Background: an optimization exercise with open tools, aiming at small area and a short achievable clock period. Do not read the settings as production practice.
RTL that was checked went through simulation tests only; none was proved equivalent to the original.
The series may have gaps, and a smaller design here may also do less where the tests do not look.
Function not checked in runs 5, 6, 8, 9, 11 and 12: the RTL went through the layout flow alone.
The flow treats the clock pin as an ideal source, which a real chip does not have.

## flow/design.v in outline (module list and top-level ports)
// module FA: 4 lines
// module HA: 4 lines
// module Multiplier: 4844 lines
// module Multiplier_Wrapper: 22 lines
module Multiplier_Wrapper #(parameter N = 32, bits = N-1, prod = 2*bits+1)(
    input clk, rst,  
    input [bits:0] a_in, b_in,  
    output reg [prod:0] p  
    );
  // ...
==> flow/run.sh <==
#!/bin/bash
# synth_recipe.tcl (not shown) runs the flow's synth.tcl, then flattens the netlist and writes it again
# the make line also repeats each setting of config.mk as NAME=value (left out here)
make -C /OpenROAD-flow-scripts/flow DESIGN_CONFIG=/design/flow/config.mk WORK_HOME=/design/flow/orfs CLKGATE_MAP_FILE= SYNTH_SCRIPT=/design/flow/synth_recipe.tcl finish
==> flow/config.mk <==
export PLATFORM = sky130hd
export DESIGN_NAME = Multiplier_Wrapper
export DESIGN_NICKNAME = Multiplier_Wrapper
export VERILOG_FILES = /design/flow/design.v
export SDC_FILE = /design/flow/constraint.sdc
export NUM_CORES = 4
export LEC_CHECK = 0
export CAP_MARGIN = 20
export CORE_MARGIN = 2
export CORE_UTILIZATION = 40
export SLEW_MARGIN = 20
export SYNTH_HIERARCHICAL = 1
export SYNTH_MINIMUM_KEEP_SIZE = 0
==> flow/constraint.sdc <==
create_clock -name core_clock -period 19.5 [get_ports {clk}]
set_input_delay 3.9000 -clock core_clock [delete_from_list [all_inputs] [get_ports {clk}]]
set_output_delay 3.9000 -clock core_clock [all_outputs]
set_load 0.01 [all_outputs]
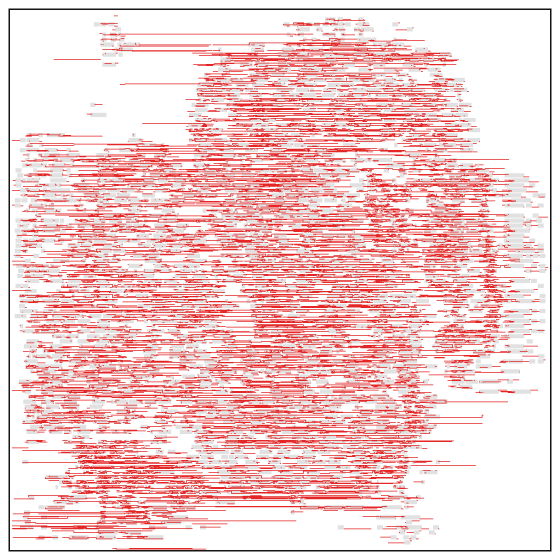
(run_1/met1.png)
share of all routed wire	39%
main direction	horizontal
wire length on this layer	44.2 mm
longest straight run	95.2 um
nets with wire on the layer	3518

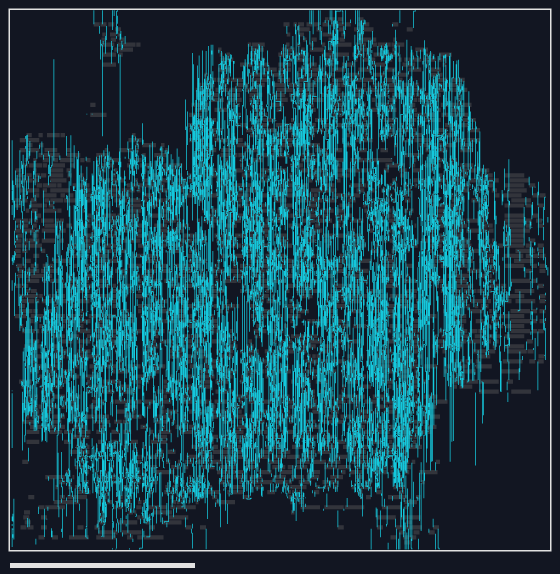
(run_1/met2.png)
The bar under the picture is 100 um long.
wire length on this layer	53.5 mm
nets with wire on the layer	3561
share of all routed wire	47%

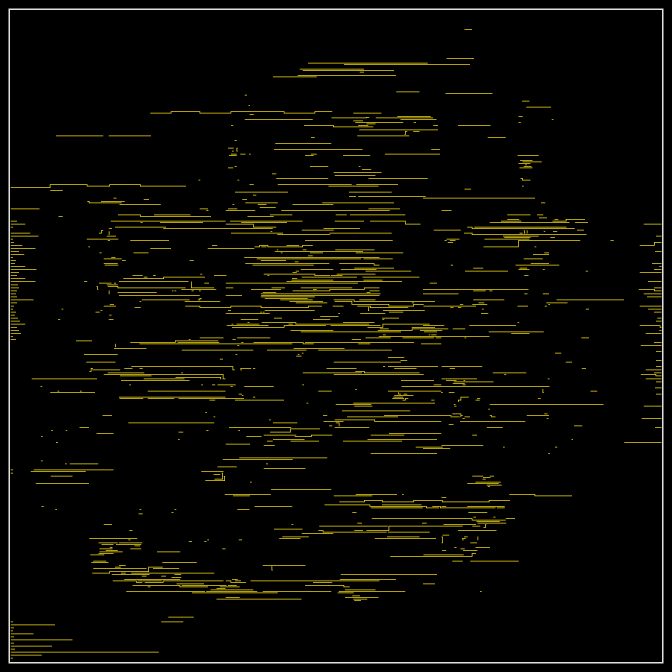
(run_1/met3.png)
longest straight run	68.1 um
wire length on this layer	9250 um

==> impl_metrics.json, run 1 <==
{
  "ys_ff_latch": 128,
  "start_util_pct": 40.4,
  "cap_violations": 0,
  "fp.coreArea_um2": 82100,
  "routed_wl_um": 113000,
  "io_pins": 130,
  "ys_warn_count": 7,
  "synth_top_area_share_pct": 54.3,
  "hold_buffers": 0,
  "avgRoutedWirePerCell_um": 28.3,
  "grt_usage_pct": 27.4,
  "nets": 3958,
  "grt_max_degree": 66,
  "worst_setup_path_start_kind": "flop",
  "gp_congestion": 0.916,
  "rrSetupSlack_ns": 10.33,
  "grt_pass1_vias": 27000,
  "yosys-top-cells-area": "fa_1, and2_1, edfxtp_1",
  "grt_overflow": 0,
  "hpwl_um": 77900,
  "cp-end-kind": "flop",
  "ys_seq_area_share_pct": 9.65,
  "synth_most_common_cell": "and2_1",
  "path_common_cell": "fa_1",
  "rsz0062_at_grt": "false",
  "worstRegToRegCells": 18,
  "largest_register_ffs": 64,
  "finalWorstPathRequiredPeriod_ns": 9.17,
  "fmax_ghz": 0.109,
  "fin_setup_tns_ns": 0,
  "area_growth_pct": 8.05,
  "cts_buffers": 17,
  "m1WireLength_um": 44200,
  "grt_pass1_wl_um": 171000,
  "path_max_fanout": 17,
  "cp.required_ns": 19.73,
  "outcome": "complete, no violations",
  "dr.max_layer_used": "met5",
  "cp_data_arrival_time_ns": 9.41,
  "io_buffers": 129
}
[run 1: per-layer routing]
metal | global-route usage (%) | vias to the layer above
li1 | - | 9140
met1 | 35.4 | 12400
met2 | 44.4 | 1309
met3 | 5.09 | 319
met4 | 13.5 | 2
met5 | 0 | -
[run 1: stage by stage]
stage | instances | area [um2] | setup slack (ns) | hold WS (ns)
6_report | 3985 | 35900 | 10.33 | 1.01
5_1_grt | 3982 | 35900 | 10.39 | 1.01
4_1_cts | 3982 | 35900 | 10.66 | 0.994
3_5_place_dp | 3950 | 35300 | 10.69 | 0.959
3_3_place_gp | 3950 | 35300 | 10.80 | 0.970
2_1_floorplan | 2940 | 33200 | 12.91 | 0.652
[run 1: logic make-up after synthesis]
kind of cell    after synthesis  synth area share [%]
xor+xnor                     53                  1.40
mux                           1                0.0302
buf+inv                     250                  2.98
compound gates              224                  4.40
flops                       128                  9.65
simple gates               1291                  23.7
fa+ha+maj                   993                  57.8
[run 1: layout by cell type (no fill, tap or decap), types with 5 or more instances in the layout]
cell type / Yosys / layout
fa_1: 900 / 900
nor4_1: 6 / 6
o21ai_1: 5 / 5
nor3_1: 18 / 18
nand4_1: 20 / 20
and2_1: 1024 / 1024
buf_4: 1 / 47
and3_1: 6 / 6
inv_1: 15 / 14
o31ai_1: 8 / 8
xnor2_1: 29 / 29
dfxtp_2: 0 / 33
clkbuf_16: 0 / 17
ha_1: 93 / 93
dfxtp_1: 64 / 31
xor2_1: 24 / 24
nor2_1: 49 / 49
or3_1: 6 / 6
o21bai_1: 9 / 9
nand2_1: 56 / 56
a21oi_1: 81 / 81
edfxtp_1: 64 / 64
o21a_1: 6 / 6
o211ai_1: 9 / 9
a211oi_1: 8 / 8
a311oi_1: 5 / 5
nand3_1: 16 / 16
a21o_1: 30 / 30
inv_6: 0 / 7
nor2b_2: 30 / 30
clkdlybuf4s50_1: 0 / 128
nor2b_1: 40 / 40
o21ai_0: 29 / 29
[run 1: area by class of cell]
class	instances	area, um2	area share (%)
multi-input combinational	2562	29000	80.9
clock buffer	18	439	1.22
inverter	15	57.6	0.160
sequential	128	3240	9.05
clock inverter	14	141	0.394
tap	1070	1340	3.73
timing repair buffer	175	1630	4.56
antenna	3	7.51	0.0209
[run 1: critical path: cells and delay by family, from the launching register on]
family	cells	cell delay (ns)
compound gates	6	2.72
xor+xnor	1	0.13
fa+ha+maj	8	3.78
buf+inv	1	0.36
flops	1	0.97
simple gates	2	0.91
==> run_1/final_clocks.png <==
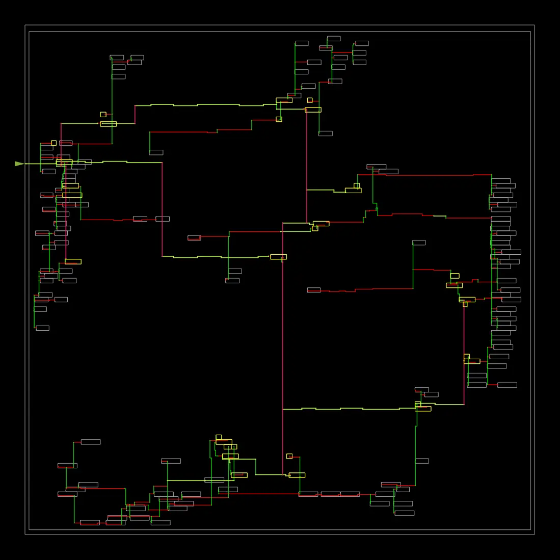

--- run 2: outline of the changes from run 1 ---
flow/design.v: 4874 -> 3734 lines; modules unchanged: 2
  BSEL: new, 3 lines
  PG0: new, 4 lines
  BLKP: new, 4 lines
  BLKN: new, 4 lines
  GRYP: new, 3 lines
  GRYN: new, 3 lines
  Multiplier: edited, 4844 -> 3667 lines
  Multiplier_Wrapper: edited, 22 -> 38 lines
==> module GRYP as of run 2 <==
module GRYP (input g, p, gl, output gn);
    assign gn = ~(g | (p & gl));
endmodule
==> module BSEL as of run 2 <==
module BSEL (input one, two, neg, x, xl, output pp);
    assign pp = ((one & x) | (two & xl)) ^ neg;
endmodule
==> module GRYN as of run 2 <==
module GRYN (input gn, pn, gln, output g);
    assign g = ~(gn & (pn | gln));
endmodule
==> module BLKN as of run 2 <==
module BLKN (input gn, pn, gln, pln, output g, p);
    assign g = ~(gn & (pn | gln));
    assign p = ~(pn | pln);
endmodule
==> module BLKP as of run 2 <==
module BLKP (input g, p, gl, pl, output gn, pn);
    assign gn = ~(g | (p & gl));
    assign pn = ~(p & pl);
endmodule
==> module Multiplier_Wrapper as of run 2 <==
module Multiplier_Wrapper #(parameter N = 32, bits = N-1, prod = 2*bits+1)(
    input clk, rst,  
    input [bits:0] a_in, b_in,  
    output reg [prod:0] p  
    );
    reg [bits:0] a;  
    reg [15:0] one, two, neg;  
    wire [prod:0] product;  
    wire [32:0] bx = {b_in, 1'b0};
    wire [15:0] one_in, two_in, neg_in;
    genvar i;
    generate
        for (i = 0; i < 16; i = i + 1) begin : enc
            assign neg_in[i] = bx[2*i+2];
            assign one_in[i] = bx[2*i+1] ^ bx[2*i];
            assign two_in[i] = (bx[2*i+2] & ~bx[2*i+1] & ~bx[2*i]) | (~bx[2*i+2] & bx[2*i+1] & bx[2*i]);
        end
    endgenerate
    always @ (posedge clk) begin
        if(rst) begin  
            a <= {N{1'b0}};
            {one, two, neg} <= 48'b0;
        end else begin
            a <= a_in;
            one <= one_in;
            two <= two_in;
            neg <= neg_in;
            p <= product;
        end
    end
    Multiplier mul (
        .a(a),
        .one(one),
        .two(two),
        .neg(neg),
        .p(product)
    );
endmodule
==> module PG0 as of run 2 <==
module PG0 (input x, y, output gn, p);
    assign gn = ~(x & y);
    assign p = x ^ y;
endmodule
==> flow/flow/run.sh (new file) <==
#!/bin/bash
# The standard ORFS layout (standard.sh, unchanged synthesis), with
# repair_timing asked to leave 13 ns of setup slack. The clock period and all
# constraints stay the design's own; the margin only makes the repair work harder.
set -euo pipefail
bash standard.sh SETUP_SLACK_MARGIN=13 finish > standard_flow.log 2>&1
==> flow/standard.sh (new file) <==
#!/bin/bash
# synth_recipe.tcl (not shown) runs the flow's synth.tcl, then flattens the netlist and writes it again
# the make line also repeats each setting of config.mk as NAME=value (left out here)
make -C /OpenROAD-flow-scripts/flow DESIGN_CONFIG=/design/flow/config.mk WORK_HOME=/design/flow/orfs CLKGATE_MAP_FILE= SYNTH_SCRIPT=/design/flow/synth_recipe.tcl "${@:-finish}"
removed: flow/run.sh
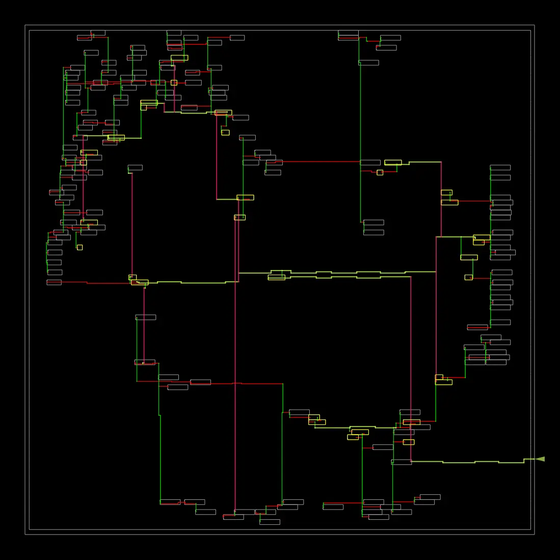
(run_2/final_clocks.png)
total CTS buffers: 17
Num Clock Sinks: 144
FF+latch count: 144
Worst-Skew Late Latency: 0.52 ns

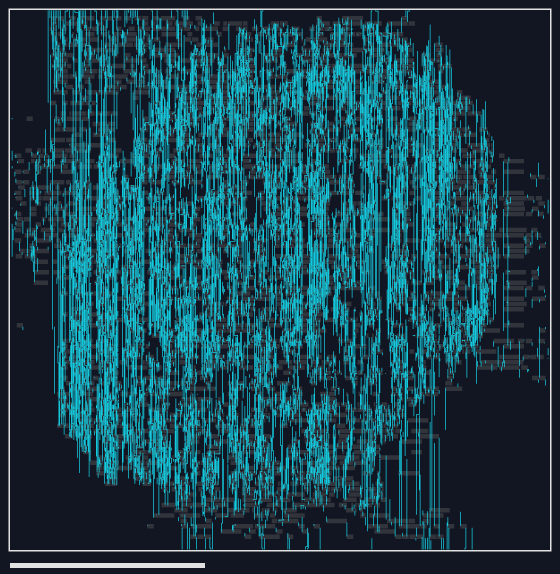
(run_2/met2.png)
The bar under the picture is 100 um long.
WL final: 105000 um
via count: 22200
met2 GRT Util: 43.8%

==> run 2 against run 1 <==
Compared with the run above:
- non-clock buffer count rose by 35
- now fails the layout checks on antenna violations
- synthesized cell count shrank 14%
- synthesized area shrank 9.8%
- global-route usage fell by 0.20 points
- flip-flop and latch count rose by 16
- setup slack improved by 2.8 ns
- critical endpoint is now p[62]
==> impl_metrics.json, run 2 <==
{
  "hold_buffers": 0,
  "drtAntennaViolNets": 1,
  "cap_violations": 0,
  "path_delay_family": "adder cells",
  "dp_slack_ns": 12.48,
  "start_util_pct": 40.3,
  "cp.required_ns": 19.79,
  "layout_common_cells": "xnor2_1, a22oi_2, fa_1",
  "grt_max_degree": 68,
  "drc": 0,
  "rsz0062_at_grt": "true",
  "fp.coreArea_um2": 74300,
  "grt_overflow": 0,
  "synth.avg_cell_area_um2": 11.9,
  "rrSetupSlack_ns": 13.14,
  "path_max_fanout": 33,
  "fmax_ghz": 0.157,
  "gp_congestion": 0.919,
  "outcome": "finished with violations",
  "worstRegToRegCells": 18,
  "path_common_cell": "fa_1",
  "cp-end-kind": "flop",
  "grt_pass1_vias": 24200,
  "setup_slack_ns": 13.14,
  "so_faults": "antenna violations",
  "path_buf_inv": 2,
  "path_cells": "clkbuf_8 > a22oi_2 > xnor2_1 > fa_1 > fa_1 > fa_1 > fa_1 > fa_1 > fa_1 > ha_1 > inv_1 > nor2_1 > nand2_1 > nor2_1 > nand2_1 > o21ai_2 > a21oi_2 > xnor2_1",
  "io_buffers": 129,
  "holdWs_ns": 1.19,
  "largest_register_ffs": 64,
  "finalWorstPathRequiredPeriod_ns": 6.36,
  "worst_setup_path_start_kind": "flop",
  "crit_cells": 18,
  "grt_usage_pct": 27.2,
  "area_growth_pct": 14.3,
  "fin_setup_tns_ns": 0,
  "hpwl_um": 68900,
  "die_y_um": 278,
  "ys_warn_count": 7,
  "final_common_cell": "xnor2_1"
}
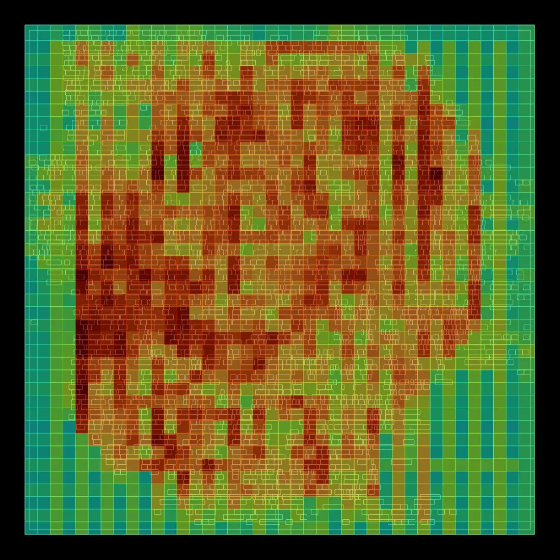
(run_2/final_congestion.png)
GR peak layer: met2
met3 Usage GRT: 5.25%
wire length per cell: 28.4 um

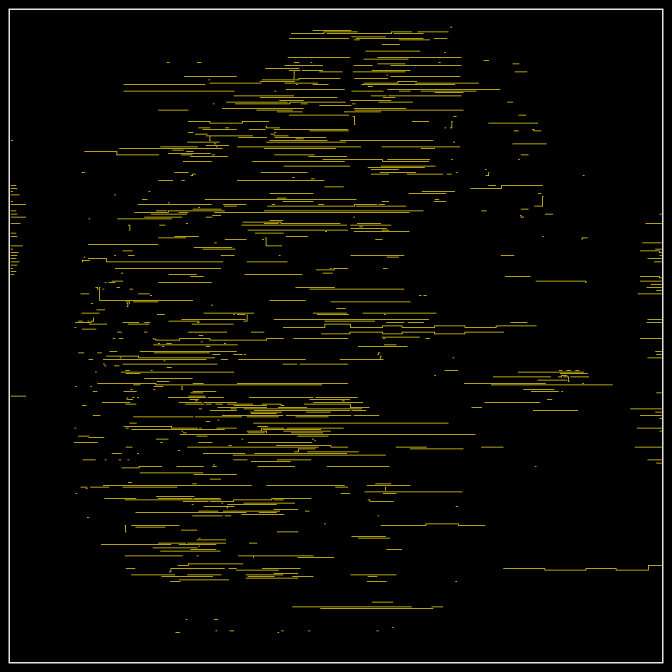
(run_2/met3.png)
longest straight run	126 um
share of all routed wire	7.9%
main direction	horizontal
nets with wire on the layer	246
wire length on this layer	8370 um

[run 2: cell type report]
class | count | area (um2)
Clock inverter | 15 | 185
Tap cell | 969 | 1210
Multi-Input combinational cell | 2179 | 25700
Timing Repair Buffer | 210 | 2400
Antenna cell | 5 | 12.5
Clock buffer | 17 | 425
Fill cell | 6811 | 40100
Sequential cell | 144 | 3680
Inverter | 178 | 669
[run 2: metal layers]
layer | global-route usage [%] | share of wire (%)
met4 | 12.8 | 5.0
met2 | 43.8 | 46
met5 | 0 | 0
met1 | 35.2 | 41
met3 | 5.25 | 7.9
[run 2: worst reg2reg max path, cell delays in order, from the launching register on]
cell	delay (ns)
dfxtp_2	0.32
clkbuf_8	0.40
a22oi_2	0.12
xnor2_1	0.17
fa_1	0.44
fa_1	0.57
fa_1	0.49
fa_1	0.43
fa_1	0.62
fa_1	0.45
ha_1	0.33
inv_1	0.07
nor2_1	0.28
nand2_1	0.18
nor2_1	0.30
nand2_1	0.15
o21ai_2	0.33
a21oi_2	0.17
xnor2_1	0.33
[run 2: per-stage QoR]
stage	cells	util [%]	cell area, um2
6_report	3717	46.1	34200
5_1_grt	3712	46.0	34200
4_1_cts	3696	45.3	33700
3_5_place_dp	3660	44.2	32900
3_3_place_gp	3660	44.2	32900
2_1_floorplan	2519	-	30000
[run 2: what timing repair did]
action	in CTS	in global routing
gates cloned	0	0
endpoints found under the setup margin	36	30
setup buffers	4	16
pin swaps	0	0
resized for setup	37	51
==> run_2/met4.png <==
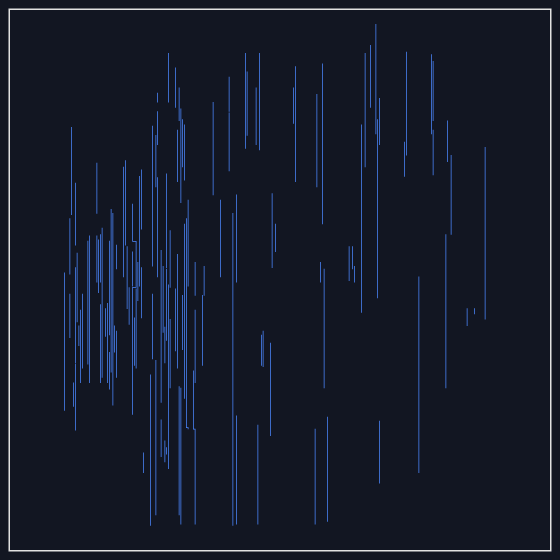

## Run 3: what changed since run 2
==> flow/flow/run.sh (replaced) <==
#!/bin/bash
# Layout flow: the standard ORFS flow (standard.sh, synthesis unchanged) with
#  - every synthesized cell first set to the smallest size of its family
#    (flow/downsize.tcl), so that the repair steps size up only what timing needs;
#  - repair_timing asked to leave 14 ns of setup slack. The clock period and all
#    constraints stay the design's own; the margin only makes the repair work harder.
# Each tool's output goes to a log file of its own in this folder.
set -euo pipefail
M=14
R=orfs/results/$FLOW_PLATFORM/Multiplier_Wrapper/base
bash standard.sh SETUP_SLACK_MARGIN=$M synth > synth.log 2>&1
RESULTS=$R LIB=$FLOW_HOME/platforms/$FLOW_PLATFORM/lib/sky130_fd_sc_hd__tt_025C_1v80.lib DONT_USE="" \
  openroad -no_init -exit flow/downsize.tcl > downsize.log 2>&1
bash standard.sh SETUP_SLACK_MARGIN=$M finish > finish.log 2>&1
==> flow/flow/downsize.tcl (new file) <==
# Set every cell to the smallest-area member of its drive-strength family
# (same cell function, e.g. a22oi_2 -> a22oi_1). The later repair steps of the
# flow size up whatever timing needs.
set results $::env(RESULTS)
read_liberty $::env(LIB)
read_db $results/1_synth.odb
set areas [dict create]
foreach lc [get_lib_cells *] {
  dict set areas [get_name $lc] [get_property $lc area]
}
set dont_use [list]
foreach p $::env(DONT_USE) { lappend dont_use $p }
set n 0
foreach inst [get_cells *] {
  set ref [get_property $inst ref_name]
  if { ![regexp {^(sky130_fd_sc_hd__[a-z0-9]+(?:_[a-z0-9]+)*?)_([0-9]+)$} $ref -> fam drv] } { continue }
  set best $ref
  set best_area [dict get $areas $ref]
  foreach cand [dict keys $areas "${fam}_*"] {
    if { ![regexp "^${fam}_\[0-9\]+\$" $cand] } { continue }
    if { [lsearch -exact $dont_use $cand] >= 0 } { continue }
    set a [dict get $areas $cand]
    if { $a < $best_area } { set best $cand; set best_area $a }
  }
  if { $best ne $ref } {
    replace_cell $inst $best
    incr n
  }
}
puts "downsized $n cells"
write_db $results/1_synth.odb
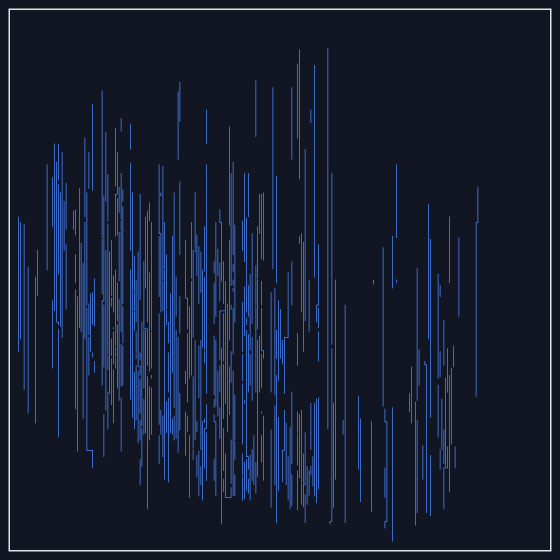
(run_3/met4.png)
longest straight run	184 um
share of all routed wire	9.3%
main direction	vertical
nets with wire on the layer	224
wire length on this layer	11700 um
via count: 25400
WL final: 126000 um

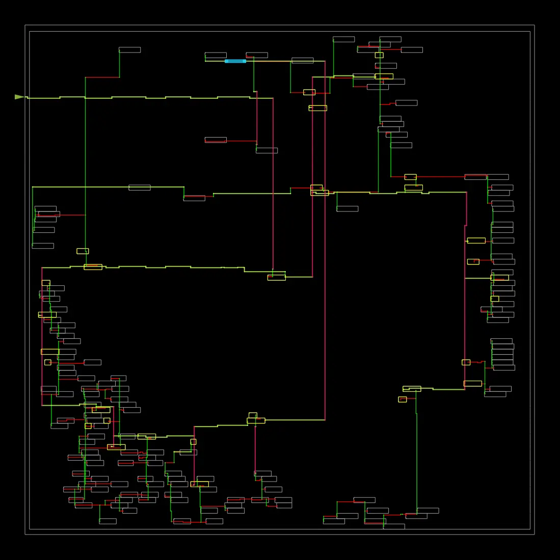
(run_3/final_clocks.png)
count of clock buffers in the final design: 17
Worst-Skew Late Latency: 0.54 ns

==> run 3 against run 2 <==
Compared with the run above:
- now clean on timing, DRC and antenna
- register-to-register slack gained 0.53 ns
- count of clock-buffer cells in the layout unchanged
- worst hold slack got worse by 0.17 ns
- utilization increased by 9.6 points
- highest routed layer is now met5
==> impl_metrics.json, run 3 <==
{
  "path_buf_inv": 4,
  "path_common_cell": "fa_2",
  "io_buffers": 129,
  "finalWorstPathRequiredPeriod_ns": 5.83,
  "gp_congestion": 0.944,
  "dp_slack_ns": 12.51,
  "path_cells": "buf_6 > buf_4 > a22oi_1 > xnor2_1 > fa_2 > fa_1 > fa_2 > fa_1 > fa_2 > ha_4 > inv_1 > nor2_4 > nand2_1 > nor2_4 > nand2_1 > o21ai_4 > inv_1 > o21ai_2 > xor2_2",
  "fmax_ghz": 0.171,
  "ys_warn_count": 7,
  "worst_setup_path_start_kind": "flop",
  "cp-end-kind": "flop",
  "start_util_pct": 40.4,
  "hpwl_um": 65500,
  "fin_setup_tns_ns": 0,
  "path_delay_family": "adder cells",
  "crit_cells": 19,
  "fp.coreArea_um2": 65700,
  "cap_violations": 0,
  "final_common_cell": "xnor2_1",
  "rsz0062_at_grt": "true",
  "drtAntennaViolNets": 0,
  "path_max_fanout": 6,
  "place_area_um2": 29200,
  "use_met3_pct": 14.9,
  "worstRegToRegCells": 19,
  "grt_max_degree": 81,
  "grt_pass1_vias": 26400,
  "grt_usage_pct": 35.8,
  "busiest_layer": "met2",
  "cts_buffers": 17,
  "outcome": "complete, no violations",
  "die_y_um": 262,
  "cp.required_ns": 19.82,
  "rrSetupSlack_ns": 13.67,
  "synth.avg_cell_area_um2": 10.6,
  "final_cell_area_um2": 36600,
  "drc": 0,
  "layout_common_cells": "xnor2_1, a22oi_1, fa_1"
}
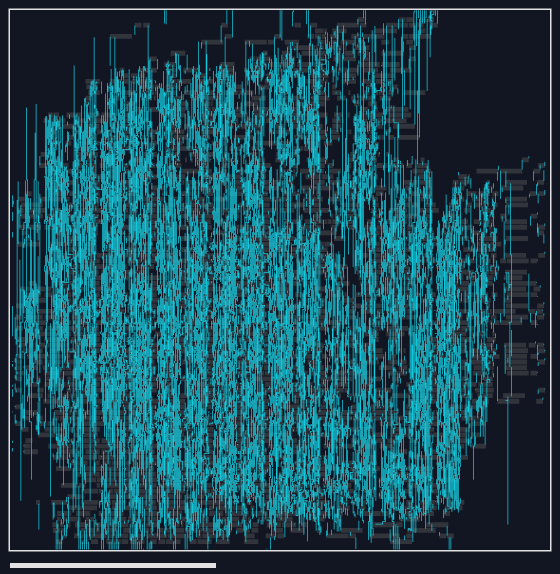
(run_3/met2.png)
The bar under the picture is 100 um long.
main direction	vertical
longest straight run	89.4 um
share of all routed wire	42%
wire length on this layer	53.3 mm
met2 GRT Util: 53.8%

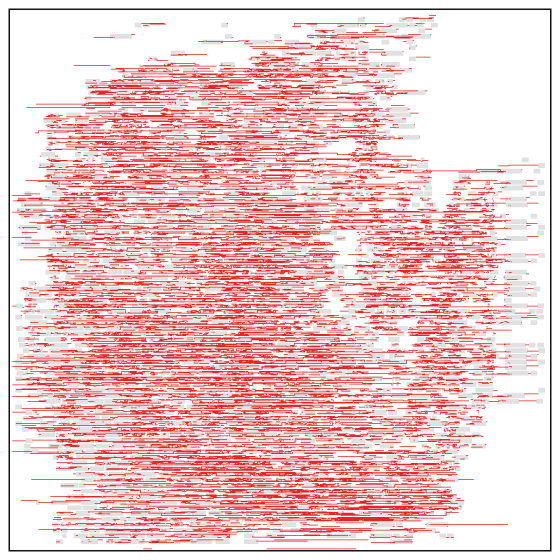
(run_3/met1.png)
routing usage on met1: 41.4%

## run 3: cell types whose count changed in the layout (fill, tap and decap cells not counted), sizes merged, moves of 2 or more
cell / delta
clkinv: -2
bufbuf: +9
buf: +230
inv: +2
## run 3: area by class of cell
cell class	instances	area (um2)
multi-input cells	2179	24700
clock buffers	17	425
repair buffers	448	5730
fillers	5364	29100
well taps	864	1080
inverters	178	686
diodes	4	10.0
flip-flops and latches	144	3780
clock inverters	15	183
## run 3: what timing repair did
| action | CTS | global route |
|---|---|---|
| pin swaps | 81 | 151 |
| resized for setup | 424 | 354 |
| setup buffers | 200 | 73 |
| endpoints found under the hold margin | 0 | 0 |
| gates cloned | 12 | 2 |
| setup endpoints to repair | 47 | 46 |
## run 3: per-stage QoR
step / hold WS [ns] / util, % / std cells
3_5_place_dp: 1.15 / 44.4 / 3526
5_1_grt: 1.02 / 55.7 / 3845
4_1_cts: 0.985 / 52.0 / 3770
6_report: 1.02 / 55.7 / 3849
3_3_place_gp: 1.15 / 44.4 / 3526
2_1_floorplan: 0.900 / - / 2519
## run 3: per-layer routing
metal	up-vias	wire length, um
li1	9729	-
met1	12400	41700
met2	2352	53300
met3	847	19000
met4	12	11700
met5	-	228
## run 3: worst min-delay path, stage by stage, from the launching register on
cell and delay [ns]:
dfxtp_2 0.36, buf_12 0.27, ha_1 0.20
==> run_3/met3.png <==
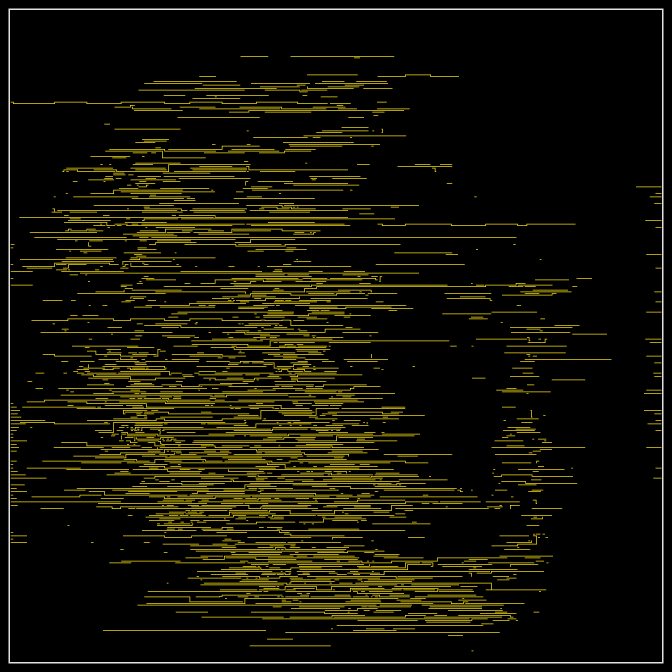

## Run 4: what changed since run 3
==> flow/flow/run.sh (replaced) <==
#!/bin/bash
# Layout flow: the standard ORFS flow (standard.sh, synthesis unchanged) with
#  - every synthesized cell first set to the smallest size of its family
#    (flow/downsize.tcl), so that the repair steps size up only what timing needs;
#  - repair_timing asked to leave 13 ns of setup slack. The clock period and all
#    constraints stay the design's own; the margin only makes the repair work harder.
# Each tool's output goes to a log file of its own in this folder.
set -euo pipefail
M=13
R=orfs/results/$FLOW_PLATFORM/Multiplier_Wrapper/base
bash standard.sh SETUP_SLACK_MARGIN=$M synth > synth.log 2>&1
RESULTS=$R LIB=$FLOW_HOME/platforms/$FLOW_PLATFORM/lib/sky130_fd_sc_hd__tt_025C_1v80.lib DONT_USE="" \
  openroad -no_init -exit flow/downsize.tcl > downsize.log 2>&1
bash standard.sh SETUP_SLACK_MARGIN=$M finish > finish.log 2>&1
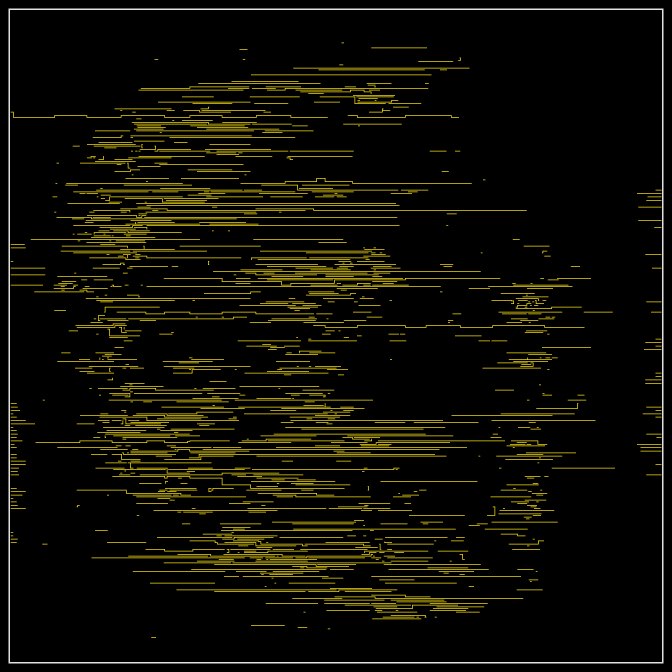
(run_4/met3.png)
WL final: 105000 um
met3 Usage GRT: 9.86%
via count: 22800

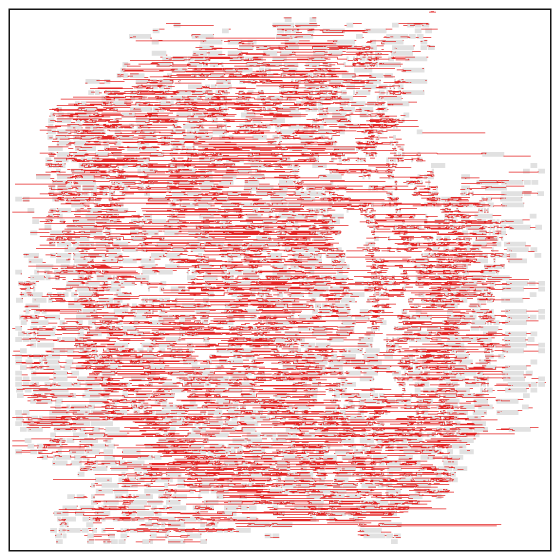
(run_4/met1.png)
main direction	horizontal
share of all routed wire	36%
routing usage on met1: 38.1%

==> run 4 against run 3 <==
Compared with the run above:
- still clean
- cell count fell by 6.5%
- setup slack got worse by 0.47 ns
- sequential share of layout area rose by 1.6 points
- highest routed layer is now met4
==> impl_metrics.json, run 4 <==
{
  "final_cell_area_um2": 30600,
  "worst_setup_path_start_kind": "flop",
  "maxSlewViolCount": 0,
  "final-instance-count-excl-fill": 3597,
  "gp_congestion": 0.946,
  "outcome": "complete, no violations",
  "ys_warn_count": 7,
  "fin_setup_tns_ns": 0,
  "final_common_cell": "xnor2_1",
  "layout_common_cells": "xnor2_1, a22oi_1, fa_1",
  "cts_buffers": 17,
  "synth_cells": 2515,
  "fmax_ghz": 0.159,
  "grt_usage_pct": 30.9,
  "insertedDiodeCount": 0,
  "path_max_fanout": 32,
  "fin_util_pct": 46.5,
  "viasPerCell": 6.35,
  "path_common_cell": "fa_1",
  "nets": 3376,
  "hpwl_um": 64900,
  "grt_pass1_vias": 24800,
  "drtAntennaViolNets": 0,
  "cp_slowest_cell": "fa_1",
  "die_y_um": 262,
  "finalWorstPathRequiredPeriod_ns": 6.31,
  "cap_violations": 0,
  "fillers": 6094,
  "syn_area_um2": 26600,
  "dp_slack_ns": 12.57,
  "fp.coreArea_um2": 65700,
  "clk_latency_ns": 0.52,
  "io_buffers": 129,
  "rrSetupSlack_ns": 13.19,
  "start_util_pct": 40.4,
  "worstRegToRegCells": 19,
  "cp-end-kind": "flop",
  "rsz0062_at_grt": "false",
  "synth.avg_cell_area_um2": 10.6,
  "dp_cells": 3547,
  "grt_max_degree": 81,
  "place_area_um2": 29300,
  "path_cells": "buf_4 > a22oi_1 > xnor2_1 > fa_1 > fa_1 > fa_1 > fa_1 > fa_1 > fa_1 > ha_1 > inv_1 > o21ai_0 > a21oi_1 > o21ai_0 > a21oi_1 > o21ai_0 > a21oi_2 > o21ai_1 > xor2_1",
  "cts_buffer_depth": 2
}
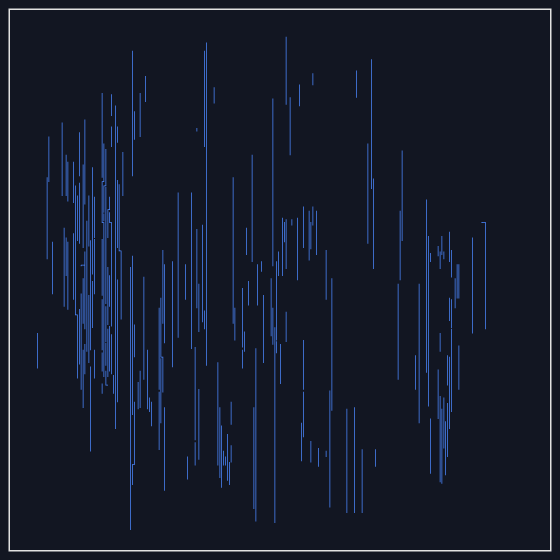
(run_4/met4.png)
longest straight run	156 um
nets with wire on the layer	108
share of all routed wire	5.7%
wire length on this layer	5990 um
main direction	vertical

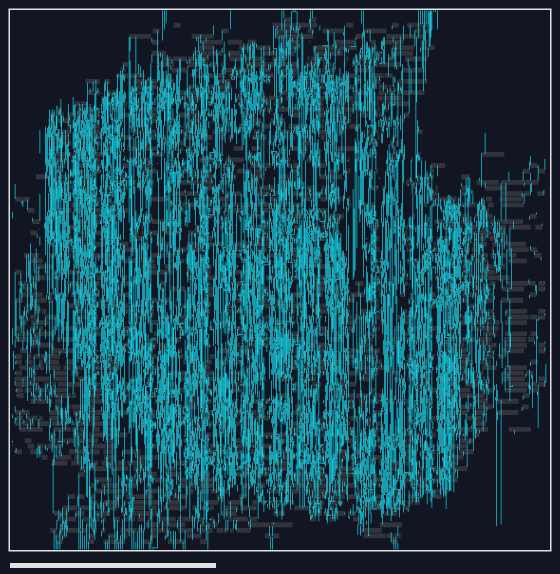
(run_4/met2.png)
The bar under the picture is 100 um long.
main direction	vertical
share of all routed wire	45%
wire length on this layer	47.4 mm
nets with wire on the layer	2890
met2 GRT Util: 49.0%

[run 4: timing repair]
item                                   4_1_cts  5_1_grt
endpoints found under the hold margin        0        0
buffers inserted                             0       18
setup endpoints to repair                   23       31
resized for setup                           38       61
gates cloned                                 0        0
[run 4: area by class of cell]
class	count	area (um2)	share of cell area, %
Timing Repair Buffer	200	2220	7.26
Clock inverter	14	160	0.524
Inverter	178	669	2.19
Clock buffer	18	439	1.44
Multi-Input combinational cell	2179	22400	73.1
Tap cell	864	1080	3.53
Sequential cell	144	3660	12.0
[run 4: per-stage QoR]
| stage | hold slack (ns) |
|---|---|
| floorplan | 0.971 |
| global placement | 1.09 |
| detailed placement | 1.07 |
| CTS | 1.10 |
| global route | 1.09 |
| finish | 1.08 |
[run 4: routing by layer]
| layer | GRT usage, % | up-vias | routed length (um) |
|---|---|---|---|
| li1 | - | 9201 | - |
| met1 | 38.1 | 11400 | 38300 |
| met2 | 49.0 | 1804 | 47400 |
| met3 | 9.86 | 442 | 13700 |
| met4 | 14.9 | 0 | 5990 |
| met5 | 0 | - | 0 |
[run 4: critical path: cells and delay by family, from the launching register on]
kind            cells  cell delay [ns]
buf+inv             2             0.46
compound gates      8             1.65
fa+ha+maj           7             3.22
xor+xnor            2             0.37
flops               1             0.31
==> run_4/final_congestion.png <==
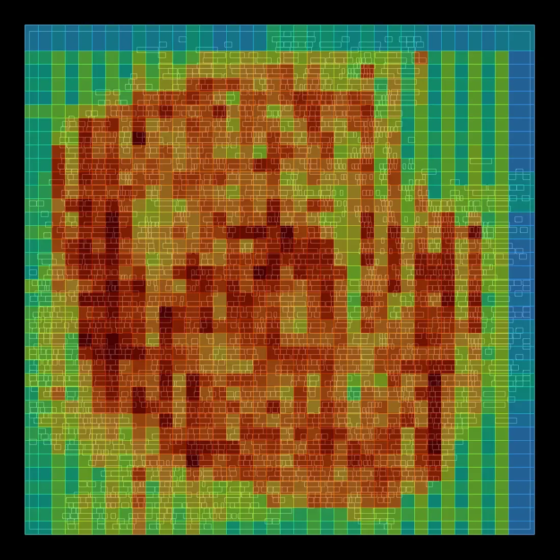

## Run 5: large edit since run 4, in outline
flow/design.v: 3734 -> 4122 lines; modules unchanged: 9
  Multiplier: edited, 3667 -> 4055 lines
==> flow/flow/run.sh (replaced) <==
#!/bin/bash
# The standard ORFS layout (standard.sh, unchanged synthesis), with
# repair_timing asked to leave 13 ns of setup slack. The clock period and all
# constraints stay the design's own; the margin only makes the repair work harder.
set -euo pipefail
bash standard.sh SETUP_SLACK_MARGIN=13 finish > standard_flow.log 2>&1
removed: flow/flow/downsize.tcl
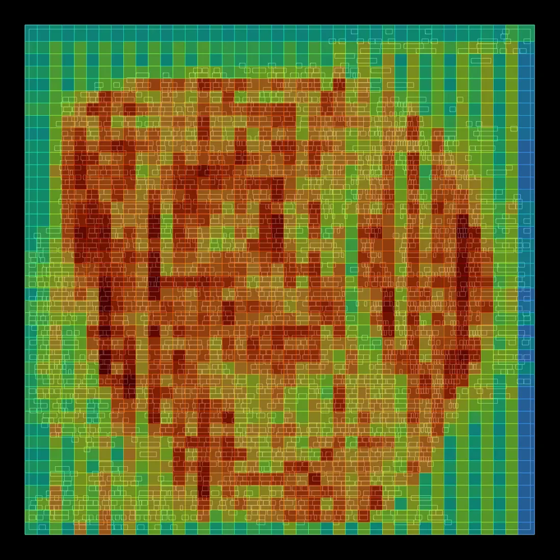
(run_5/final_congestion.png)
routing usage on met1: 37.5%
wire length per cell: 29.0 um
met3 Usage GRT: 7.94%
met2 GRT Util: 46.3%
final core occ: 45.4%

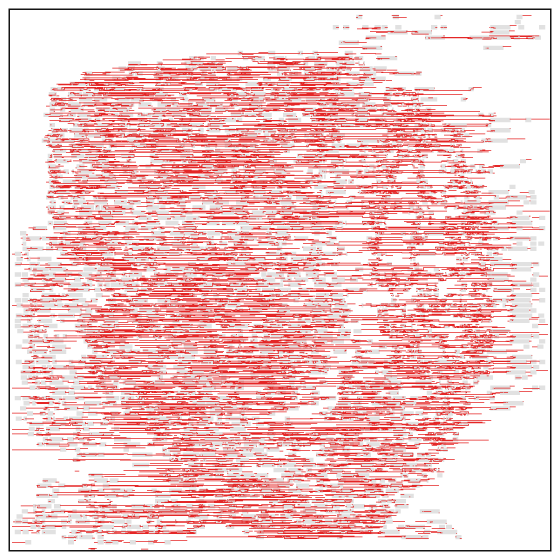
(run_5/met1.png)
via count: 24400
WL final: 118000 um

==> run 5 against run 4 <==
Compared with the run above:
- cell count grew 13%
- maximum frequency shrank 0.96%
- worst hold slack gained 0.048 ns
- routed wire length grew 11%
- largest cell class unchanged
- synthesized area grew 19%
- register-to-register slack lost 0.06 ns
- utilization shrank 1.2 points
- highest routed layer is now met5
- count of clock-buffer cells in the layout grew 2
- die area grew 19%
==> impl_metrics.json, run 5 <==
{
  "cts_buffer_depth": 2,
  "synth_cells": 2773,
  "maxSlewViolCount": 0,
  "layout_common_cells": "xnor2_1, a22oi_2, fa_1",
  "drtAntennaViolNets": 0,
  "cp.required_ns": 19.74,
  "cts-root-buf": "clkbuf_16",
  "final_common_cell": "xnor2_1",
  "worstRegToRegCells": 18,
  "start_util_pct": 40.2,
  "outcome": "complete, no violations",
  "cts_buffers": 17,
  "die_y_um": 285,
  "worstMarginPinSlew_ns": 0.986,
  "ys_warn_count": 7,
  "cp-end-kind": "flop",
  "viasPerCell": 6.02,
  "hpwl_um": 79900,
  "rrSetupSlack_ns": 13.13,
  "synth.avg_cell_area_um2": 11.4,
  "cap_violations": 0,
  "cp_slowest_cell": "fa_1",
  "worst_setup_path_start_kind": "flop",
  "fmax_ghz": 0.157,
  "path_max_fanout": 32,
  "syn_area_um2": 31600,
  "final_cell_area_um2": 35700,
  "insertedDiodeCount": 0,
  "grt_pass1_vias": 27100,
  "fin_setup_tns_ns": 0,
  "place_area_um2": 34800,
  "nets": 3641,
  "finalWorstPathRequiredPeriod_ns": 6.37,
  "fp.coreArea_um2": 78600,
  "fillers": 7419,
  "rsz0062_at_grt": "true",
  "die_area_um2": 81300,
  "grt_usage_pct": 29.0,
  "clk_latency_ns": 0.50,
  "grt_max_degree": 67,
  "path_common_cell": "fa_1",
  "path_cells": "clkbuf_8 > a22oi_2 > xnor2_1 > fa_1 > fa_1 > fa_1 > fa_1 > fa_1 > fa_1 > ha_1 > inv_1 > nor2_1 > nand2_1 > nor2_1 > nand2_1 > nor2_1 > a21oi_2 > xnor2_1",
  "io_buffers": 129
}
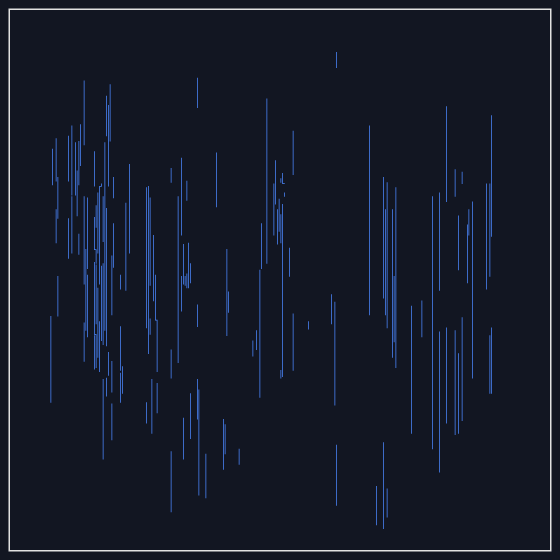
(run_5/met4.png)

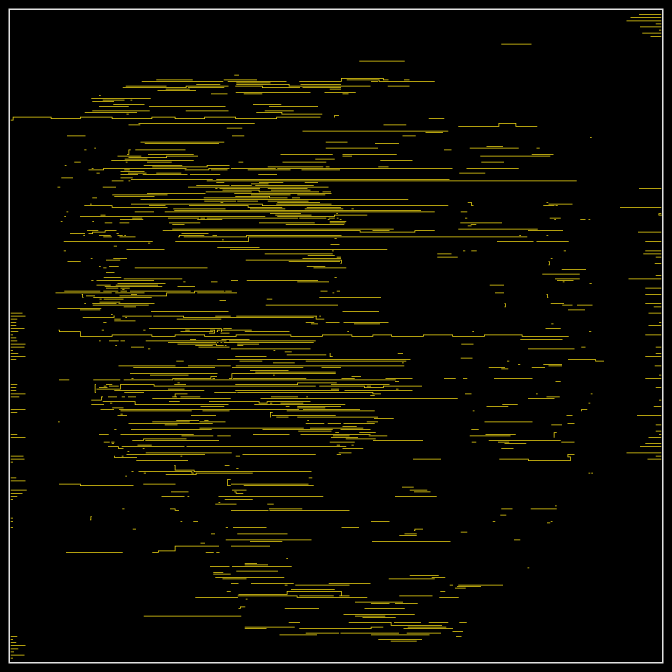
(run_5/met3.png)
wire length on this layer	11300 um
share of all routed wire	9.6%

run 5: changes by cell type in the layout (fill, tap and decap cells not counted), moves of 31 or more:
cell | before | now
a21oi_1 | 79 | 1
a21oi_2 | 8 | 160
a22oi_1 | 496 | 0
a22oi_2 | 0 | 496
dfxtp_1 | 31 | 0
dfxtp_2 | 19 | 72
nand2_1 | 95 | 132
nor2_1 | 86 | 161
o21ai_0 | 70 | 0
o21ai_2 | 1 | 146
run 5: area by class of cell:
cell class	count	area [um2]	share of cell area, %
Multi-Input combinational cell	2436	27300	76.6
Clock inverter	12	116	0.326
Tap cell	1050	1310	3.68
Inverter	179	672	1.88
Sequential cell	144	3640	10.2
Clock buffer	20	479	1.34
Timing Repair Buffer	207	2130	5.97
run 5: layer usage:
| metal | global-route usage, % | share of wire [%] | up-vias |
|---|---|---|---|
| li1 | - | - | 10100 |
| met3 | 7.94 | 9.6 | 319 |
| met1 | 37.5 | 41 | 12500 |
| met4 | 11.1 | 4.0 | 2 |
| met5 | 0 | 0.011 | - |
| met2 | 46.3 | 46 | 1362 |
run 5: worst max-delay path, delay by kind of cell (launching register included):
kind	cells	cell delay, ns
AND/OR/NAND/NOR	5	1.19
adder cells (fa/ha/maj)	7	3.41
AO/OA/AOI/OAI	2	0.27
buffers and inverters	2	0.54
flip-flops	1	0.32
XOR/XNOR	2	0.34
run 5: through the flow:
stage | std cells | hold WS [ns] | worst slack (ns) | util, %
2_1_floorplan | 2777 | 1.11 | 13.31 | -
3_3_place_gp | 4013 | 1.19 | 12.78 | 44.2
3_5_place_dp | 4013 | 1.18 | 12.82 | 44.2
4_1_cts | 4045 | 1.22 | 13.00 | 45.0
5_1_grt | 4048 | 1.15 | 12.96 | 45.4
6_report | 4048 | 1.13 | 13.13 | 45.4
run 5: timing repair:
item,CTS,global route
buffers inserted,0,3
gates resized for setup,4,65
cloned,0,0
endpoints found under the setup margin,19,35
hold buffers,0,0
==> run_5/met2.png <==
The bar under the picture is 100 um long.
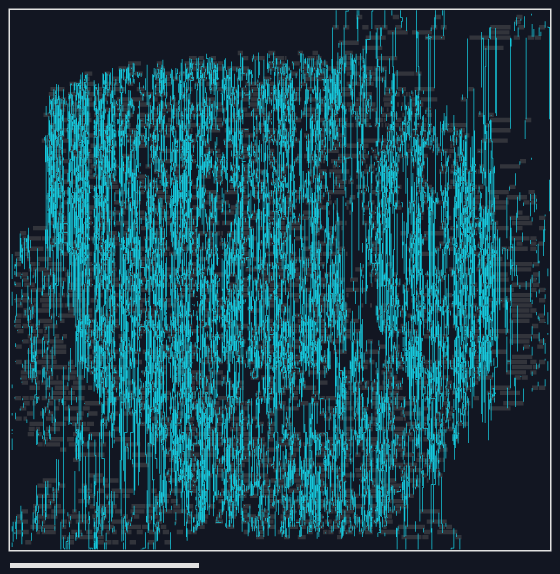

## Run 6: what changed since run 5
==> flow/flow/run.sh (replaced) <==
#!/bin/bash
# Layout flow: the standard ORFS flow (standard.sh, synthesis unchanged) with
#  - every synthesized cell first set to the smallest size of its family
#    (flow/downsize.tcl), so that the repair steps size up only what timing needs;
#  - repair_timing asked to leave 13 ns of setup slack. The clock period and all
#    constraints stay the design's own; the margin only makes the repair work harder.
# Each tool's output goes to a log file of its own in this folder.
set -euo pipefail
M=13
R=orfs/results/$FLOW_PLATFORM/Multiplier_Wrapper/base
bash standard.sh SETUP_SLACK_MARGIN=$M synth > synth.log 2>&1
RESULTS=$R LIB=$FLOW_HOME/platforms/$FLOW_PLATFORM/lib/sky130_fd_sc_hd__tt_025C_1v80.lib DONT_USE="" \
  openroad -no_init -exit flow/downsize.tcl > downsize.log 2>&1
bash standard.sh SETUP_SLACK_MARGIN=$M finish > finish.log 2>&1
==> flow/flow/downsize.tcl (new file) <==
# Set every cell to the smallest-area member of its drive-strength family
# (same cell function, e.g. a22oi_2 -> a22oi_1). The later repair steps of the
# flow size up whatever timing needs.
set results $::env(RESULTS)
read_liberty $::env(LIB)
read_db $results/1_synth.odb
set areas [dict create]
foreach lc [get_lib_cells *] {
  dict set areas [get_name $lc] [get_property $lc area]
}
set dont_use [list]
foreach p $::env(DONT_USE) { lappend dont_use $p }
set n 0
foreach inst [get_cells *] {
  set ref [get_property $inst ref_name]
  if { ![regexp {^(sky130_fd_sc_hd__[a-z0-9]+(?:_[a-z0-9]+)*?)_([0-9]+)$} $ref -> fam drv] } { continue }
  set best $ref
  set best_area [dict get $areas $ref]
  foreach cand [dict keys $areas "${fam}_*"] {
    if { ![regexp "^${fam}_\[0-9\]+\$" $cand] } { continue }
    if { [lsearch -exact $dont_use $cand] >= 0 } { continue }
    set a [dict get $areas $cand]
    if { $a < $best_area } { set best $cand; set best_area $a }
  }
  if { $best ne $ref } {
    replace_cell $inst $best
    incr n
  }
}
puts "downsized $n cells"
write_db $results/1_synth.odb
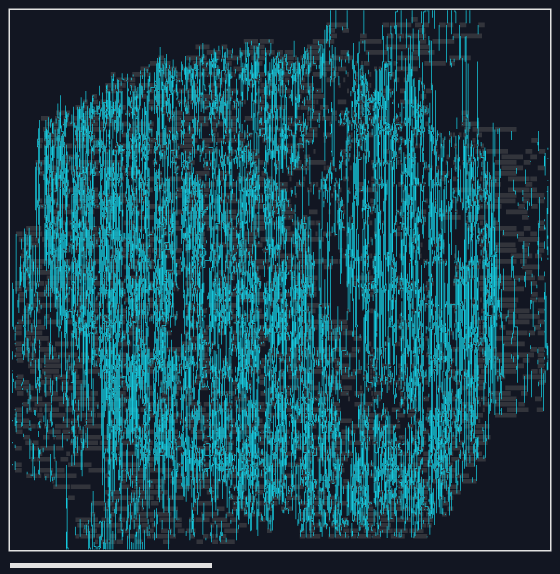
(run_6/met2.png)
The bar under the picture is 100 um long.
share of all routed wire	45%
main direction	vertical
wire length on this layer	50.3 mm
longest straight run	97.2 um
nets with wire on the layer	3111

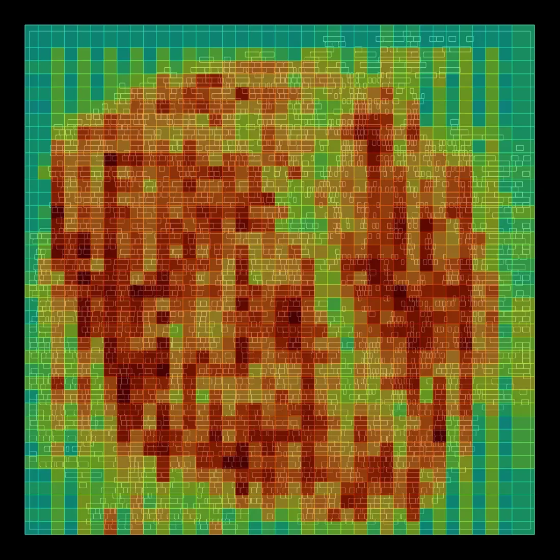
(run_6/final_congestion.png)
final core occ: 46.1%
routing usage on met1: 40.0%

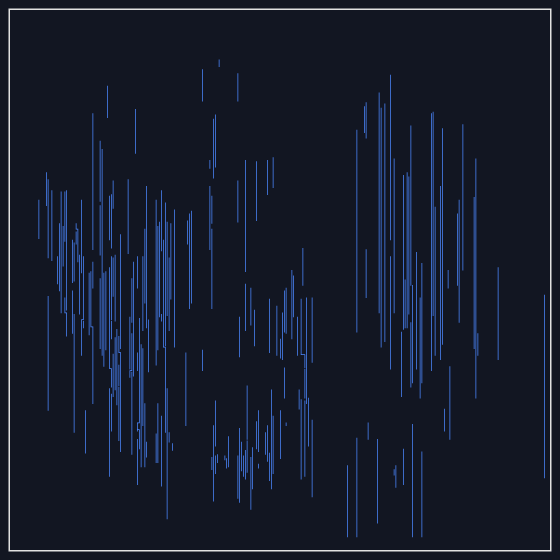
(run_6/met4.png)
main direction	vertical
longest straight run	127 um
share of all routed wire	6.4%
wire length on this layer	7200 um
nets with wire on the layer	118
WL final: 113000 um
via count: 24600

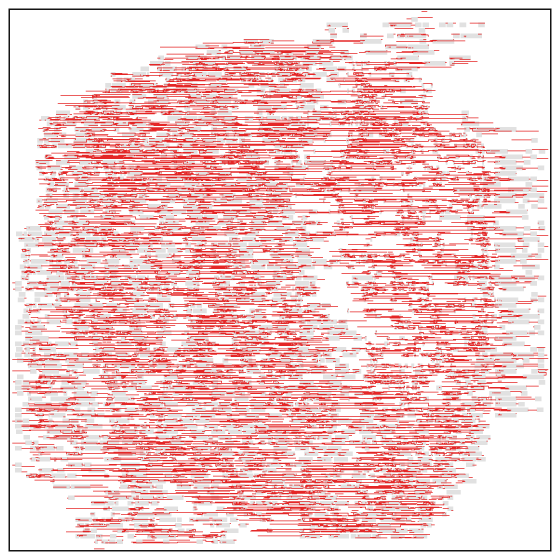
(run_6/met1.png)
nets with wire on the layer	3193
longest straight run	81.4 um

==> run 6 against run 5 <==
Compared with the run above:
- still clean
- synthesized cell count is the same
- maximum frequency shrank 0.53%
- utilization rose by 0.74 points
- global-route usage is 2.8 points higher
- sequential share of layout area increased by 1.4 points
- critical endpoint is now p[63]
==> impl_metrics.json, run 6 <==
{
  "grt_max_degree": 81,
  "die_y_um": 267,
  "cts_buffer_depth": 2,
  "dr_wl_met3_um": 13000,
  "io_buffers": 129,
  "synth.avg_cell_area_um2": 9.99,
  "outcome": "complete, no violations",
  "cts-root-buf": "clkbuf_16",
  "synth_cells": 2773,
  "clk_latency_ns": 0.49,
  "ys_warn_count": 7,
  "nets": 3622,
  "final_common_cell": "xnor2_1",
  "syn_area_um2": 27700,
  "cap_violations": 0,
  "worstRegToRegCells": 18,
  "grt_pass1_vias": 26600,
  "dr.max_layer_used": "met4",
  "finalWorstPathRequiredPeriod_ns": 6.40,
  "avgRoutedWirePerCell_um": 28.9,
  "worst_setup_path_start_kind": "flop",
  "grt_usage_pct": 31.8,
  "m1WireLength_um": 42300,
  "rrSetupSlack_ns": 13.10,
  "cp_slowest_cell": "fa_1"
}
[run 6: final cells by class]
class	count	area (um2)
inverters	179	672
well taps	931	1160
clock buffers	20	489
fillers	6542	37000
multi-input cells	2436	23500
flip-flops and latches	144	3660
clock inverters	12	135
repair buffers	188	2030
[run 6: layer usage]
layer | track usage, % | vias up
li1 | - | 10100
met1 | 40.0 | 12300
met2 | 50.1 | 1769
met3 | 8.27 | 471
met4 | 17.0 | 0
met5 | 0 | -
[run 6: critical path: cells and delay by family (launching register included)]
family                     cells  cell delay [ns]
DFF                            1             0.32
adders and majority gates      7             3.22
and+or+nand+nor                2             0.41
AOI/OAI and AO/OA              5             1.21
buffers and inverters          2             0.49
xor gates and xnor gates       2             0.49
[run 6: per-stage QoR]
step	instance area [um2]	hold WS (ns)
2_1_floorplan	27700	0.998
3_3_place_gp	30500	1.08
3_5_place_dp	30500	1.08
4_1_cts	31200	1.07
5_1_grt	31600	1.09
6_report	31600	1.05
[run 6: timing repair]
item,CTS,global route
pin swaps,0,0
setup buffers,0,7
endpoints found under the setup margin,19,24
gates resized for setup,21,73
==> run_6/met3.png <==
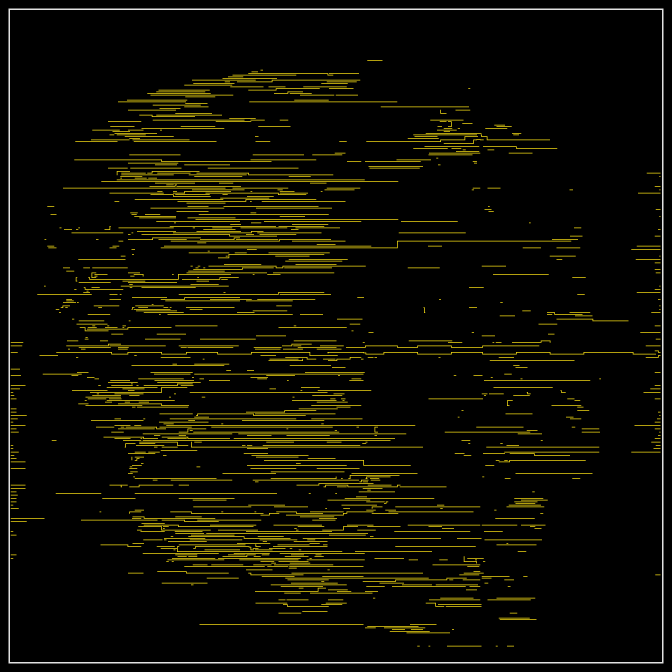

## Run 7: large edit since run 6, in outline
flow/design.v: 4122 -> 3608 lines; modules unchanged: 8
  PG0: edited, 4 -> 4 lines
  Multiplier: edited, 4055 -> 3541 lines
==> module PG0 as of run 7 <==
module PG0 (input x, y, output g, p);
    assign g = x & y;
    assign p = x ^ y;
endmodule
--- a/flow/flow/run.sh
+++ b/flow/flow/run.sh
@@ -3,4 +3,5 @@
 #  - every synthesized cell first set to the smallest size of its family
 #    (flow/downsize.tcl), so that the repair steps size up only what timing needs;
+#  - port buffers of the smallest buffer cell (buf_1) instead of the default pick;
 #  - repair_timing asked to leave 13 ns of setup slack. The clock period and all
 #    constraints stay the design's own; the margin only makes the repair work harder.
@@ -12,3 +13,3 @@
 RESULTS=$R LIB=$FLOW_HOME/platforms/$FLOW_PLATFORM/lib/sky130_fd_sc_hd__tt_025C_1v80.lib DONT_USE="" \
   openroad -no_init -exit flow/downsize.tcl > downsize.log 2>&1
-bash standard.sh SETUP_SLACK_MARGIN=$M finish > finish.log 2>&1
+bash standard.sh SETUP_SLACK_MARGIN=$M "BUFFER_PORTS_ARGS=-buffer_cell sky130_fd_sc_hd__buf_1"  finish > finish.log 2>&1
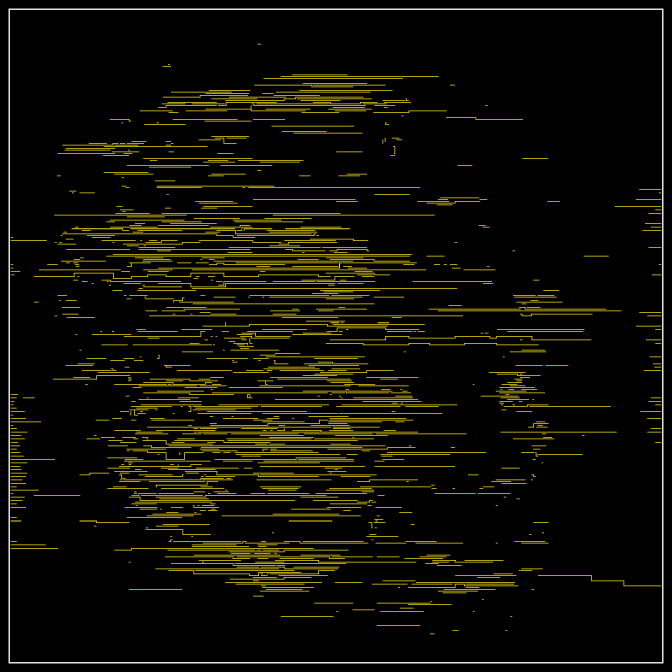
(run_7/met3.png)
share of all routed wire	13%
wire length on this layer	13500 um

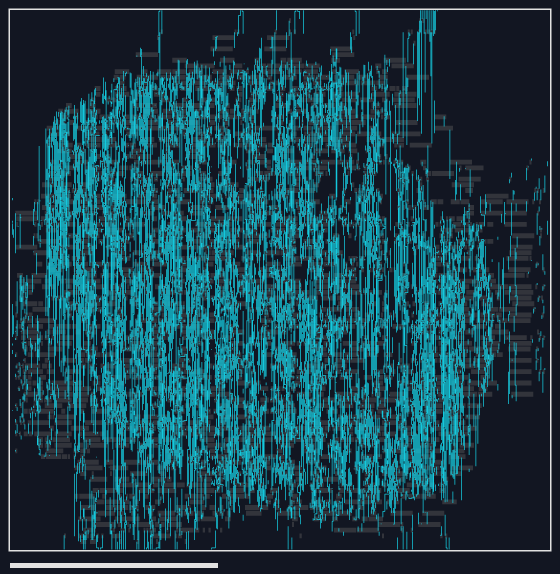
(run_7/met2.png)
The bar under the picture is 100 um long.
WL final: 100000 um
via count: 22100
met2 GRT Util: 45.5%

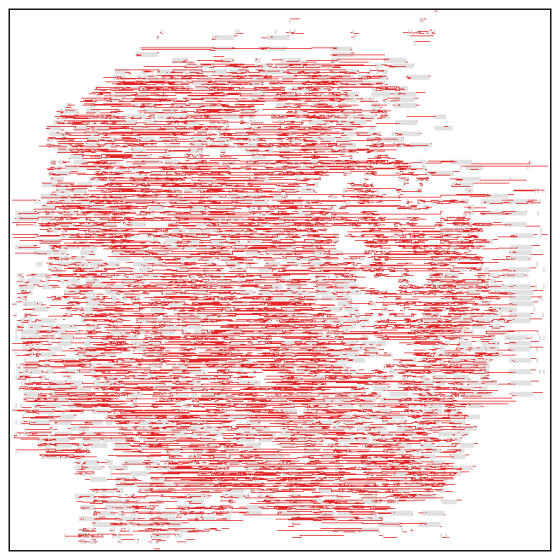
(run_7/met1.png)
routing usage on met1: 38.0%

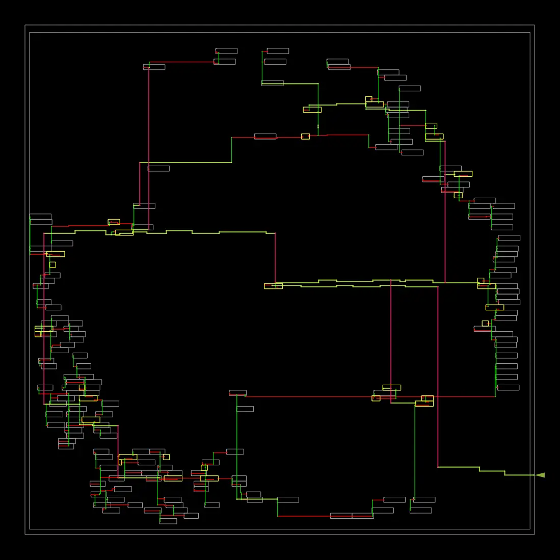
(run_7/final_clocks.png)
count of clock buffers in the final design: 18
Worst-Skew Late Latency: 0.52 ns
Final Skew: 0.0333 ns

==> run 7 against run 6 <==
Compared with the run above:
- still clean
- die area fell by 5.7%
- non-clock buffer count shrank 13
- synthesized cell count shrank 14%
- sequential share of layout area up 1.2 points
- flip-flop and latch count stayed put
- synthesized area decreased by 5.8%
- critical path type unchanged
- highest routed layer unchanged
==> impl_metrics.json, run 7 <==
{
  "grt_usage_pct": 30.2,
  "cts_sinks": 144,
  "fin_util_pct": 44.7,
  "grt_max_degree": 80,
  "finalWorstPathRequiredPeriod_ns": 6.38,
  "place_area_um2": 28000,
  "final_common_cell": "xnor2_1",
  "nets": 3227,
  "holdPathStages": 2,
  "dr.pass1.iters": 6,
  "avgRoutedWirePerCell_um": 29.2,
  "hold_path.class": "flop to flop",
  "outcome": "complete, no violations",
  "grt_pass1_vias": 24100,
  "cp-end-kind": "flop",
  "hold_viol_final": 0,
  "synth_cells": 2391,
  "ys_warn_count": 7,
  "final_cell_area_um2": 28800,
  "cts-root-buf": "clkbuf_16",
  "worst_setup_path_start_kind": "flop",
  "io_buffers": 129,
  "antenna_found_initial": 0,
  "fin_setup_tns_ns": 0,
  "cts_buffer_depth": 2,
  "cp_slowest_cell": "buf_4",
  "syn_area_um2": 26100,
  "worstRegToRegCells": 18,
  "synth.avg_cell_area_um2": 10.9,
  "tritoncts": "yes",
  "hpwl_um": 62500,
  "fp.coreArea_um2": 64500,
  "die_y_um": 259,
  "worstSetupPathType": "flop to flop",
  "rrSetupSlack_ns": 13.12,
  "holdWs_ns": 1.07,
  "cap_violations": 0
}
==> run 7: changes by cell type in the layout (fill, tap and decap cells not counted), moves of 4 or more <==
cell             before  now
buf_1                 0  128
buf_6                40   18
dfxtp_1              30   23
clkdlybuf4s50_1     128    0
clkbuf_8              6    0
dfxtp_4              29   38
o21ai_1              23   17
a21oi_1             158  123
buf_4                 7   24
buf_16                5    1
o21ai_0             141   52
nor2_1              159   67
nand2_1             150  115
inv_1               178   53
==> run 7: area by class of cell <==
class | count | area (um2)
Sequential cell | 144 | 3690
Clock inverter | 14 | 150
Fill cell | 6133 | 35600
Inverter | 54 | 203
Multi-Input combinational cell | 2179 | 22300
Timing Repair Buffer | 175 | 956
Tap cell | 855 | 1070
Clock buffer | 18 | 429
==> run 7: per-layer routing <==
metal / wire length [um] / global-route usage, % / up-vias
li1: - / - / 8903
met1: 37300 / 38.0 / 11100
met2: 43500 / 45.5 / 1748
met3: 13500 / 10.4 / 428
met4: 6140 / 16.2 / 0
met5: 0 / 0 / -
==> run 7: timing repair <==
action,CTS,global route
pin swaps,0,0
endpoints found under the hold margin,0,0
setup endpoints to repair,29,33
gates resized for setup,29,37
setup buffers,0,4
==> run 7: critical path, delay by kind of cell (launching register included) <==
family | cells | cell delay [ns]
adders and majority gates | 7 | 3.11
DFF | 1 | 0.31
buffers and inverters | 1 | 0.52
xor gates and xnor gates | 2 | 0.29
AOI/OAI and AO/OA | 8 | 1.92
==> run_7/final_congestion.png <==
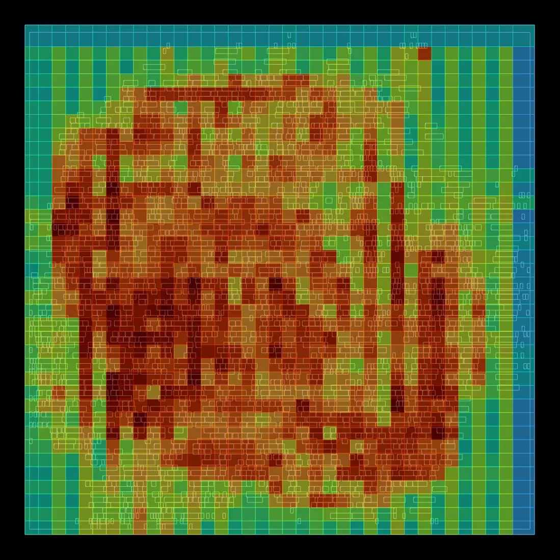

## Run 8: what changed since run 7
--- a/flow/design.v
+++ b/flow/design.v
@@ -3588,16 +3588,16 @@
     endgenerate
     always @ (posedge clk) begin
         if(rst) begin  
-            a <= {N{1'b0}};
             {one, two, neg} <= 48'b0;
         end else begin
-            a <= a_in;
             one <= one_in;
             two <= two_in;
             neg <= neg_in;
             p <= product;
         end
     end
+    always @ (posedge clk)
+        a <= a_in;
     Multiplier mul (
         .a(a),
         .one(one),
==> flow/flow/run.sh (replaced) <==
#!/bin/bash
# Layout flow: the standard ORFS flow (standard.sh, synthesis unchanged) with
#  - every synthesized cell first set to the smallest size of its family
#    (flow/downsize.tcl), so that the repair steps size up only what timing needs;
#  - port buffers of the smallest buffer cell (buf_1) instead of the default pick;
#  - repair_timing asked to leave 14 ns of setup slack. The clock period and all
#    constraints stay the design's own; the margin only makes the repair work harder.
# Each tool's output goes to a log file of its own in this folder.
set -euo pipefail
M=14
R=orfs/results/$FLOW_PLATFORM/Multiplier_Wrapper/base
bash standard.sh SETUP_SLACK_MARGIN=$M synth > synth.log 2>&1
RESULTS=$R LIB=$FLOW_HOME/platforms/$FLOW_PLATFORM/lib/sky130_fd_sc_hd__tt_025C_1v80.lib DONT_USE="" \
  openroad -no_init -exit flow/downsize.tcl > downsize.log 2>&1
bash standard.sh SETUP_SLACK_MARGIN=$M "BUFFER_PORTS_ARGS=-buffer_cell sky130_fd_sc_hd__buf_1" \
  "POST_CTS_TCL=$PWD/flow/skew.tcl" "SKEW_CHAIN=clkdlybuf4s25_1 clkbuf_8"  finish > finish.log 2>&1
==> flow/flow/skew.tcl (new file) <==
set block [ord::get_db_block]
set db [ord::get_db]
set chain $::env(SKEW_CHAIN)
set groups [dict create]
foreach inst [$block getInsts] {
  if { ![regexp {^p\\?\[[0-9]+\\?\]} [$inst getName]] } { continue }
  set it [$inst findITerm CLK]
  if { $it eq "NULL" } { continue }
  set net [$it getNet]
  dict lappend groups [$net getName] $inst
}
set g 0
dict for {netname insts} $groups {
  set net [$block findNet $netname]
  set sx 0
  set sy 0
  foreach inst $insts {
    set bb [$inst getBBox]
    incr sx [expr { ([$bb xMin] + [$bb xMax]) / 2 }]
    incr sy [expr { ([$bb yMin] + [$bb yMax]) / 2 }]
  }
  set n [llength $insts]
  set x [expr { $sx / $n }]
  set y [expr { $sy / $n }]
  set cur $net
  set k 0
  foreach cell $chain {
    set master [$db findMaster sky130_fd_sc_hd__$cell]
    set buf [odb::dbInst_create $block $master "pskew_${g}_${k}"]
    set out [odb::dbNet_create $block "pskew_net_${g}_${k}"]
    $out setSigType CLOCK
    [$buf findITerm A] connect $cur
    [$buf findITerm X] connect $out
    $buf setLocation $x $y
    $buf setPlacementStatus PLACED
    set cur $out
    incr k
  }
  foreach inst $insts {
    set it [$inst findITerm CLK]
    $it disconnect
    $it connect $cur
  }
  puts "skew: leaf net $netname: $n p registers behind [llength $chain] buffers"
  incr g
}
detailed_placement
check_placement -verbose
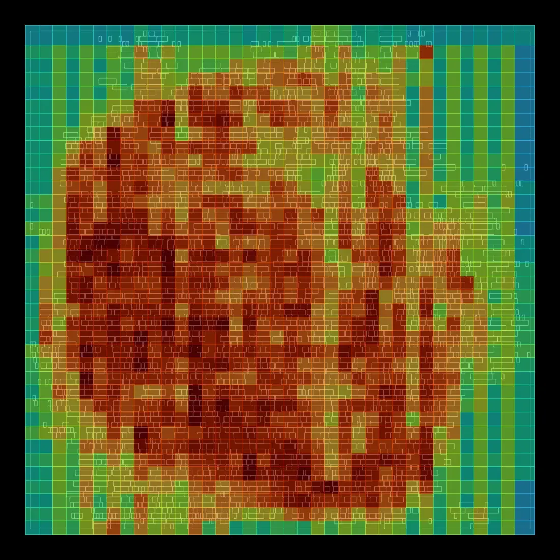
(run_8/final_congestion.png)
total global-route track usage: 35.4%
met2 GRT Util: 51.7%
final core occ: 50.4%

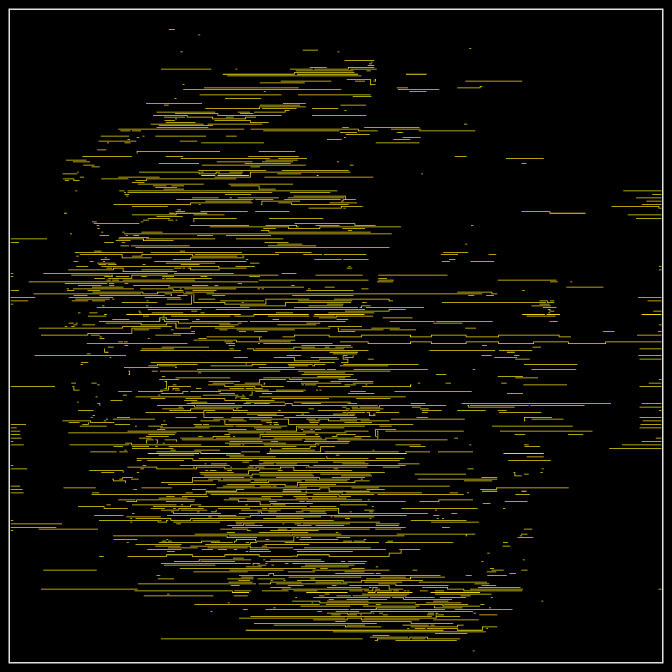
(run_8/met3.png)
wire length on this layer	17200 um
longest straight run	109 um
nets with wire on the layer	443
share of all routed wire	15%
met3 Usage GRT: 14.6%
via count: 23700
WL final: 117000 um

==> run 8 against run 7 <==
Compared with the run above:
- first-iteration DRC count grew 40%
- sequential share of layout area decreased by 1.3 points
- maximum frequency up 16%
- critical endpoint is now p[36]
- highest routed layer is now met5
==> impl_metrics.json, run 8 <==
{
  "synth.avg_cell_area_um2": 11.0,
  "grt_pass1_wl_um": 171000,
  "path_delay_family": "flip-flops",
  "fmax_ghz": 0.182,
  "tritoncts": "yes",
  "synth_cells": 2355,
  "grt_max_degree": 60,
  "viasPerCell": 6.64,
  "gp_congestion": 0.972,
  "final_common_cell": "xnor2_1",
  "hold_viol_final": 0,
  "cp_slowest_cell": "edfxtp_1",
  "grt_pass1_vias": 25900,
  "cts_sinks": 144,
  "worstRegToRegCells": 17,
  "die_area_um2": 66700,
  "drive_gt1_share_pct": 17.1,
  "dr.pass1.iters": 9,
  "worst_setup_path_start_kind": "flop",
  "io_pins": 130,
  "antenna_found_initial": 3,
  "die_y_um": 258,
  "path_max_fanout": 1,
  "holdPathStages": 2,
  "place_area_um2": 27800,
  "fp.coreArea_um2": 64200,
  "holdWs_ns": 0.589,
  "hpwl_um": 64800,
  "worstSetupPathType": "flop to output pin",
  "maxSlewViolCount": 0,
  "slew-limit-headroom_pct": 38.3,
  "fin_setup_tns_ns": 0,
  "outcome": "complete, no violations",
  "syn_area_um2": 25900,
  "grt_overflow": 0,
  "rrSetupSlack_ns": 14.07,
  "final_cell_area_um2": 32400,
  "avgRoutedWirePerCell_um": 32.8,
  "area_growth_pct": 25.1,
  "ys_warn_count": 7,
  "cpPeakStageDelay_ns": 0.51,
  "nets": 3355,
  "path_buf_inv": 1,
  "clkSlewWorstSetupHoldPaths_ns": 0.07,
  "io_buffers": 129,
  "die_w_um": 258,
  "hold_path.class": "flop to flop",
  "largest_register_ffs": 64,
  "crit_cells": 1,
  "cap_violations": 0,
  "finalWorstPathRequiredPeriod_ns": 5.51,
  "cp-end-kind": "output pin"
}
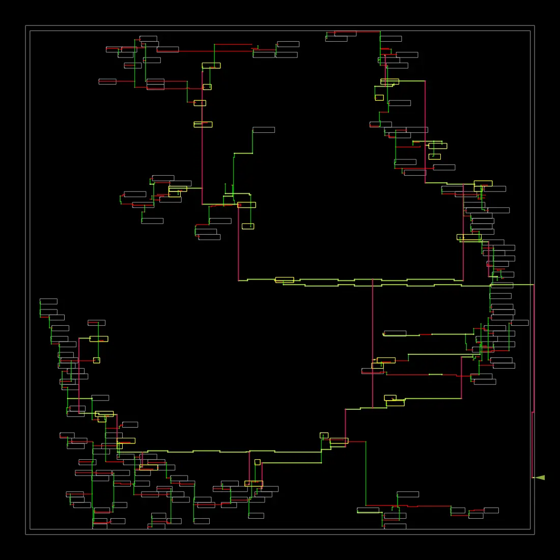
(run_8/final_clocks.png)
Final Skew: 0.430 ns
Worst-Skew Late Latency: 0.92 ns

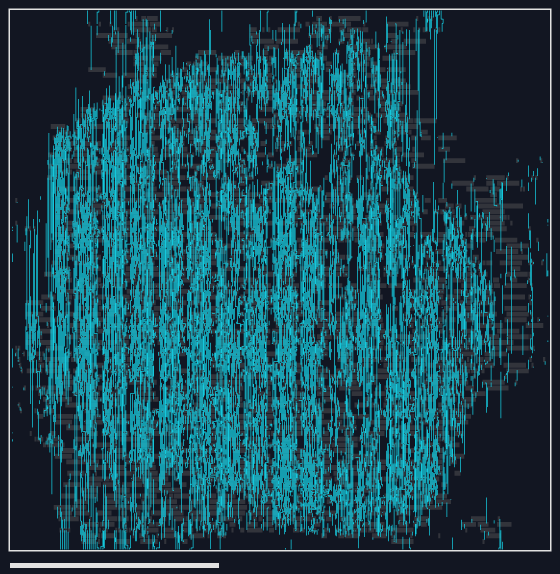
(run_8/met2.png)
The bar under the picture is 100 um long.
nets with wire on the layer	2919
main direction	vertical
share of all routed wire	42%

==> run 8: layer usage <==
layer  global-route usage (%)  part of all wire [%]  vias to the layer above
met2                     51.7                    42                     2143
met3                     14.6                    15                      635
met1                     41.8                    35                    11800
li1                         -                     -                     9155
met4                     25.9                   8.5                        4
met5                        0                 0.023                        -
==> run 8: worst min-delay path: stages, from the launching register on <==
cell	delay, ns
dfxtp_2	0.34
buf_12	0.26
ha_1	0.18
==> run 8: stage by stage <==
| step | cells | worst slack [ns] |
|---|---|---|
| after floorplan | 2359 | 14.00 |
| after detailed placement | 3378 | 12.65 |
| final | 3570 | 13.99 |
| after global routing | 3567 | 13.97 |
| after global placement | 3378 | 12.66 |
==> run 8: cell type report, without the clock buffers <==
class | count | area (um2)
repair buffers | 315 | 3420
fillers | 5738 | 31900
flip-flops and latches | 144 | 3730
multi-input cells | 2147 | 23100
diodes | 3 | 7.51
inverters | 54 | 206
well taps | 855 | 1070
clock inverters | 15 | 186
plain buffers | 20 | 238
==> run_8/met4.png <==
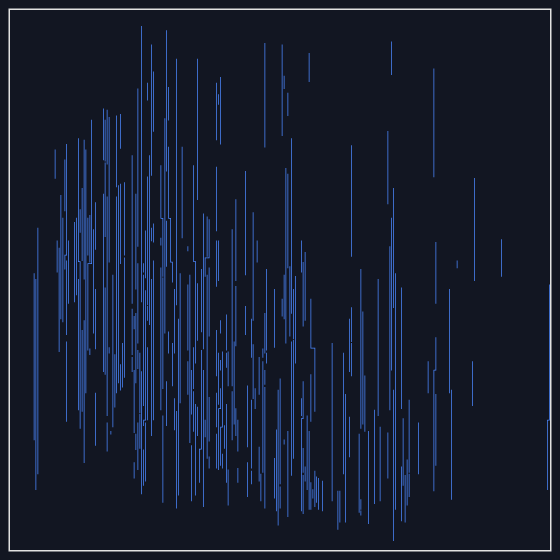

## Run 9: what changed since run 8
--- a/flow/flow/run.sh
+++ b/flow/flow/run.sh
@@ -3,11 +3,11 @@
 #  - every synthesized cell first set to the smallest size of its family
 #    (flow/downsize.tcl), so that the repair steps size up only what timing needs;
 #  - port buffers of the smallest buffer cell (buf_1) instead of the default pick;
-#  - repair_timing asked to leave 14 ns of setup slack. The clock period and all
+#  - repair_timing asked to leave 13.5 ns of setup slack. The clock period and all
 #    constraints stay the design's own; the margin only makes the repair work harder.
 # Each tool's output goes to a log file of its own in this folder.
 set -euo pipefail
-M=14
+M=13.5
 R=orfs/results/$FLOW_PLATFORM/Multiplier_Wrapper/base
 bash standard.sh SETUP_SLACK_MARGIN=$M synth > synth.log 2>&1
 RESULTS=$R LIB=$FLOW_HOME/platforms/$FLOW_PLATFORM/lib/sky130_fd_sc_hd__tt_025C_1v80.lib DONT_USE="" \
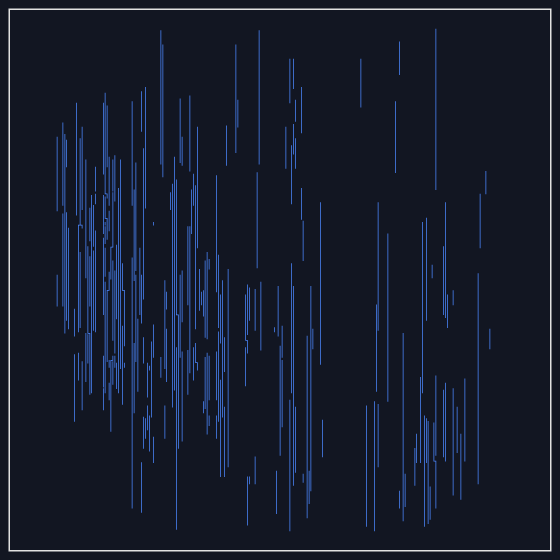
(run_9/met4.png)
WL final: 108000 um
via count: 22300

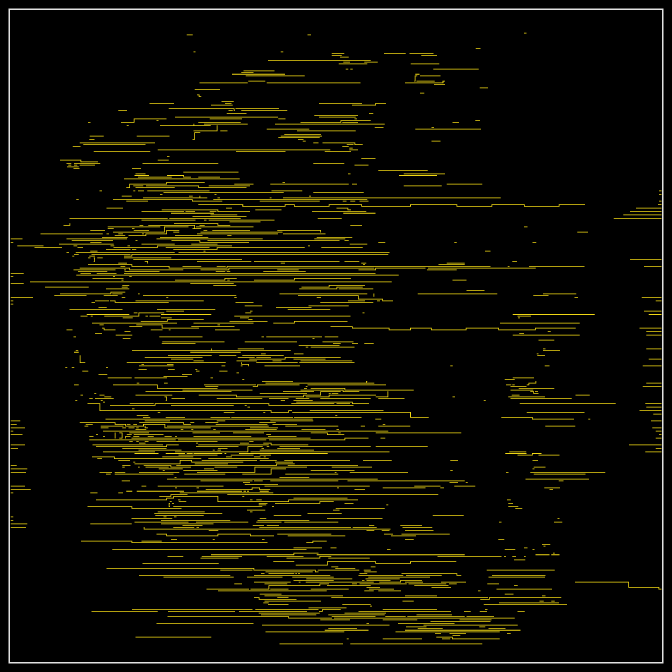
(run_9/met3.png)
nets with wire on the layer	299
share of all routed wire	13%
wire length on this layer	13700 um
main direction	horizontal
longest straight run	143 um
met3 Usage GRT: 10.5%

==> run 9 against run 8 <==
Compared with the run above:
- still clean
- synthesized area unchanged
- cell area shrank 8.2%
==> impl_metrics.json, run 9 <==
{
  "maxSlewViolCount": 0,
  "die_w_um": 258,
  "ys_warn_count": 7,
  "viasPerCell": 6.45,
  "final_common_cell": "xnor2_1",
  "clkSlewWorstSetupHoldPaths_ns": 0.08,
  "io_buffers": 129,
  "slew-limit-headroom_pct": 25.3,
  "grt_pass1_wl_um": 159000,
  "crit_cells": 17,
  "clk_latency_ns": 0.92,
  "place_area_um2": 27900,
  "fin_util_pct": 46.2,
  "path_max_fanout": 34,
  "hold_viol_final": 0,
  "area_growth_pct": 14.8,
  "tritoncts": "yes",
  "outcome": "complete, no violations",
  "final-instance-count-excl-fill": 3460,
  "finalWorstPathRequiredPeriod_ns": 5.82,
  "grt_pass1_vias": 24500,
  "holdWs_ns": 0.689,
  "hold_path.class": "flop to flop",
  "fin_setup_tns_ns": 0,
  "final_cell_area_um2": 29700,
  "holdPathStages": 2,
  "antenna_found_initial": 1,
  "cts_sinks": 144,
  "cp_slowest_cell": "fa_1",
  "worstSetupPathType": "flop to flop",
  "fin_skew_ns": 0.443,
  "dp_cells": 3388,
  "largest_register_ffs": 64,
  "fp.coreArea_um2": 64200,
  "cpPeakStageDelay_ns": 0.52,
  "hpwl_um": 64800,
  "grt_overflow": 0,
  "syn_area_um2": 25900,
  "synth_cells": 2355
}
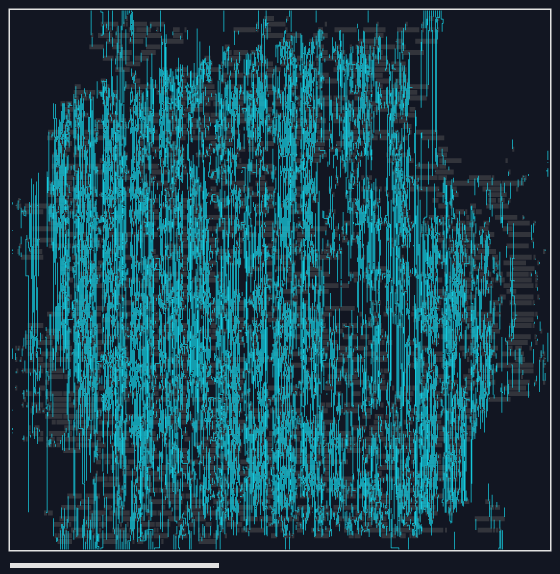
(run_9/met2.png)
The bar under the picture is 100 um long.
longest straight run	113 um
share of all routed wire	44%
nets with wire on the layer	2726
met2 GRT Util: 50.6%

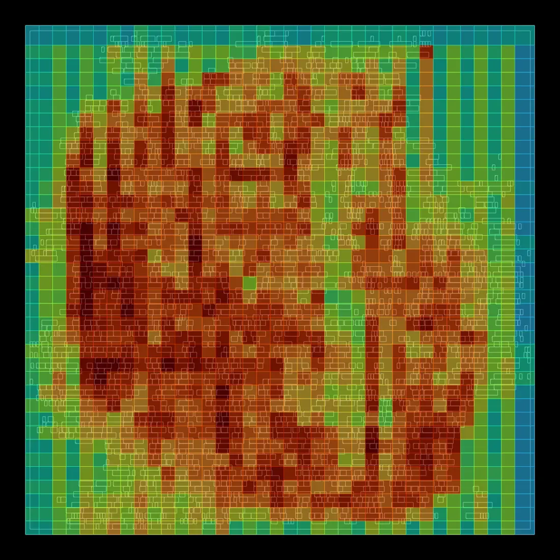
(run_9/final_congestion.png)
routing usage on met1: 39.7%
wire length per cell: 31.2 um
total global-route track usage: 32.6%

## run 9: per-stage QoR
| stage | worst slack [ns] |
|---|---|
| 2_1_floorplan | 13.52 |
| 3_3_place_gp | 12.61 |
| 3_5_place_dp | 12.55 |
| 5_1_grt | 13.55 |
| 6_report | 13.68 |
## run 9: worst min-delay path: cells and delay by family, from the launching register on
family / cells / cell delay, ns
adder cells (fa/ha/maj): 1 / 0.36
buffers and inverters: 1 / 0.23
flip-flops: 1 / 0.32
## run 9: cell type report, without the clock buffers
type                            instances  area (um2)
Antenna cell                            1        2.50
Buffer                                 22         262
Clock inverter                         15         183
Fill cell                            6030       34500
Inverter                               54         204
Multi-Input combinational cell       2147       22200
Sequential cell                       144        3630
Tap cell                              855        1070
Timing Repair Buffer                  205        1730
## run 9: per-layer routing
metal / wire length (um) / up-vias / part of all wire (%)
li1: - / 8922 / -
met5: 0 / - / 0
met1: 39400 / 11100 / 36
met2: 47500 / 1742 / 44
met4: 7320 / 0 / 6.8
met3: 13700 / 505 / 13
==> run_9/met1.png <==
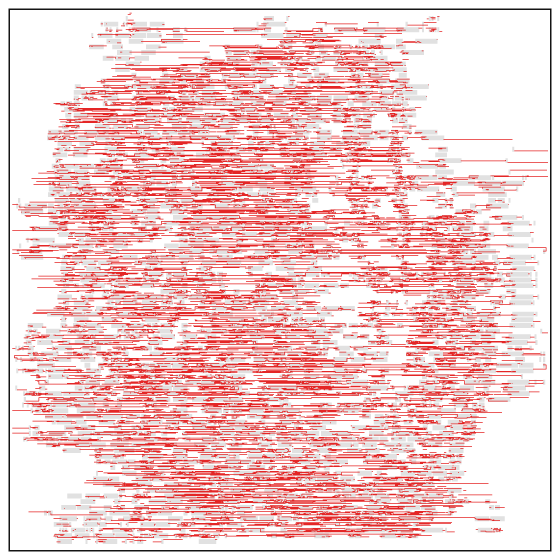

## Run 10: what changed since run 9
--- a/flow/design.v
+++ b/flow/design.v
@@ -3588,16 +3588,16 @@
     endgenerate
     always @ (posedge clk) begin
         if(rst) begin  
+            a <= {N{1'b0}};
             {one, two, neg} <= 48'b0;
         end else begin
+            a <= a_in;
             one <= one_in;
             two <= two_in;
             neg <= neg_in;
             p <= product;
         end
     end
-    always @ (posedge clk)
-        a <= a_in;
     Multiplier mul (
         .a(a),
         .one(one),
==> flow/flow/run.sh (replaced) <==
#!/bin/bash
# Layout flow: the standard ORFS flow (standard.sh, synthesis unchanged) with
#  - every synthesized cell first set to the smallest size of its family
#    (flow/downsize.tcl), so that the repair steps size up only what timing needs;
#  - port buffers of the smallest buffer cell (buf_1) instead of the default pick;
#  - repair_timing asked to leave 13.8 ns of setup slack. The clock period and all
#    constraints stay the design's own; the margin only makes the repair work harder.
# Each tool's output goes to a log file of its own in this folder.
set -euo pipefail
M=13.8
R=orfs/results/$FLOW_PLATFORM/Multiplier_Wrapper/base
bash standard.sh SETUP_SLACK_MARGIN=$M synth > synth.log 2>&1
RESULTS=$R LIB=$FLOW_HOME/platforms/$FLOW_PLATFORM/lib/sky130_fd_sc_hd__tt_025C_1v80.lib DONT_USE="" \
  openroad -no_init -exit flow/downsize.tcl > downsize.log 2>&1
bash standard.sh SETUP_SLACK_MARGIN=$M "BUFFER_PORTS_ARGS=-buffer_cell sky130_fd_sc_hd__buf_1" \
  "POST_CTS_TCL=$PWD/flow/skew.tcl" "SKEW_CHAIN=clkdlybuf4s50_1 clkbuf_8"  finish > finish.log 2>&1
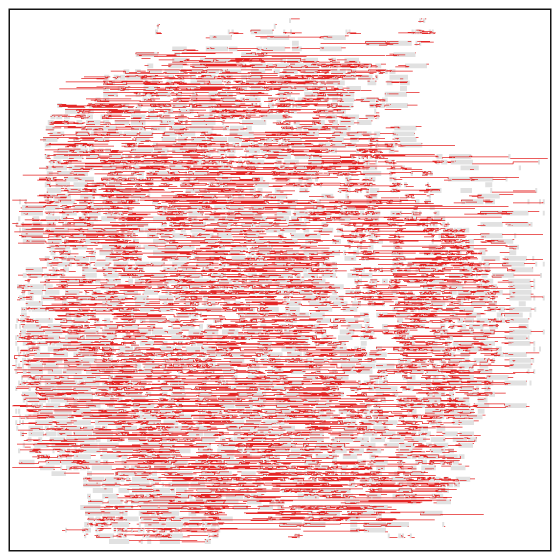
(run_10/met1.png)
main direction	horizontal
longest straight run	79.6 um
share of all routed wire	36%
nets with wire on the layer	2954
wire length on this layer	39.5 mm

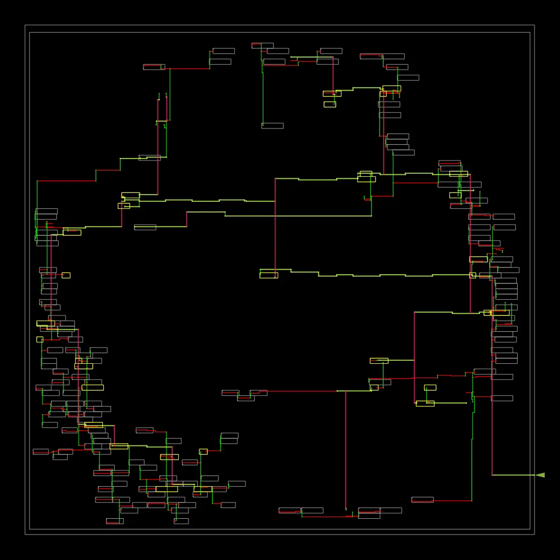
(run_10/final_clocks.png)
Final Skew: 0.694 ns
Worst-Skew Late Latency: 1.19 ns

==> run 10 against run 9 <==
Compared with the run above:
- clock skew rose by 0.25 ns
- utilization rose by 2.6 points
- register-to-register slack improved by 0.50 ns
- sequential share of layout area fell by 0.42 points
- largest cell class unchanged
==> impl_metrics.json, run 10 <==
{
  "die_w_um": 259,
  "insertedDiodeCount": 0,
  "holdPathStages": 4,
  "fillers": 5961,
  "slew-limit-headroom_pct": 33.0,
  "cts_sinks": 144,
  "worstSetupPathType": "flop to output pin",
  "fin_setup_tns_ns": 0,
  "rrSetupSlack_ns": 14.18,
  "io_buffers": 129,
  "grt_overflow": 0,
  "clkSlewWorstSetupHoldPaths_ns": 0.09,
  "hpwl_um": 63100,
  "area_growth_pct": 20.7,
  "grt_usage_pct": 33.3,
  "period_share_pct": 29.2,
  "synth_cells": 2391,
  "grt_pass1_wl_um": 163000,
  "crit_cells": 1,
  "finalWorstPathRequiredPeriod_ns": 5.69,
  "fp.coreArea_um2": 64500,
  "grt_pass1_vias": 24900,
  "avgRoutedWirePerCell_um": 30.9,
  "ys_warn_count": 7,
  "cp_slowest_cell": "edfxtp_1",
  "final_common_cell": "xnor2_1",
  "maxSlewViolCount": 0,
  "syn_area_um2": 26100,
  "outcome": "complete, no violations",
  "gp_congestion": 0.939,
  "tritoncts": "yes",
  "nets": 3352,
  "hold_path.class": "flop to flop",
  "antenna_found_initial": 2,
  "cpPeakStageDelay_ns": 0.44,
  "path_max_fanout": 1,
  "largest_register_ffs": 64,
  "viasPerCell": 6.46,
  "cap_violations": 0,
  "hold_viol_final": 0
}
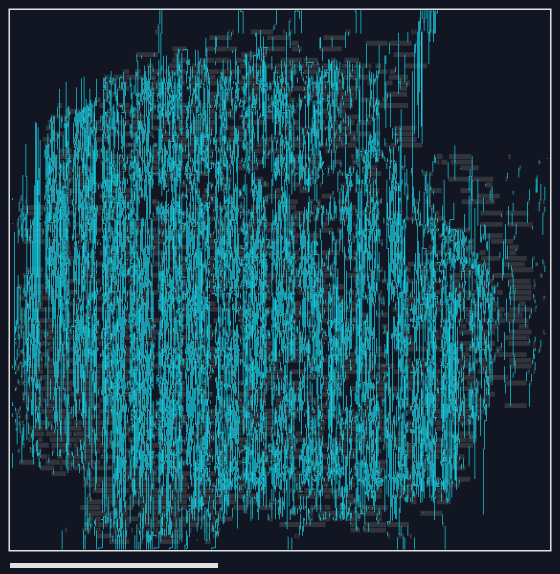
(run_10/met2.png)
The bar under the picture is 100 um long.
main direction	vertical
nets with wire on the layer	2913
share of all routed wire	43%
met2 GRT Util: 49.9%
WL final: 110000 um
via count: 23000

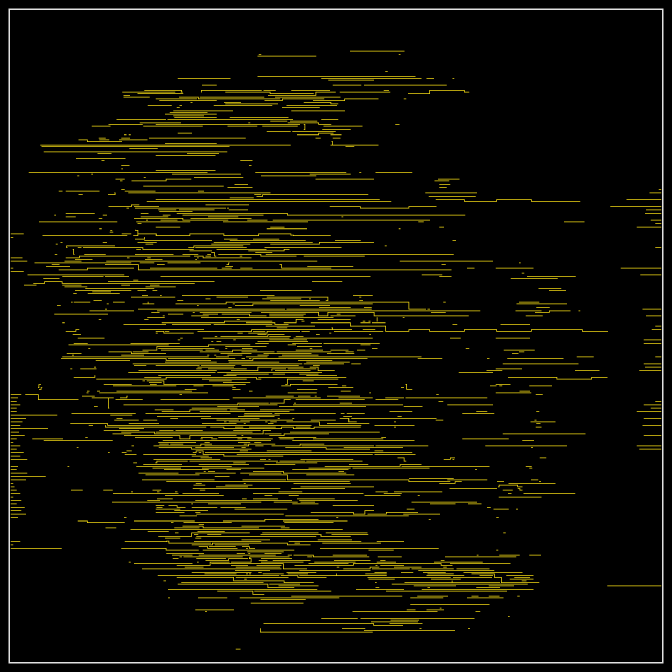
(run_10/met3.png)
share of all routed wire	14%
wire length on this layer	15800 um

[run 10: area by class of cell, without the clock buffers]
cell class / instances / area, um2 / area share, %
clock inverters: 15 / 219 / 0.695
well taps: 855 / 1070 / 3.40
plain buffers: 20 / 238 / 0.755
multi-input cells: 2179 / 22700 / 72.1
flip-flops and latches: 144 / 3720 / 11.8
repair buffers: 280 / 2900 / 9.22
inverters: 54 / 203 / 0.644
[run 10: through the flow]
| step | hold slack, ns | cell area, um2 | util, % | worst slack (ns) | cells |
|---|---|---|---|---|---|
| floorplan | 0.971 | 26100 | - | 13.83 | 2395 |
| global placement | 1.21 | 28000 | 43.4 | 12.54 | 3406 |
| detailed placement | 1.19 | 28000 | 43.4 | 12.67 | 3406 |
| global route | 0.509 | 31500 | 48.8 | 13.79 | 3564 |
| finish | 0.495 | 31500 | 48.8 | 13.81 | 3564 |
[run 10: layer usage]
metal  vias up  track usage (%)  part of all wire, %
met5         -                0                    0
met2      1880             49.9                   43
li1       9171                -                    -
met4         0             19.7                  6.8
met1     11500             40.9                   36
met3       474             12.5                   14
==> run_10/final_congestion.png <==
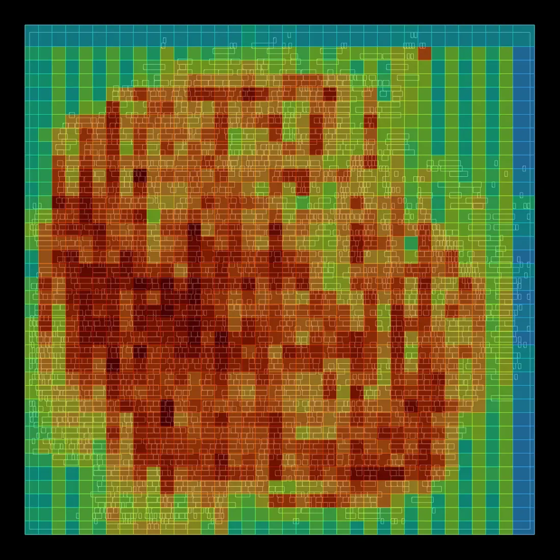

==> run 11: too many edits to list; what changed since run 10 <==
flow/design.v: 3608 -> 2672 lines; modules unchanged: 7
  BSEL8: new, 3 lines
  BSEL8P: new, 3 lines
  Multiplier: edited, 3541 -> 2587 lines
  Multiplier_Wrapper: edited, 38 -> 53 lines
  removed: BSEL
==> module BSEL8 as of run 11 <==
module BSEL8 (input s1, x1, s2, x2, s3, x3, s4, x4, neg, output pp);
    assign pp = ((s1 & x1) | (s2 & x2) | (s3 & x3) | (s4 & x4)) ^ neg;
endmodule
==> module BSEL8P as of run 11 <==
module BSEL8P (input s1, x1, s2, x2, s3, x3, s4, x4, output pp);
    assign pp = (s1 & x1) | (s2 & x2) | (s3 & x3) | (s4 & x4);
endmodule
==> module Multiplier_Wrapper as of run 11 <==
module Multiplier_Wrapper #(parameter N = 32, bits = N-1, prod = 2*bits+1)(
    input clk, rst,  
    input [bits:0] a_in, b_in,  
    output reg [prod:0] p  
    );
    reg [bits:0] a;  
    reg [33:0] t;  
    reg [10:0] s1, s2, s3, s4;  
    reg [9:0] neg;  
    wire [prod:0] product;  
    wire [35:0] bx = {3'b000, b_in, 1'b0};
    wire [10:0] s1_in, s2_in, s3_in, s4_in, neg_in;
    genvar i;
    generate
        for (i = 0; i < 11; i = i + 1) begin : enc
            wire q3 = bx[3*i+3], q2 = bx[3*i+2], q1 = bx[3*i+1], q0 = bx[3*i];
            wire [2:0] u = {1'b0, q2, 1'b0} + q1 + q0;
            wire [2:0] m = q3 ? 3'd4 - u : u;
            assign s1_in[i] = m == 3'd1;
            assign s2_in[i] = m == 3'd2;
            assign s3_in[i] = m == 3'd3;
            assign s4_in[i] = m == 3'd4;
            assign neg_in[i] = q3;
        end
    endgenerate
    always @ (posedge clk) begin
        if(rst) begin  
            {s1, s2, s3, s4} <= 44'b0;
            neg <= 10'b0;
        end else begin
            s1 <= s1_in;
            s2 <= s2_in;
            s3 <= s3_in;
            s4 <= s4_in;
            neg <= neg_in[9:0];
            p <= product;
        end
    end
    always @ (posedge clk) begin
        a <= a_in;
        t <= {2'b00, a_in} + {1'b0, a_in, 1'b0};
    end
    Multiplier mul (
        .a(a),
        .t(t),
        .s1(s1),
        .s2(s2),
        .s3(s3),
        .s4(s4),
        .neg(neg),
        .p(product)
    );
endmodule
==> flow/flow/run.sh (replaced) <==
#!/bin/bash
# Layout flow: the standard ORFS flow (standard.sh, synthesis unchanged) with
#  - every synthesized cell first set to the smallest size of its family
#    (flow/downsize.tcl), so that the repair steps size up only what timing needs;
#  - port buffers of the smallest buffer cell (buf_1) instead of the default pick;
#  - repair_timing asked to leave 14 ns of setup slack. The clock period and all
#    constraints stay the design's own; the margin only makes the repair work harder.
# Each tool's output goes to a log file of its own in this folder.
set -euo pipefail
M=14
R=orfs/results/$FLOW_PLATFORM/Multiplier_Wrapper/base
bash standard.sh SETUP_SLACK_MARGIN=$M synth > synth.log 2>&1
RESULTS=$R LIB=$FLOW_HOME/platforms/$FLOW_PLATFORM/lib/sky130_fd_sc_hd__tt_025C_1v80.lib DONT_USE="" \
  openroad -no_init -exit flow/downsize.tcl > downsize.log 2>&1
bash standard.sh SETUP_SLACK_MARGIN=$M "BUFFER_PORTS_ARGS=-buffer_cell sky130_fd_sc_hd__buf_1" \
  "POST_CTS_TCL=$PWD/flow/skew.tcl" "SKEW_CHAIN=clkdlybuf4s25_1 clkbuf_8"  finish > finish.log 2>&1
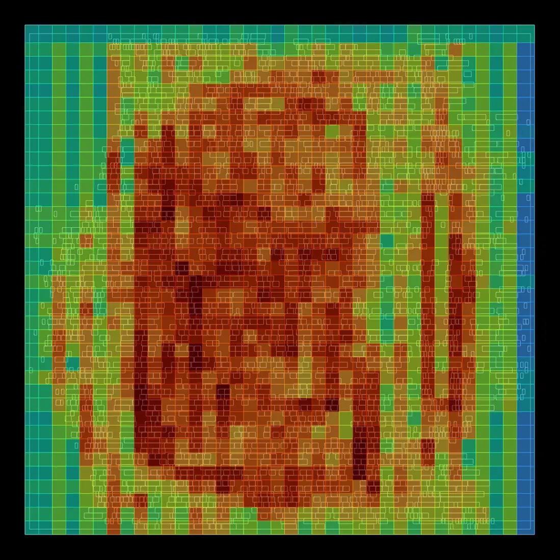
(run_11/final_congestion.png)
wire length per cell: 31.3 um
met2 GRT Util: 48.5%
final core occ: 46.7%

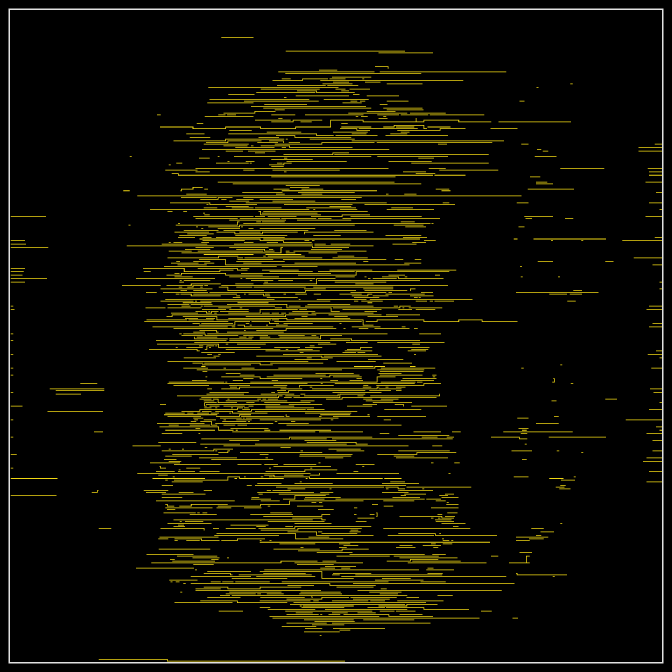
(run_11/met3.png)
met3 Usage GRT: 13.3%
via count: 25200
WL final: 113000 um

==> run 11 against run 10 <==
Compared with the run above:
- critical path type is now input port to flop
- global-route usage rose by 0.12 points
- still clean on timing, DRC and antenna
- sequential share of layout area is 3.5 points higher
- clock skew is 0.27 ns lower
- highest routed layer is now met5
- largest cell class unchanged
==> impl_metrics.json, run 11 <==
{
  "cap_violations": 0,
  "fp.coreArea_um2": 63300,
  "hold_path.class": "flop to flop",
  "holdPathStages": 4,
  "largest_register_ffs": 64,
  "clk_latency_ns": 0.92,
  "tritoncts": "yes",
  "die_w_um": 257,
  "grt_pass1_vias": 25700,
  "holdWs_ns": 0.839,
  "syn_area_um2": 25700,
  "grt_pass1_wl_um": 166000,
  "cpPeakStageDelay_ns": 0.38,
  "outcome": "complete, no violations",
  "synth_cells": 2514,
  "fin_setup_tns_ns": 0,
  "grt_overflow": 0,
  "final_common_cell": "xnor2_1",
  "seq_area_um2": 4530,
  "worstSetupPathType": "input port to flop",
  "fillers": 6044,
  "slew-limit-headroom_pct": 33.1,
  "period_share_pct": 29.0,
  "grt_usage_pct": 33.4,
  "antenna_found_initial": 3
}
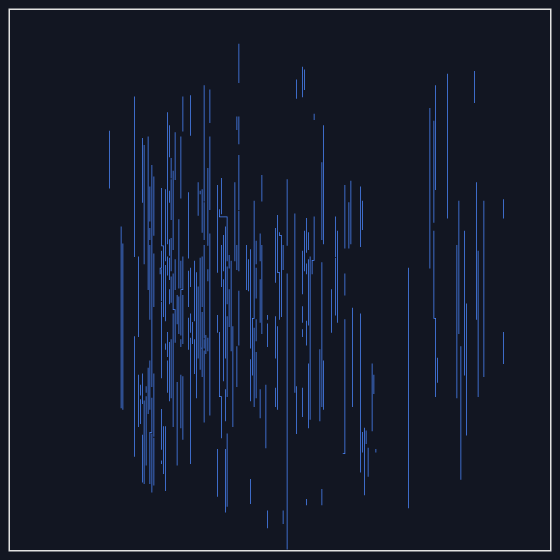
(run_11/met4.png)

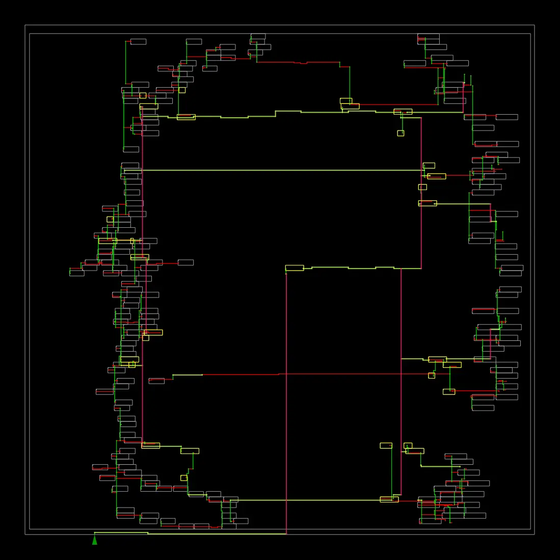
(run_11/final_clocks.png)
Final Skew: 0.428 ns

==> run 11: per-layer routing <==
layer | vias up | wire (um) | GRT usage, %
li1 | 10400 | - | -
met1 | 12200 | 42800 | 42.2
met2 | 2128 | 47000 | 48.5
met3 | 523 | 16200 | 13.3
met4 | 2 | 6600 | 18.2
met5 | - | 54 | 0
==> run 11: per-stage QoR <==
step	cells	worst slack [ns]
floorplan	2523	13.60
global placement	3507	13.04
detailed placement	3507	13.03
global route	3595	13.77
finish	3599	13.85
==> run 11: final cells by class, without the clock buffers <==
class,count,share of cell area (%)
well taps,846,3.58
diodes,4,0.0339
inverters,90,1.15
multi-input cells,2218,72.9
repair buffers,210,4.38
plain buffers,16,0.644
flip-flops and latches,183,15.3
clock inverters,14,0.533
==> run 11: worst reg2reg max path: cells and delay by family (launching register included) <==
family / cells / cell delay (ns)
adders and majority gates: 6 / 2.82
xor gates and xnor gates: 1 / 0.14
DFF: 1 / 0.32
and+or+nand+nor: 5 / 0.90
buffers and inverters: 2 / 0.96
AOI/OAI and AO/OA: 2 / 0.37
==> run_11/met1.png <==
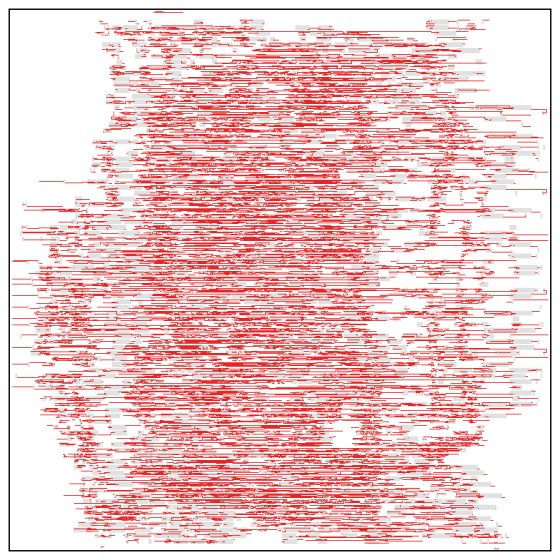

## Run 12: what changed since run 11
--- a/flow/flow/run.sh
+++ b/flow/flow/run.sh
@@ -3,11 +3,11 @@
 #  - every synthesized cell first set to the smallest size of its family
 #    (flow/downsize.tcl), so that the repair steps size up only what timing needs;
 #  - port buffers of the smallest buffer cell (buf_1) instead of the default pick;
-#  - repair_timing asked to leave 14 ns of setup slack. The clock period and all
+#  - repair_timing asked to leave 13.5 ns of setup slack. The clock period and all
 #    constraints stay the design's own; the margin only makes the repair work harder.
 # Each tool's output goes to a log file of its own in this folder.
 set -euo pipefail
-M=14
+M=13.5
 R=orfs/results/$FLOW_PLATFORM/Multiplier_Wrapper/base
 bash standard.sh SETUP_SLACK_MARGIN=$M synth > synth.log 2>&1
 RESULTS=$R LIB=$FLOW_HOME/platforms/$FLOW_PLATFORM/lib/sky130_fd_sc_hd__tt_025C_1v80.lib DONT_USE="" \
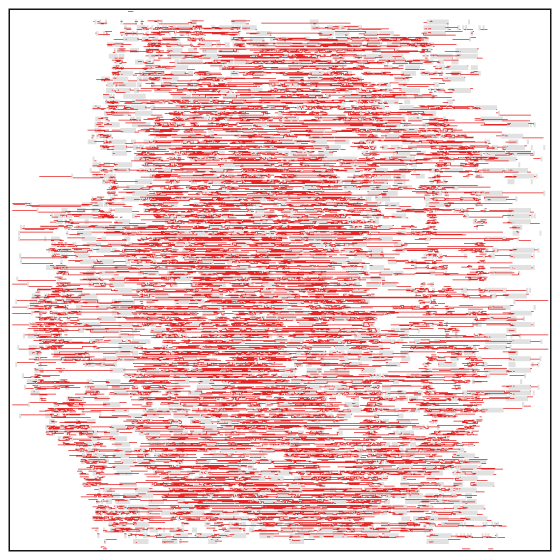
(run_12/met1.png)
wire length on this layer	41.6 mm
longest straight run	92.9 um
main direction	horizontal
nets with wire on the layer	2956

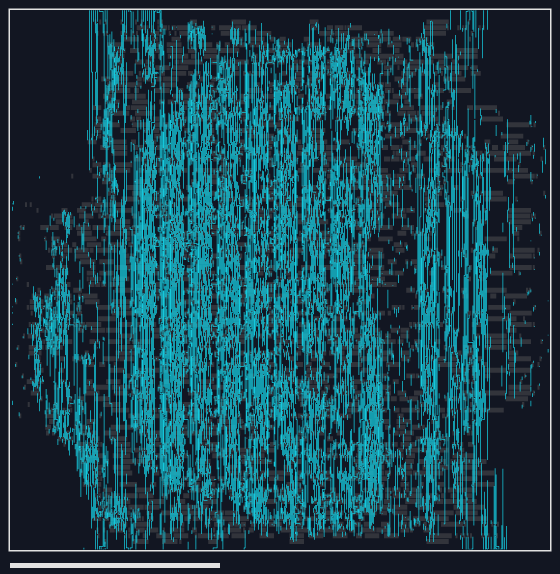
(run_12/met2.png)
The bar under the picture is 100 um long.
longest straight run	118 um
share of all routed wire	42%
main direction	vertical
via count: 24900
WL final: 109000 um
met2 GRT Util: 47.8%

==> run 12 against run 11 <==
Compared with the run above:
- still clean on timing, DRC and antenna
- global-route usage down 0.92 points
- clock skew is 0.0079 ns higher
- register-to-register slack got worse by 0.53 ns
- setup slack got worse by 0.24 ns
- synthesized area stayed put
- largest cell class unchanged
==> impl_metrics.json, run 12 <==
{
  "outcome": "complete, no violations",
  "path_cells": "a22o_1 > a221oi_1 > xnor2_1 > fa_1 > fa_1 > fa_1 > fa_1 > fa_1 > ha_1 > nand2_1 > nor2_1 > nand2_1 > o21ai_0 > a21oi_1 > o21ai_1 > a21oi_1 > xnor2_1",
  "fp.coreArea_um2": 63300,
  "rsz0062_at_grt": "false",
  "worstSetupPathType": "flop to flop",
  "grt_pass1_vias": 25400,
  "io_buffers": 129,
  "antenna_found_initial": 0,
  "synth_cells": 2514,
  "path_delay_family": "adder cells",
  "rrSetupSlack_ns": 13.61,
  "slew-limit-headroom_pct": 29.6,
  "rows": 92,
  "tritoncts": "yes",
  "fillers": 6063,
  "area_growth_pct": 11.0,
  "period_share_pct": 30.2,
  "grt_pass1_wl_um": 163000,
  "fin_setup_tns_ns": 0,
  "avgRoutedWirePerCell_um": 30.6,
  "grt_overflow": 0,
  "dr.pass1.iters": 9,
  "cp.required_ns": 20.14,
  "crit_cells": 17,
  "worstMarginPinSlew_ns": 1.06,
  "insertedDiodeCount": 0,
  "final_common_cell": "xnor2_1",
  "hold_path.class": "flop to flop",
  "gp_congestion": 0.941,
  "fin_util_pct": 45.0,
  "drc": 0,
  "syn_area_um2": 25700,
  "cpPeakStageDelay_ns": 0.98,
  "holdPathStages": 2,
  "io_pins": 130,
  "synth.avg_cell_area_um2": 10.2,
  "grt_usage_pct": 32.5,
  "die_w_um": 257,
  "cap_violations": 0,
  "largest_register_ffs": 64,
  "ys_warn_count": 7,
  "cp_slowest_cell": "dfxtp_1"
}
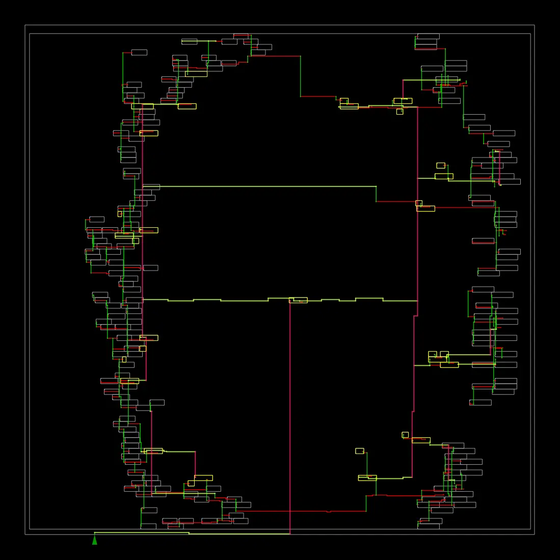
(run_12/final_clocks.png)
Final Skew: 0.436 ns
Num Clock Sinks: 183
Worst-Skew Late Latency: 0.93 ns
FF+latch count: 183

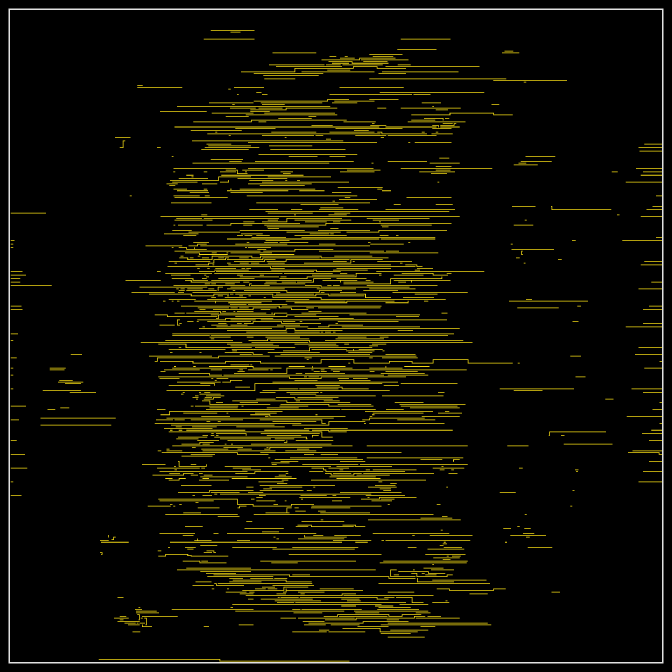
(run_12/met3.png)
main direction	horizontal
share of all routed wire	14%
longest straight run	118 um
wire length on this layer	15700 um
nets with wire on the layer	368
met3 Usage GRT: 12.9%

==> run 12: cell types whose count changed in the layout (fill, tap and decap cells not counted), sizes merged <==
| cell | previous run | this run |
|---|---|---|
| diode | 4 | 0 |
| inv | 97 | 99 |
| bufinv | 0 | 2 |
| buf | 207 | 180 |
| clkinv | 7 | 4 |
| clkbuf | 29 | 25 |
==> run 12: per-stage QoR <==
step | hold slack, ns | cells | setup slack, ns | area, um2
finish | 0.868 | 3565 | 13.61 | 28500
global placement | 1.20 | 3515 | 12.89 | 27600
floorplan | 1.09 | 2523 | 13.52 | 25700
detailed placement | 1.20 | 3515 | 12.87 | 27600
global route | 0.866 | 3565 | 13.53 | 28500
==> run 12: final cells by class, without the clock buffers <==
| class | count | area [um2] | area share, % |
|---|---|---|---|
| multi-input cells | 2218 | 21000 | 73.7 |
| flip-flops and latches | 183 | 4450 | 15.6 |
| well taps | 846 | 1060 | 3.72 |
| repair buffers | 180 | 867 | 3.04 |
| inverters | 90 | 339 | 1.19 |
| plain buffers | 16 | 190 | 0.668 |
| clock inverters | 15 | 179 | 0.628 |
==> run 12: metal layers <==
metal	GRT usage (%)	vias up	part of all wire [%]
met4	15.6	2	5.4
met5	1.02	-	0.032
met3	12.9	509	14
li1	-	10300	-
met2	47.8	2031	42
met1	41.3	12100	38
==> run 12: worst min-delay path, cell delays in order, from the launching register on <==
cell	delay [ns]
dfxtp_2	0.32
buf_4	0.31
ha_1	0.44
==> run_12/final_congestion.png <==
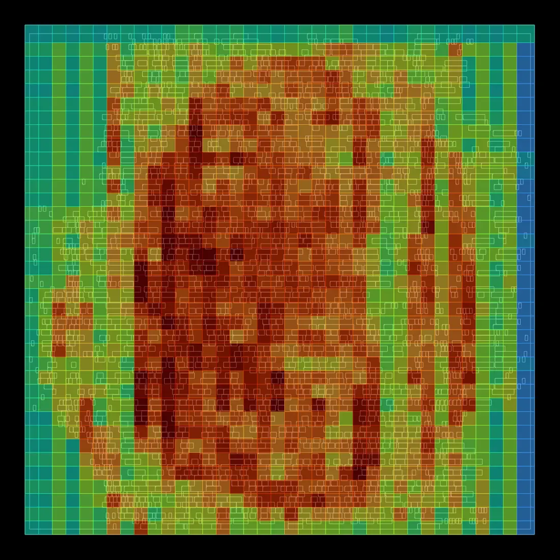

--- run 13: outline of the changes from run 12 ---
flow/design.v: 2672 -> 3197 lines; modules unchanged: 10
  Times3: new, 523 lines
  Multiplier_Wrapper: edited, 53 -> 55 lines
==> module Multiplier_Wrapper as of run 13 <==
module Multiplier_Wrapper #(parameter N = 32, bits = N-1, prod = 2*bits+1)(
    input clk, rst,  
    input [bits:0] a_in, b_in,  
    output reg [prod:0] p  
    );
    reg [bits:0] a;  
    reg [33:0] t;  
    reg [10:0] s1, s2, s3, s4;  
    reg [9:0] neg;  
    wire [prod:0] product;  
    wire [33:0] t_in;
    Times3 times3 (.x(a_in), .t(t_in));
    wire [35:0] bx = {3'b000, b_in, 1'b0};
    wire [10:0] s1_in, s2_in, s3_in, s4_in, neg_in;
    genvar i;
    generate
        for (i = 0; i < 11; i = i + 1) begin : enc
            wire q3 = bx[3*i+3], q2 = bx[3*i+2], q1 = bx[3*i+1], q0 = bx[3*i];
            wire [2:0] u = {1'b0, q2, 1'b0} + q1 + q0;
            wire [2:0] m = q3 ? 3'd4 - u : u;
            assign s1_in[i] = m == 3'd1;
            assign s2_in[i] = m == 3'd2;
            assign s3_in[i] = m == 3'd3;
            assign s4_in[i] = m == 3'd4;
            assign neg_in[i] = q3;
        end
    endgenerate
    always @ (posedge clk) begin
        if(rst) begin  
            {s1, s2, s3, s4} <= 44'b0;
            neg <= 10'b0;
        end else begin
            s1 <= s1_in;
            s2 <= s2_in;
            s3 <= s3_in;
            s4 <= s4_in;
            neg <= neg_in[9:0];
            p <= product;
        end
    end
    always @ (posedge clk) begin
        a <= a_in;
        t <= t_in;
    end
    Multiplier mul (
        .a(a),
        .t(t),
        .s1(s1),
        .s2(s2),
        .s3(s3),
        .s4(s4),
        .neg(neg),
        .p(product)
    );
endmodule
==> flow/flow/run.sh (replaced) <==
#!/bin/bash
# Layout flow: the standard ORFS flow (standard.sh, synthesis unchanged) with
#  - every synthesized cell first set to the smallest size of its family
#    (flow/downsize.tcl), so that the repair steps size up only what timing needs;
#  - port buffers of the smallest buffer cell (buf_1) instead of the default pick;
#  - repair_timing asked to leave 14.2 ns of setup slack. The clock period and all
#    constraints stay the design's own; the margin only makes the repair work harder.
# Each tool's output goes to a log file of its own in this folder.
set -euo pipefail
M=14.2
R=orfs/results/$FLOW_PLATFORM/Multiplier_Wrapper/base
bash standard.sh SETUP_SLACK_MARGIN=$M synth > synth.log 2>&1
RESULTS=$R LIB=$FLOW_HOME/platforms/$FLOW_PLATFORM/lib/sky130_fd_sc_hd__tt_025C_1v80.lib DONT_USE="" \
  openroad -no_init -exit flow/downsize.tcl > downsize.log 2>&1
bash standard.sh SETUP_SLACK_MARGIN=$M "BUFFER_PORTS_ARGS=-buffer_cell sky130_fd_sc_hd__buf_1" \
  "POST_CTS_TCL=$PWD/flow/skew.tcl" "SKEW_CHAIN=clkbuf_1 clkbuf_8"  finish > finish.log 2>&1
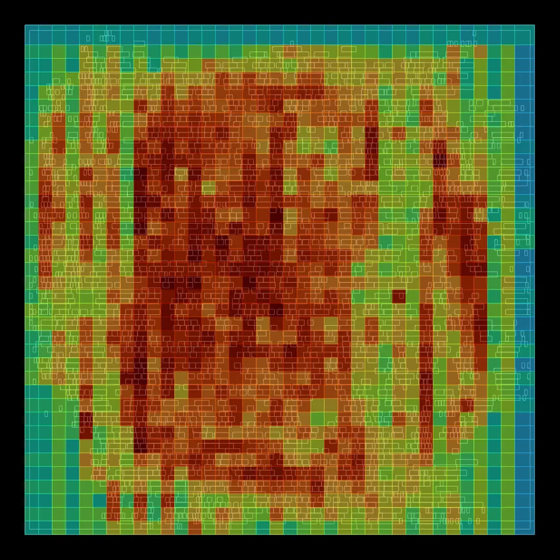
(run_13/final_congestion.png)
total global-route track usage: 34.7%
wire length per cell: 31.7 um
routing usage on met1: 43.3%
final core occ: 48.0%

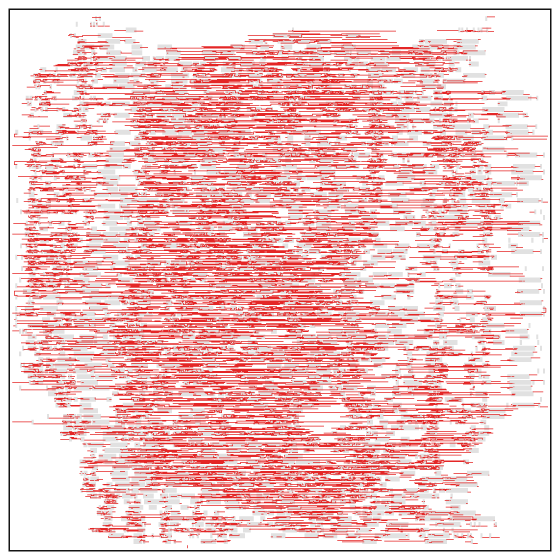
(run_13/met1.png)
longest straight run	64.4 um
main direction	horizontal
nets with wire on the layer	3067
wire length on this layer	45.1 mm
share of all routed wire	38%
via count: 25800
WL final: 118000 um

==> run 13 against run 12 <==
Compared with the run above:
- die area increased by 0.87%
- synthesized area increased by 0.88%
- utilization increased by 3.0 points
- highest routed layer unchanged
- critical path depth decreased by 9
- setup slack improved by 0.63 ns
- sequential share of layout area decreased by 0.94 points
- maximum frequency increased by 12%
- via count increased by 3.7%
==> impl_metrics.json, run 13 <==
{
  "largest_register_ffs": 64,
  "slew-limit-headroom_pct": 32.7,
  "grt_pass1_wl_um": 174000,
  "clk_latency_ns": 0.75,
  "busiest_layer": "met2",
  "synth.avg_cell_area_um2": 9.99,
  "fp.coreArea_um2": 64200,
  "die_w_um": 258,
  "cap_violations": 0,
  "use_met3_pct": 14.5,
  "holdPathStages": 2,
  "cpPeakStageDelay_ns": 0.33,
  "rsz0062_at_grt": "true",
  "holdWs_ns": 1.03,
  "tritoncts": "yes",
  "cp_slowest_cell": "ha_1",
  "period_share_pct": 27.0,
  "io_buffers": 129,
  "rrSetupSlack_ns": 14.24,
  "worstSetupPathType": "input port to flop",
  "fillers": 6099,
  "antenna_found_initial": 3,
  "crit_cells": 8,
  "gp_congestion": 0.985,
  "grt_overflow": 0,
  "final_common_cell": "xnor2_1",
  "cts_sinks": 184,
  "outcome": "complete, no violations",
  "path_delay_family": "compound AO/OA/AOI/OAI gates",
  "final-instance-count-excl-fill": 3710
}
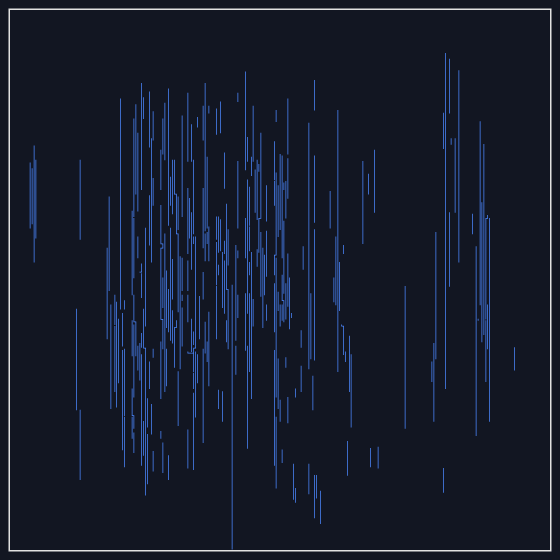
(run_13/met4.png)
wire length on this layer	6940 um
share of all routed wire	5.9%
main direction	vertical

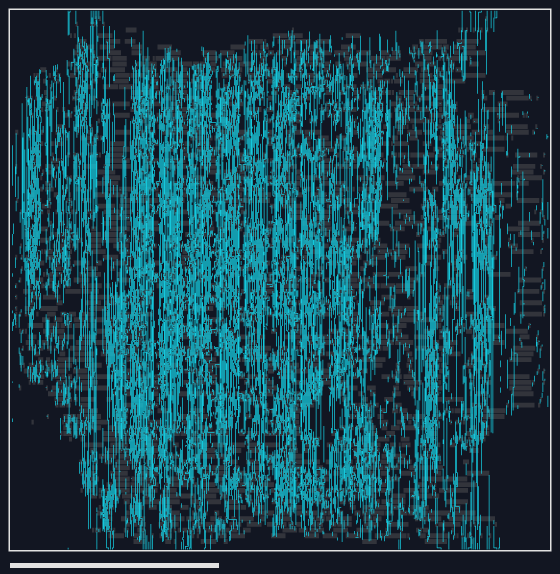
(run_13/met2.png)
The bar under the picture is 100 um long.
longest straight run	95.9 um
nets with wire on the layer	2738
wire length on this layer	48.8 mm
main direction	vertical
share of all routed wire	41%
met2 GRT Util: 51.1%

[run 13: layout make-up, without the clock buffers]
| class | instances | area (um2) | area share, % |
|---|---|---|---|
| Timing Repair Buffer | 234 | 1730 | 5.61 |
| Buffer | 14 | 123 | 0.398 |
| Multi-Input combinational cell | 2307 | 22400 | 72.7 |
| Clock inverter | 15 | 223 | 0.722 |
| Tap cell | 855 | 1070 | 3.47 |
| Sequential cell | 184 | 4520 | 14.7 |
| Inverter | 84 | 315 | 1.02 |
[run 13: layer usage]
metal	routed length (um)	vias up
met1	45100	12500
met2	48800	2088
met4	6940	6
met3	16800	579
met5	102	-
li1	-	10600
[run 13: metrics by stage]
step | area [um2] | worst slack [ns]
floorplan | 25900 | 14.23
global placement | 27900 | 13.04
detailed placement | 27900 | 13.13
global route | 30800 | 14.16
finish | 30800 | 14.23
[run 13: worst min-delay path, cell delays in order, from the launching register on]
cell and delay (ns):
dfxtp_2 0.32, buf_4 0.34, ha_1 0.44

==> static timing again, ports no longer ideal <==
The results above use ideal ports. As a check the final layouts listed here were re-extracted and re-timed, cells and wires unchanged. Step 1 assumes that a clkbuf_16 drives the clock port and a buf_2 every other input. Step 2, shift: input delay + t, output delay - t, t = (earliest + latest rising clock arrival at the registers) / 2. This alone moves slack from input paths to output paths. Three values: ideal ports, drivers, drivers and shift; two values: the first two.
| run | t (ns) | setup slack, ns | worst setup path at the end | clock arrival spread, ns | slew at the worst register clock pin (ns) |
|---|---|---|---|---|---|
| run 1 | 0.550 | 10.326 / 10.326 / 10.326 | register to register | 0.026 / 0.027 | 0.09 / 0.09 |
| run 2 | 0.572 | 13.137 / 13.137 / 13.137 | register to register | 0.036 / 0.035 | 0.10 / 0.10 |
| run 3 | 0.583 | 13.667 / 13.667 / 13.667 | register to register | 0.048 / 0.047 | 0.11 / 0.11 |
| run 4 | 0.566 | 13.192 / 13.192 / 13.192 | register to register | 0.038 / 0.038 | 0.10 / 0.10 |
| run 5 | 0.550 | 13.131 / 13.131 / 13.131 | register to register | 0.021 / 0.021 | 0.08 / 0.08 |
| run 6 | 0.542 | 13.097 / 13.097 / 13.097 | register to register | 0.015 / 0.015 | 0.08 / 0.08 |
| run 7 | 0.562 | 13.118 / 13.118 / 13.118 | register to register | 0.037 / 0.038 | 0.10 / 0.10 |
| run 8 | 0.764 | 13.993 / 13.935 / 13.840 | input to register | 0.430 / 0.430 | 0.08 / 0.08 |
| run 9 | 0.766 | 13.685 / 13.685 / 13.685 | register to register | 0.443 / 0.443 | 0.09 / 0.09 |
| run 10 | 0.907 | 13.814 / 13.752 / 14.076 | input to register | 0.694 / 0.694 | 0.09 / 0.09 |
| run 11 | 0.762 | 13.851 / 13.868 / 13.107 | input to register | 0.428 / 0.427 | 0.08 / 0.08 |
| run 12 | 0.766 | 13.607 / 13.607 / 12.924 | input to register | 0.438 / 0.438 | 0.09 / 0.09 |
| run 13 | 0.681 | 14.233 / 14.237 / 13.592 | input to register | 0.252 / 0.252 | 0.09 / 0.09 |
In 5 of these runs the clock reaches the registers at very different times; t lies between them, and the last value is a rough guide only. The setup slack of run 11, which loses most, moves by +0.017 ns with the drivers and by -0.744 ns with both steps.
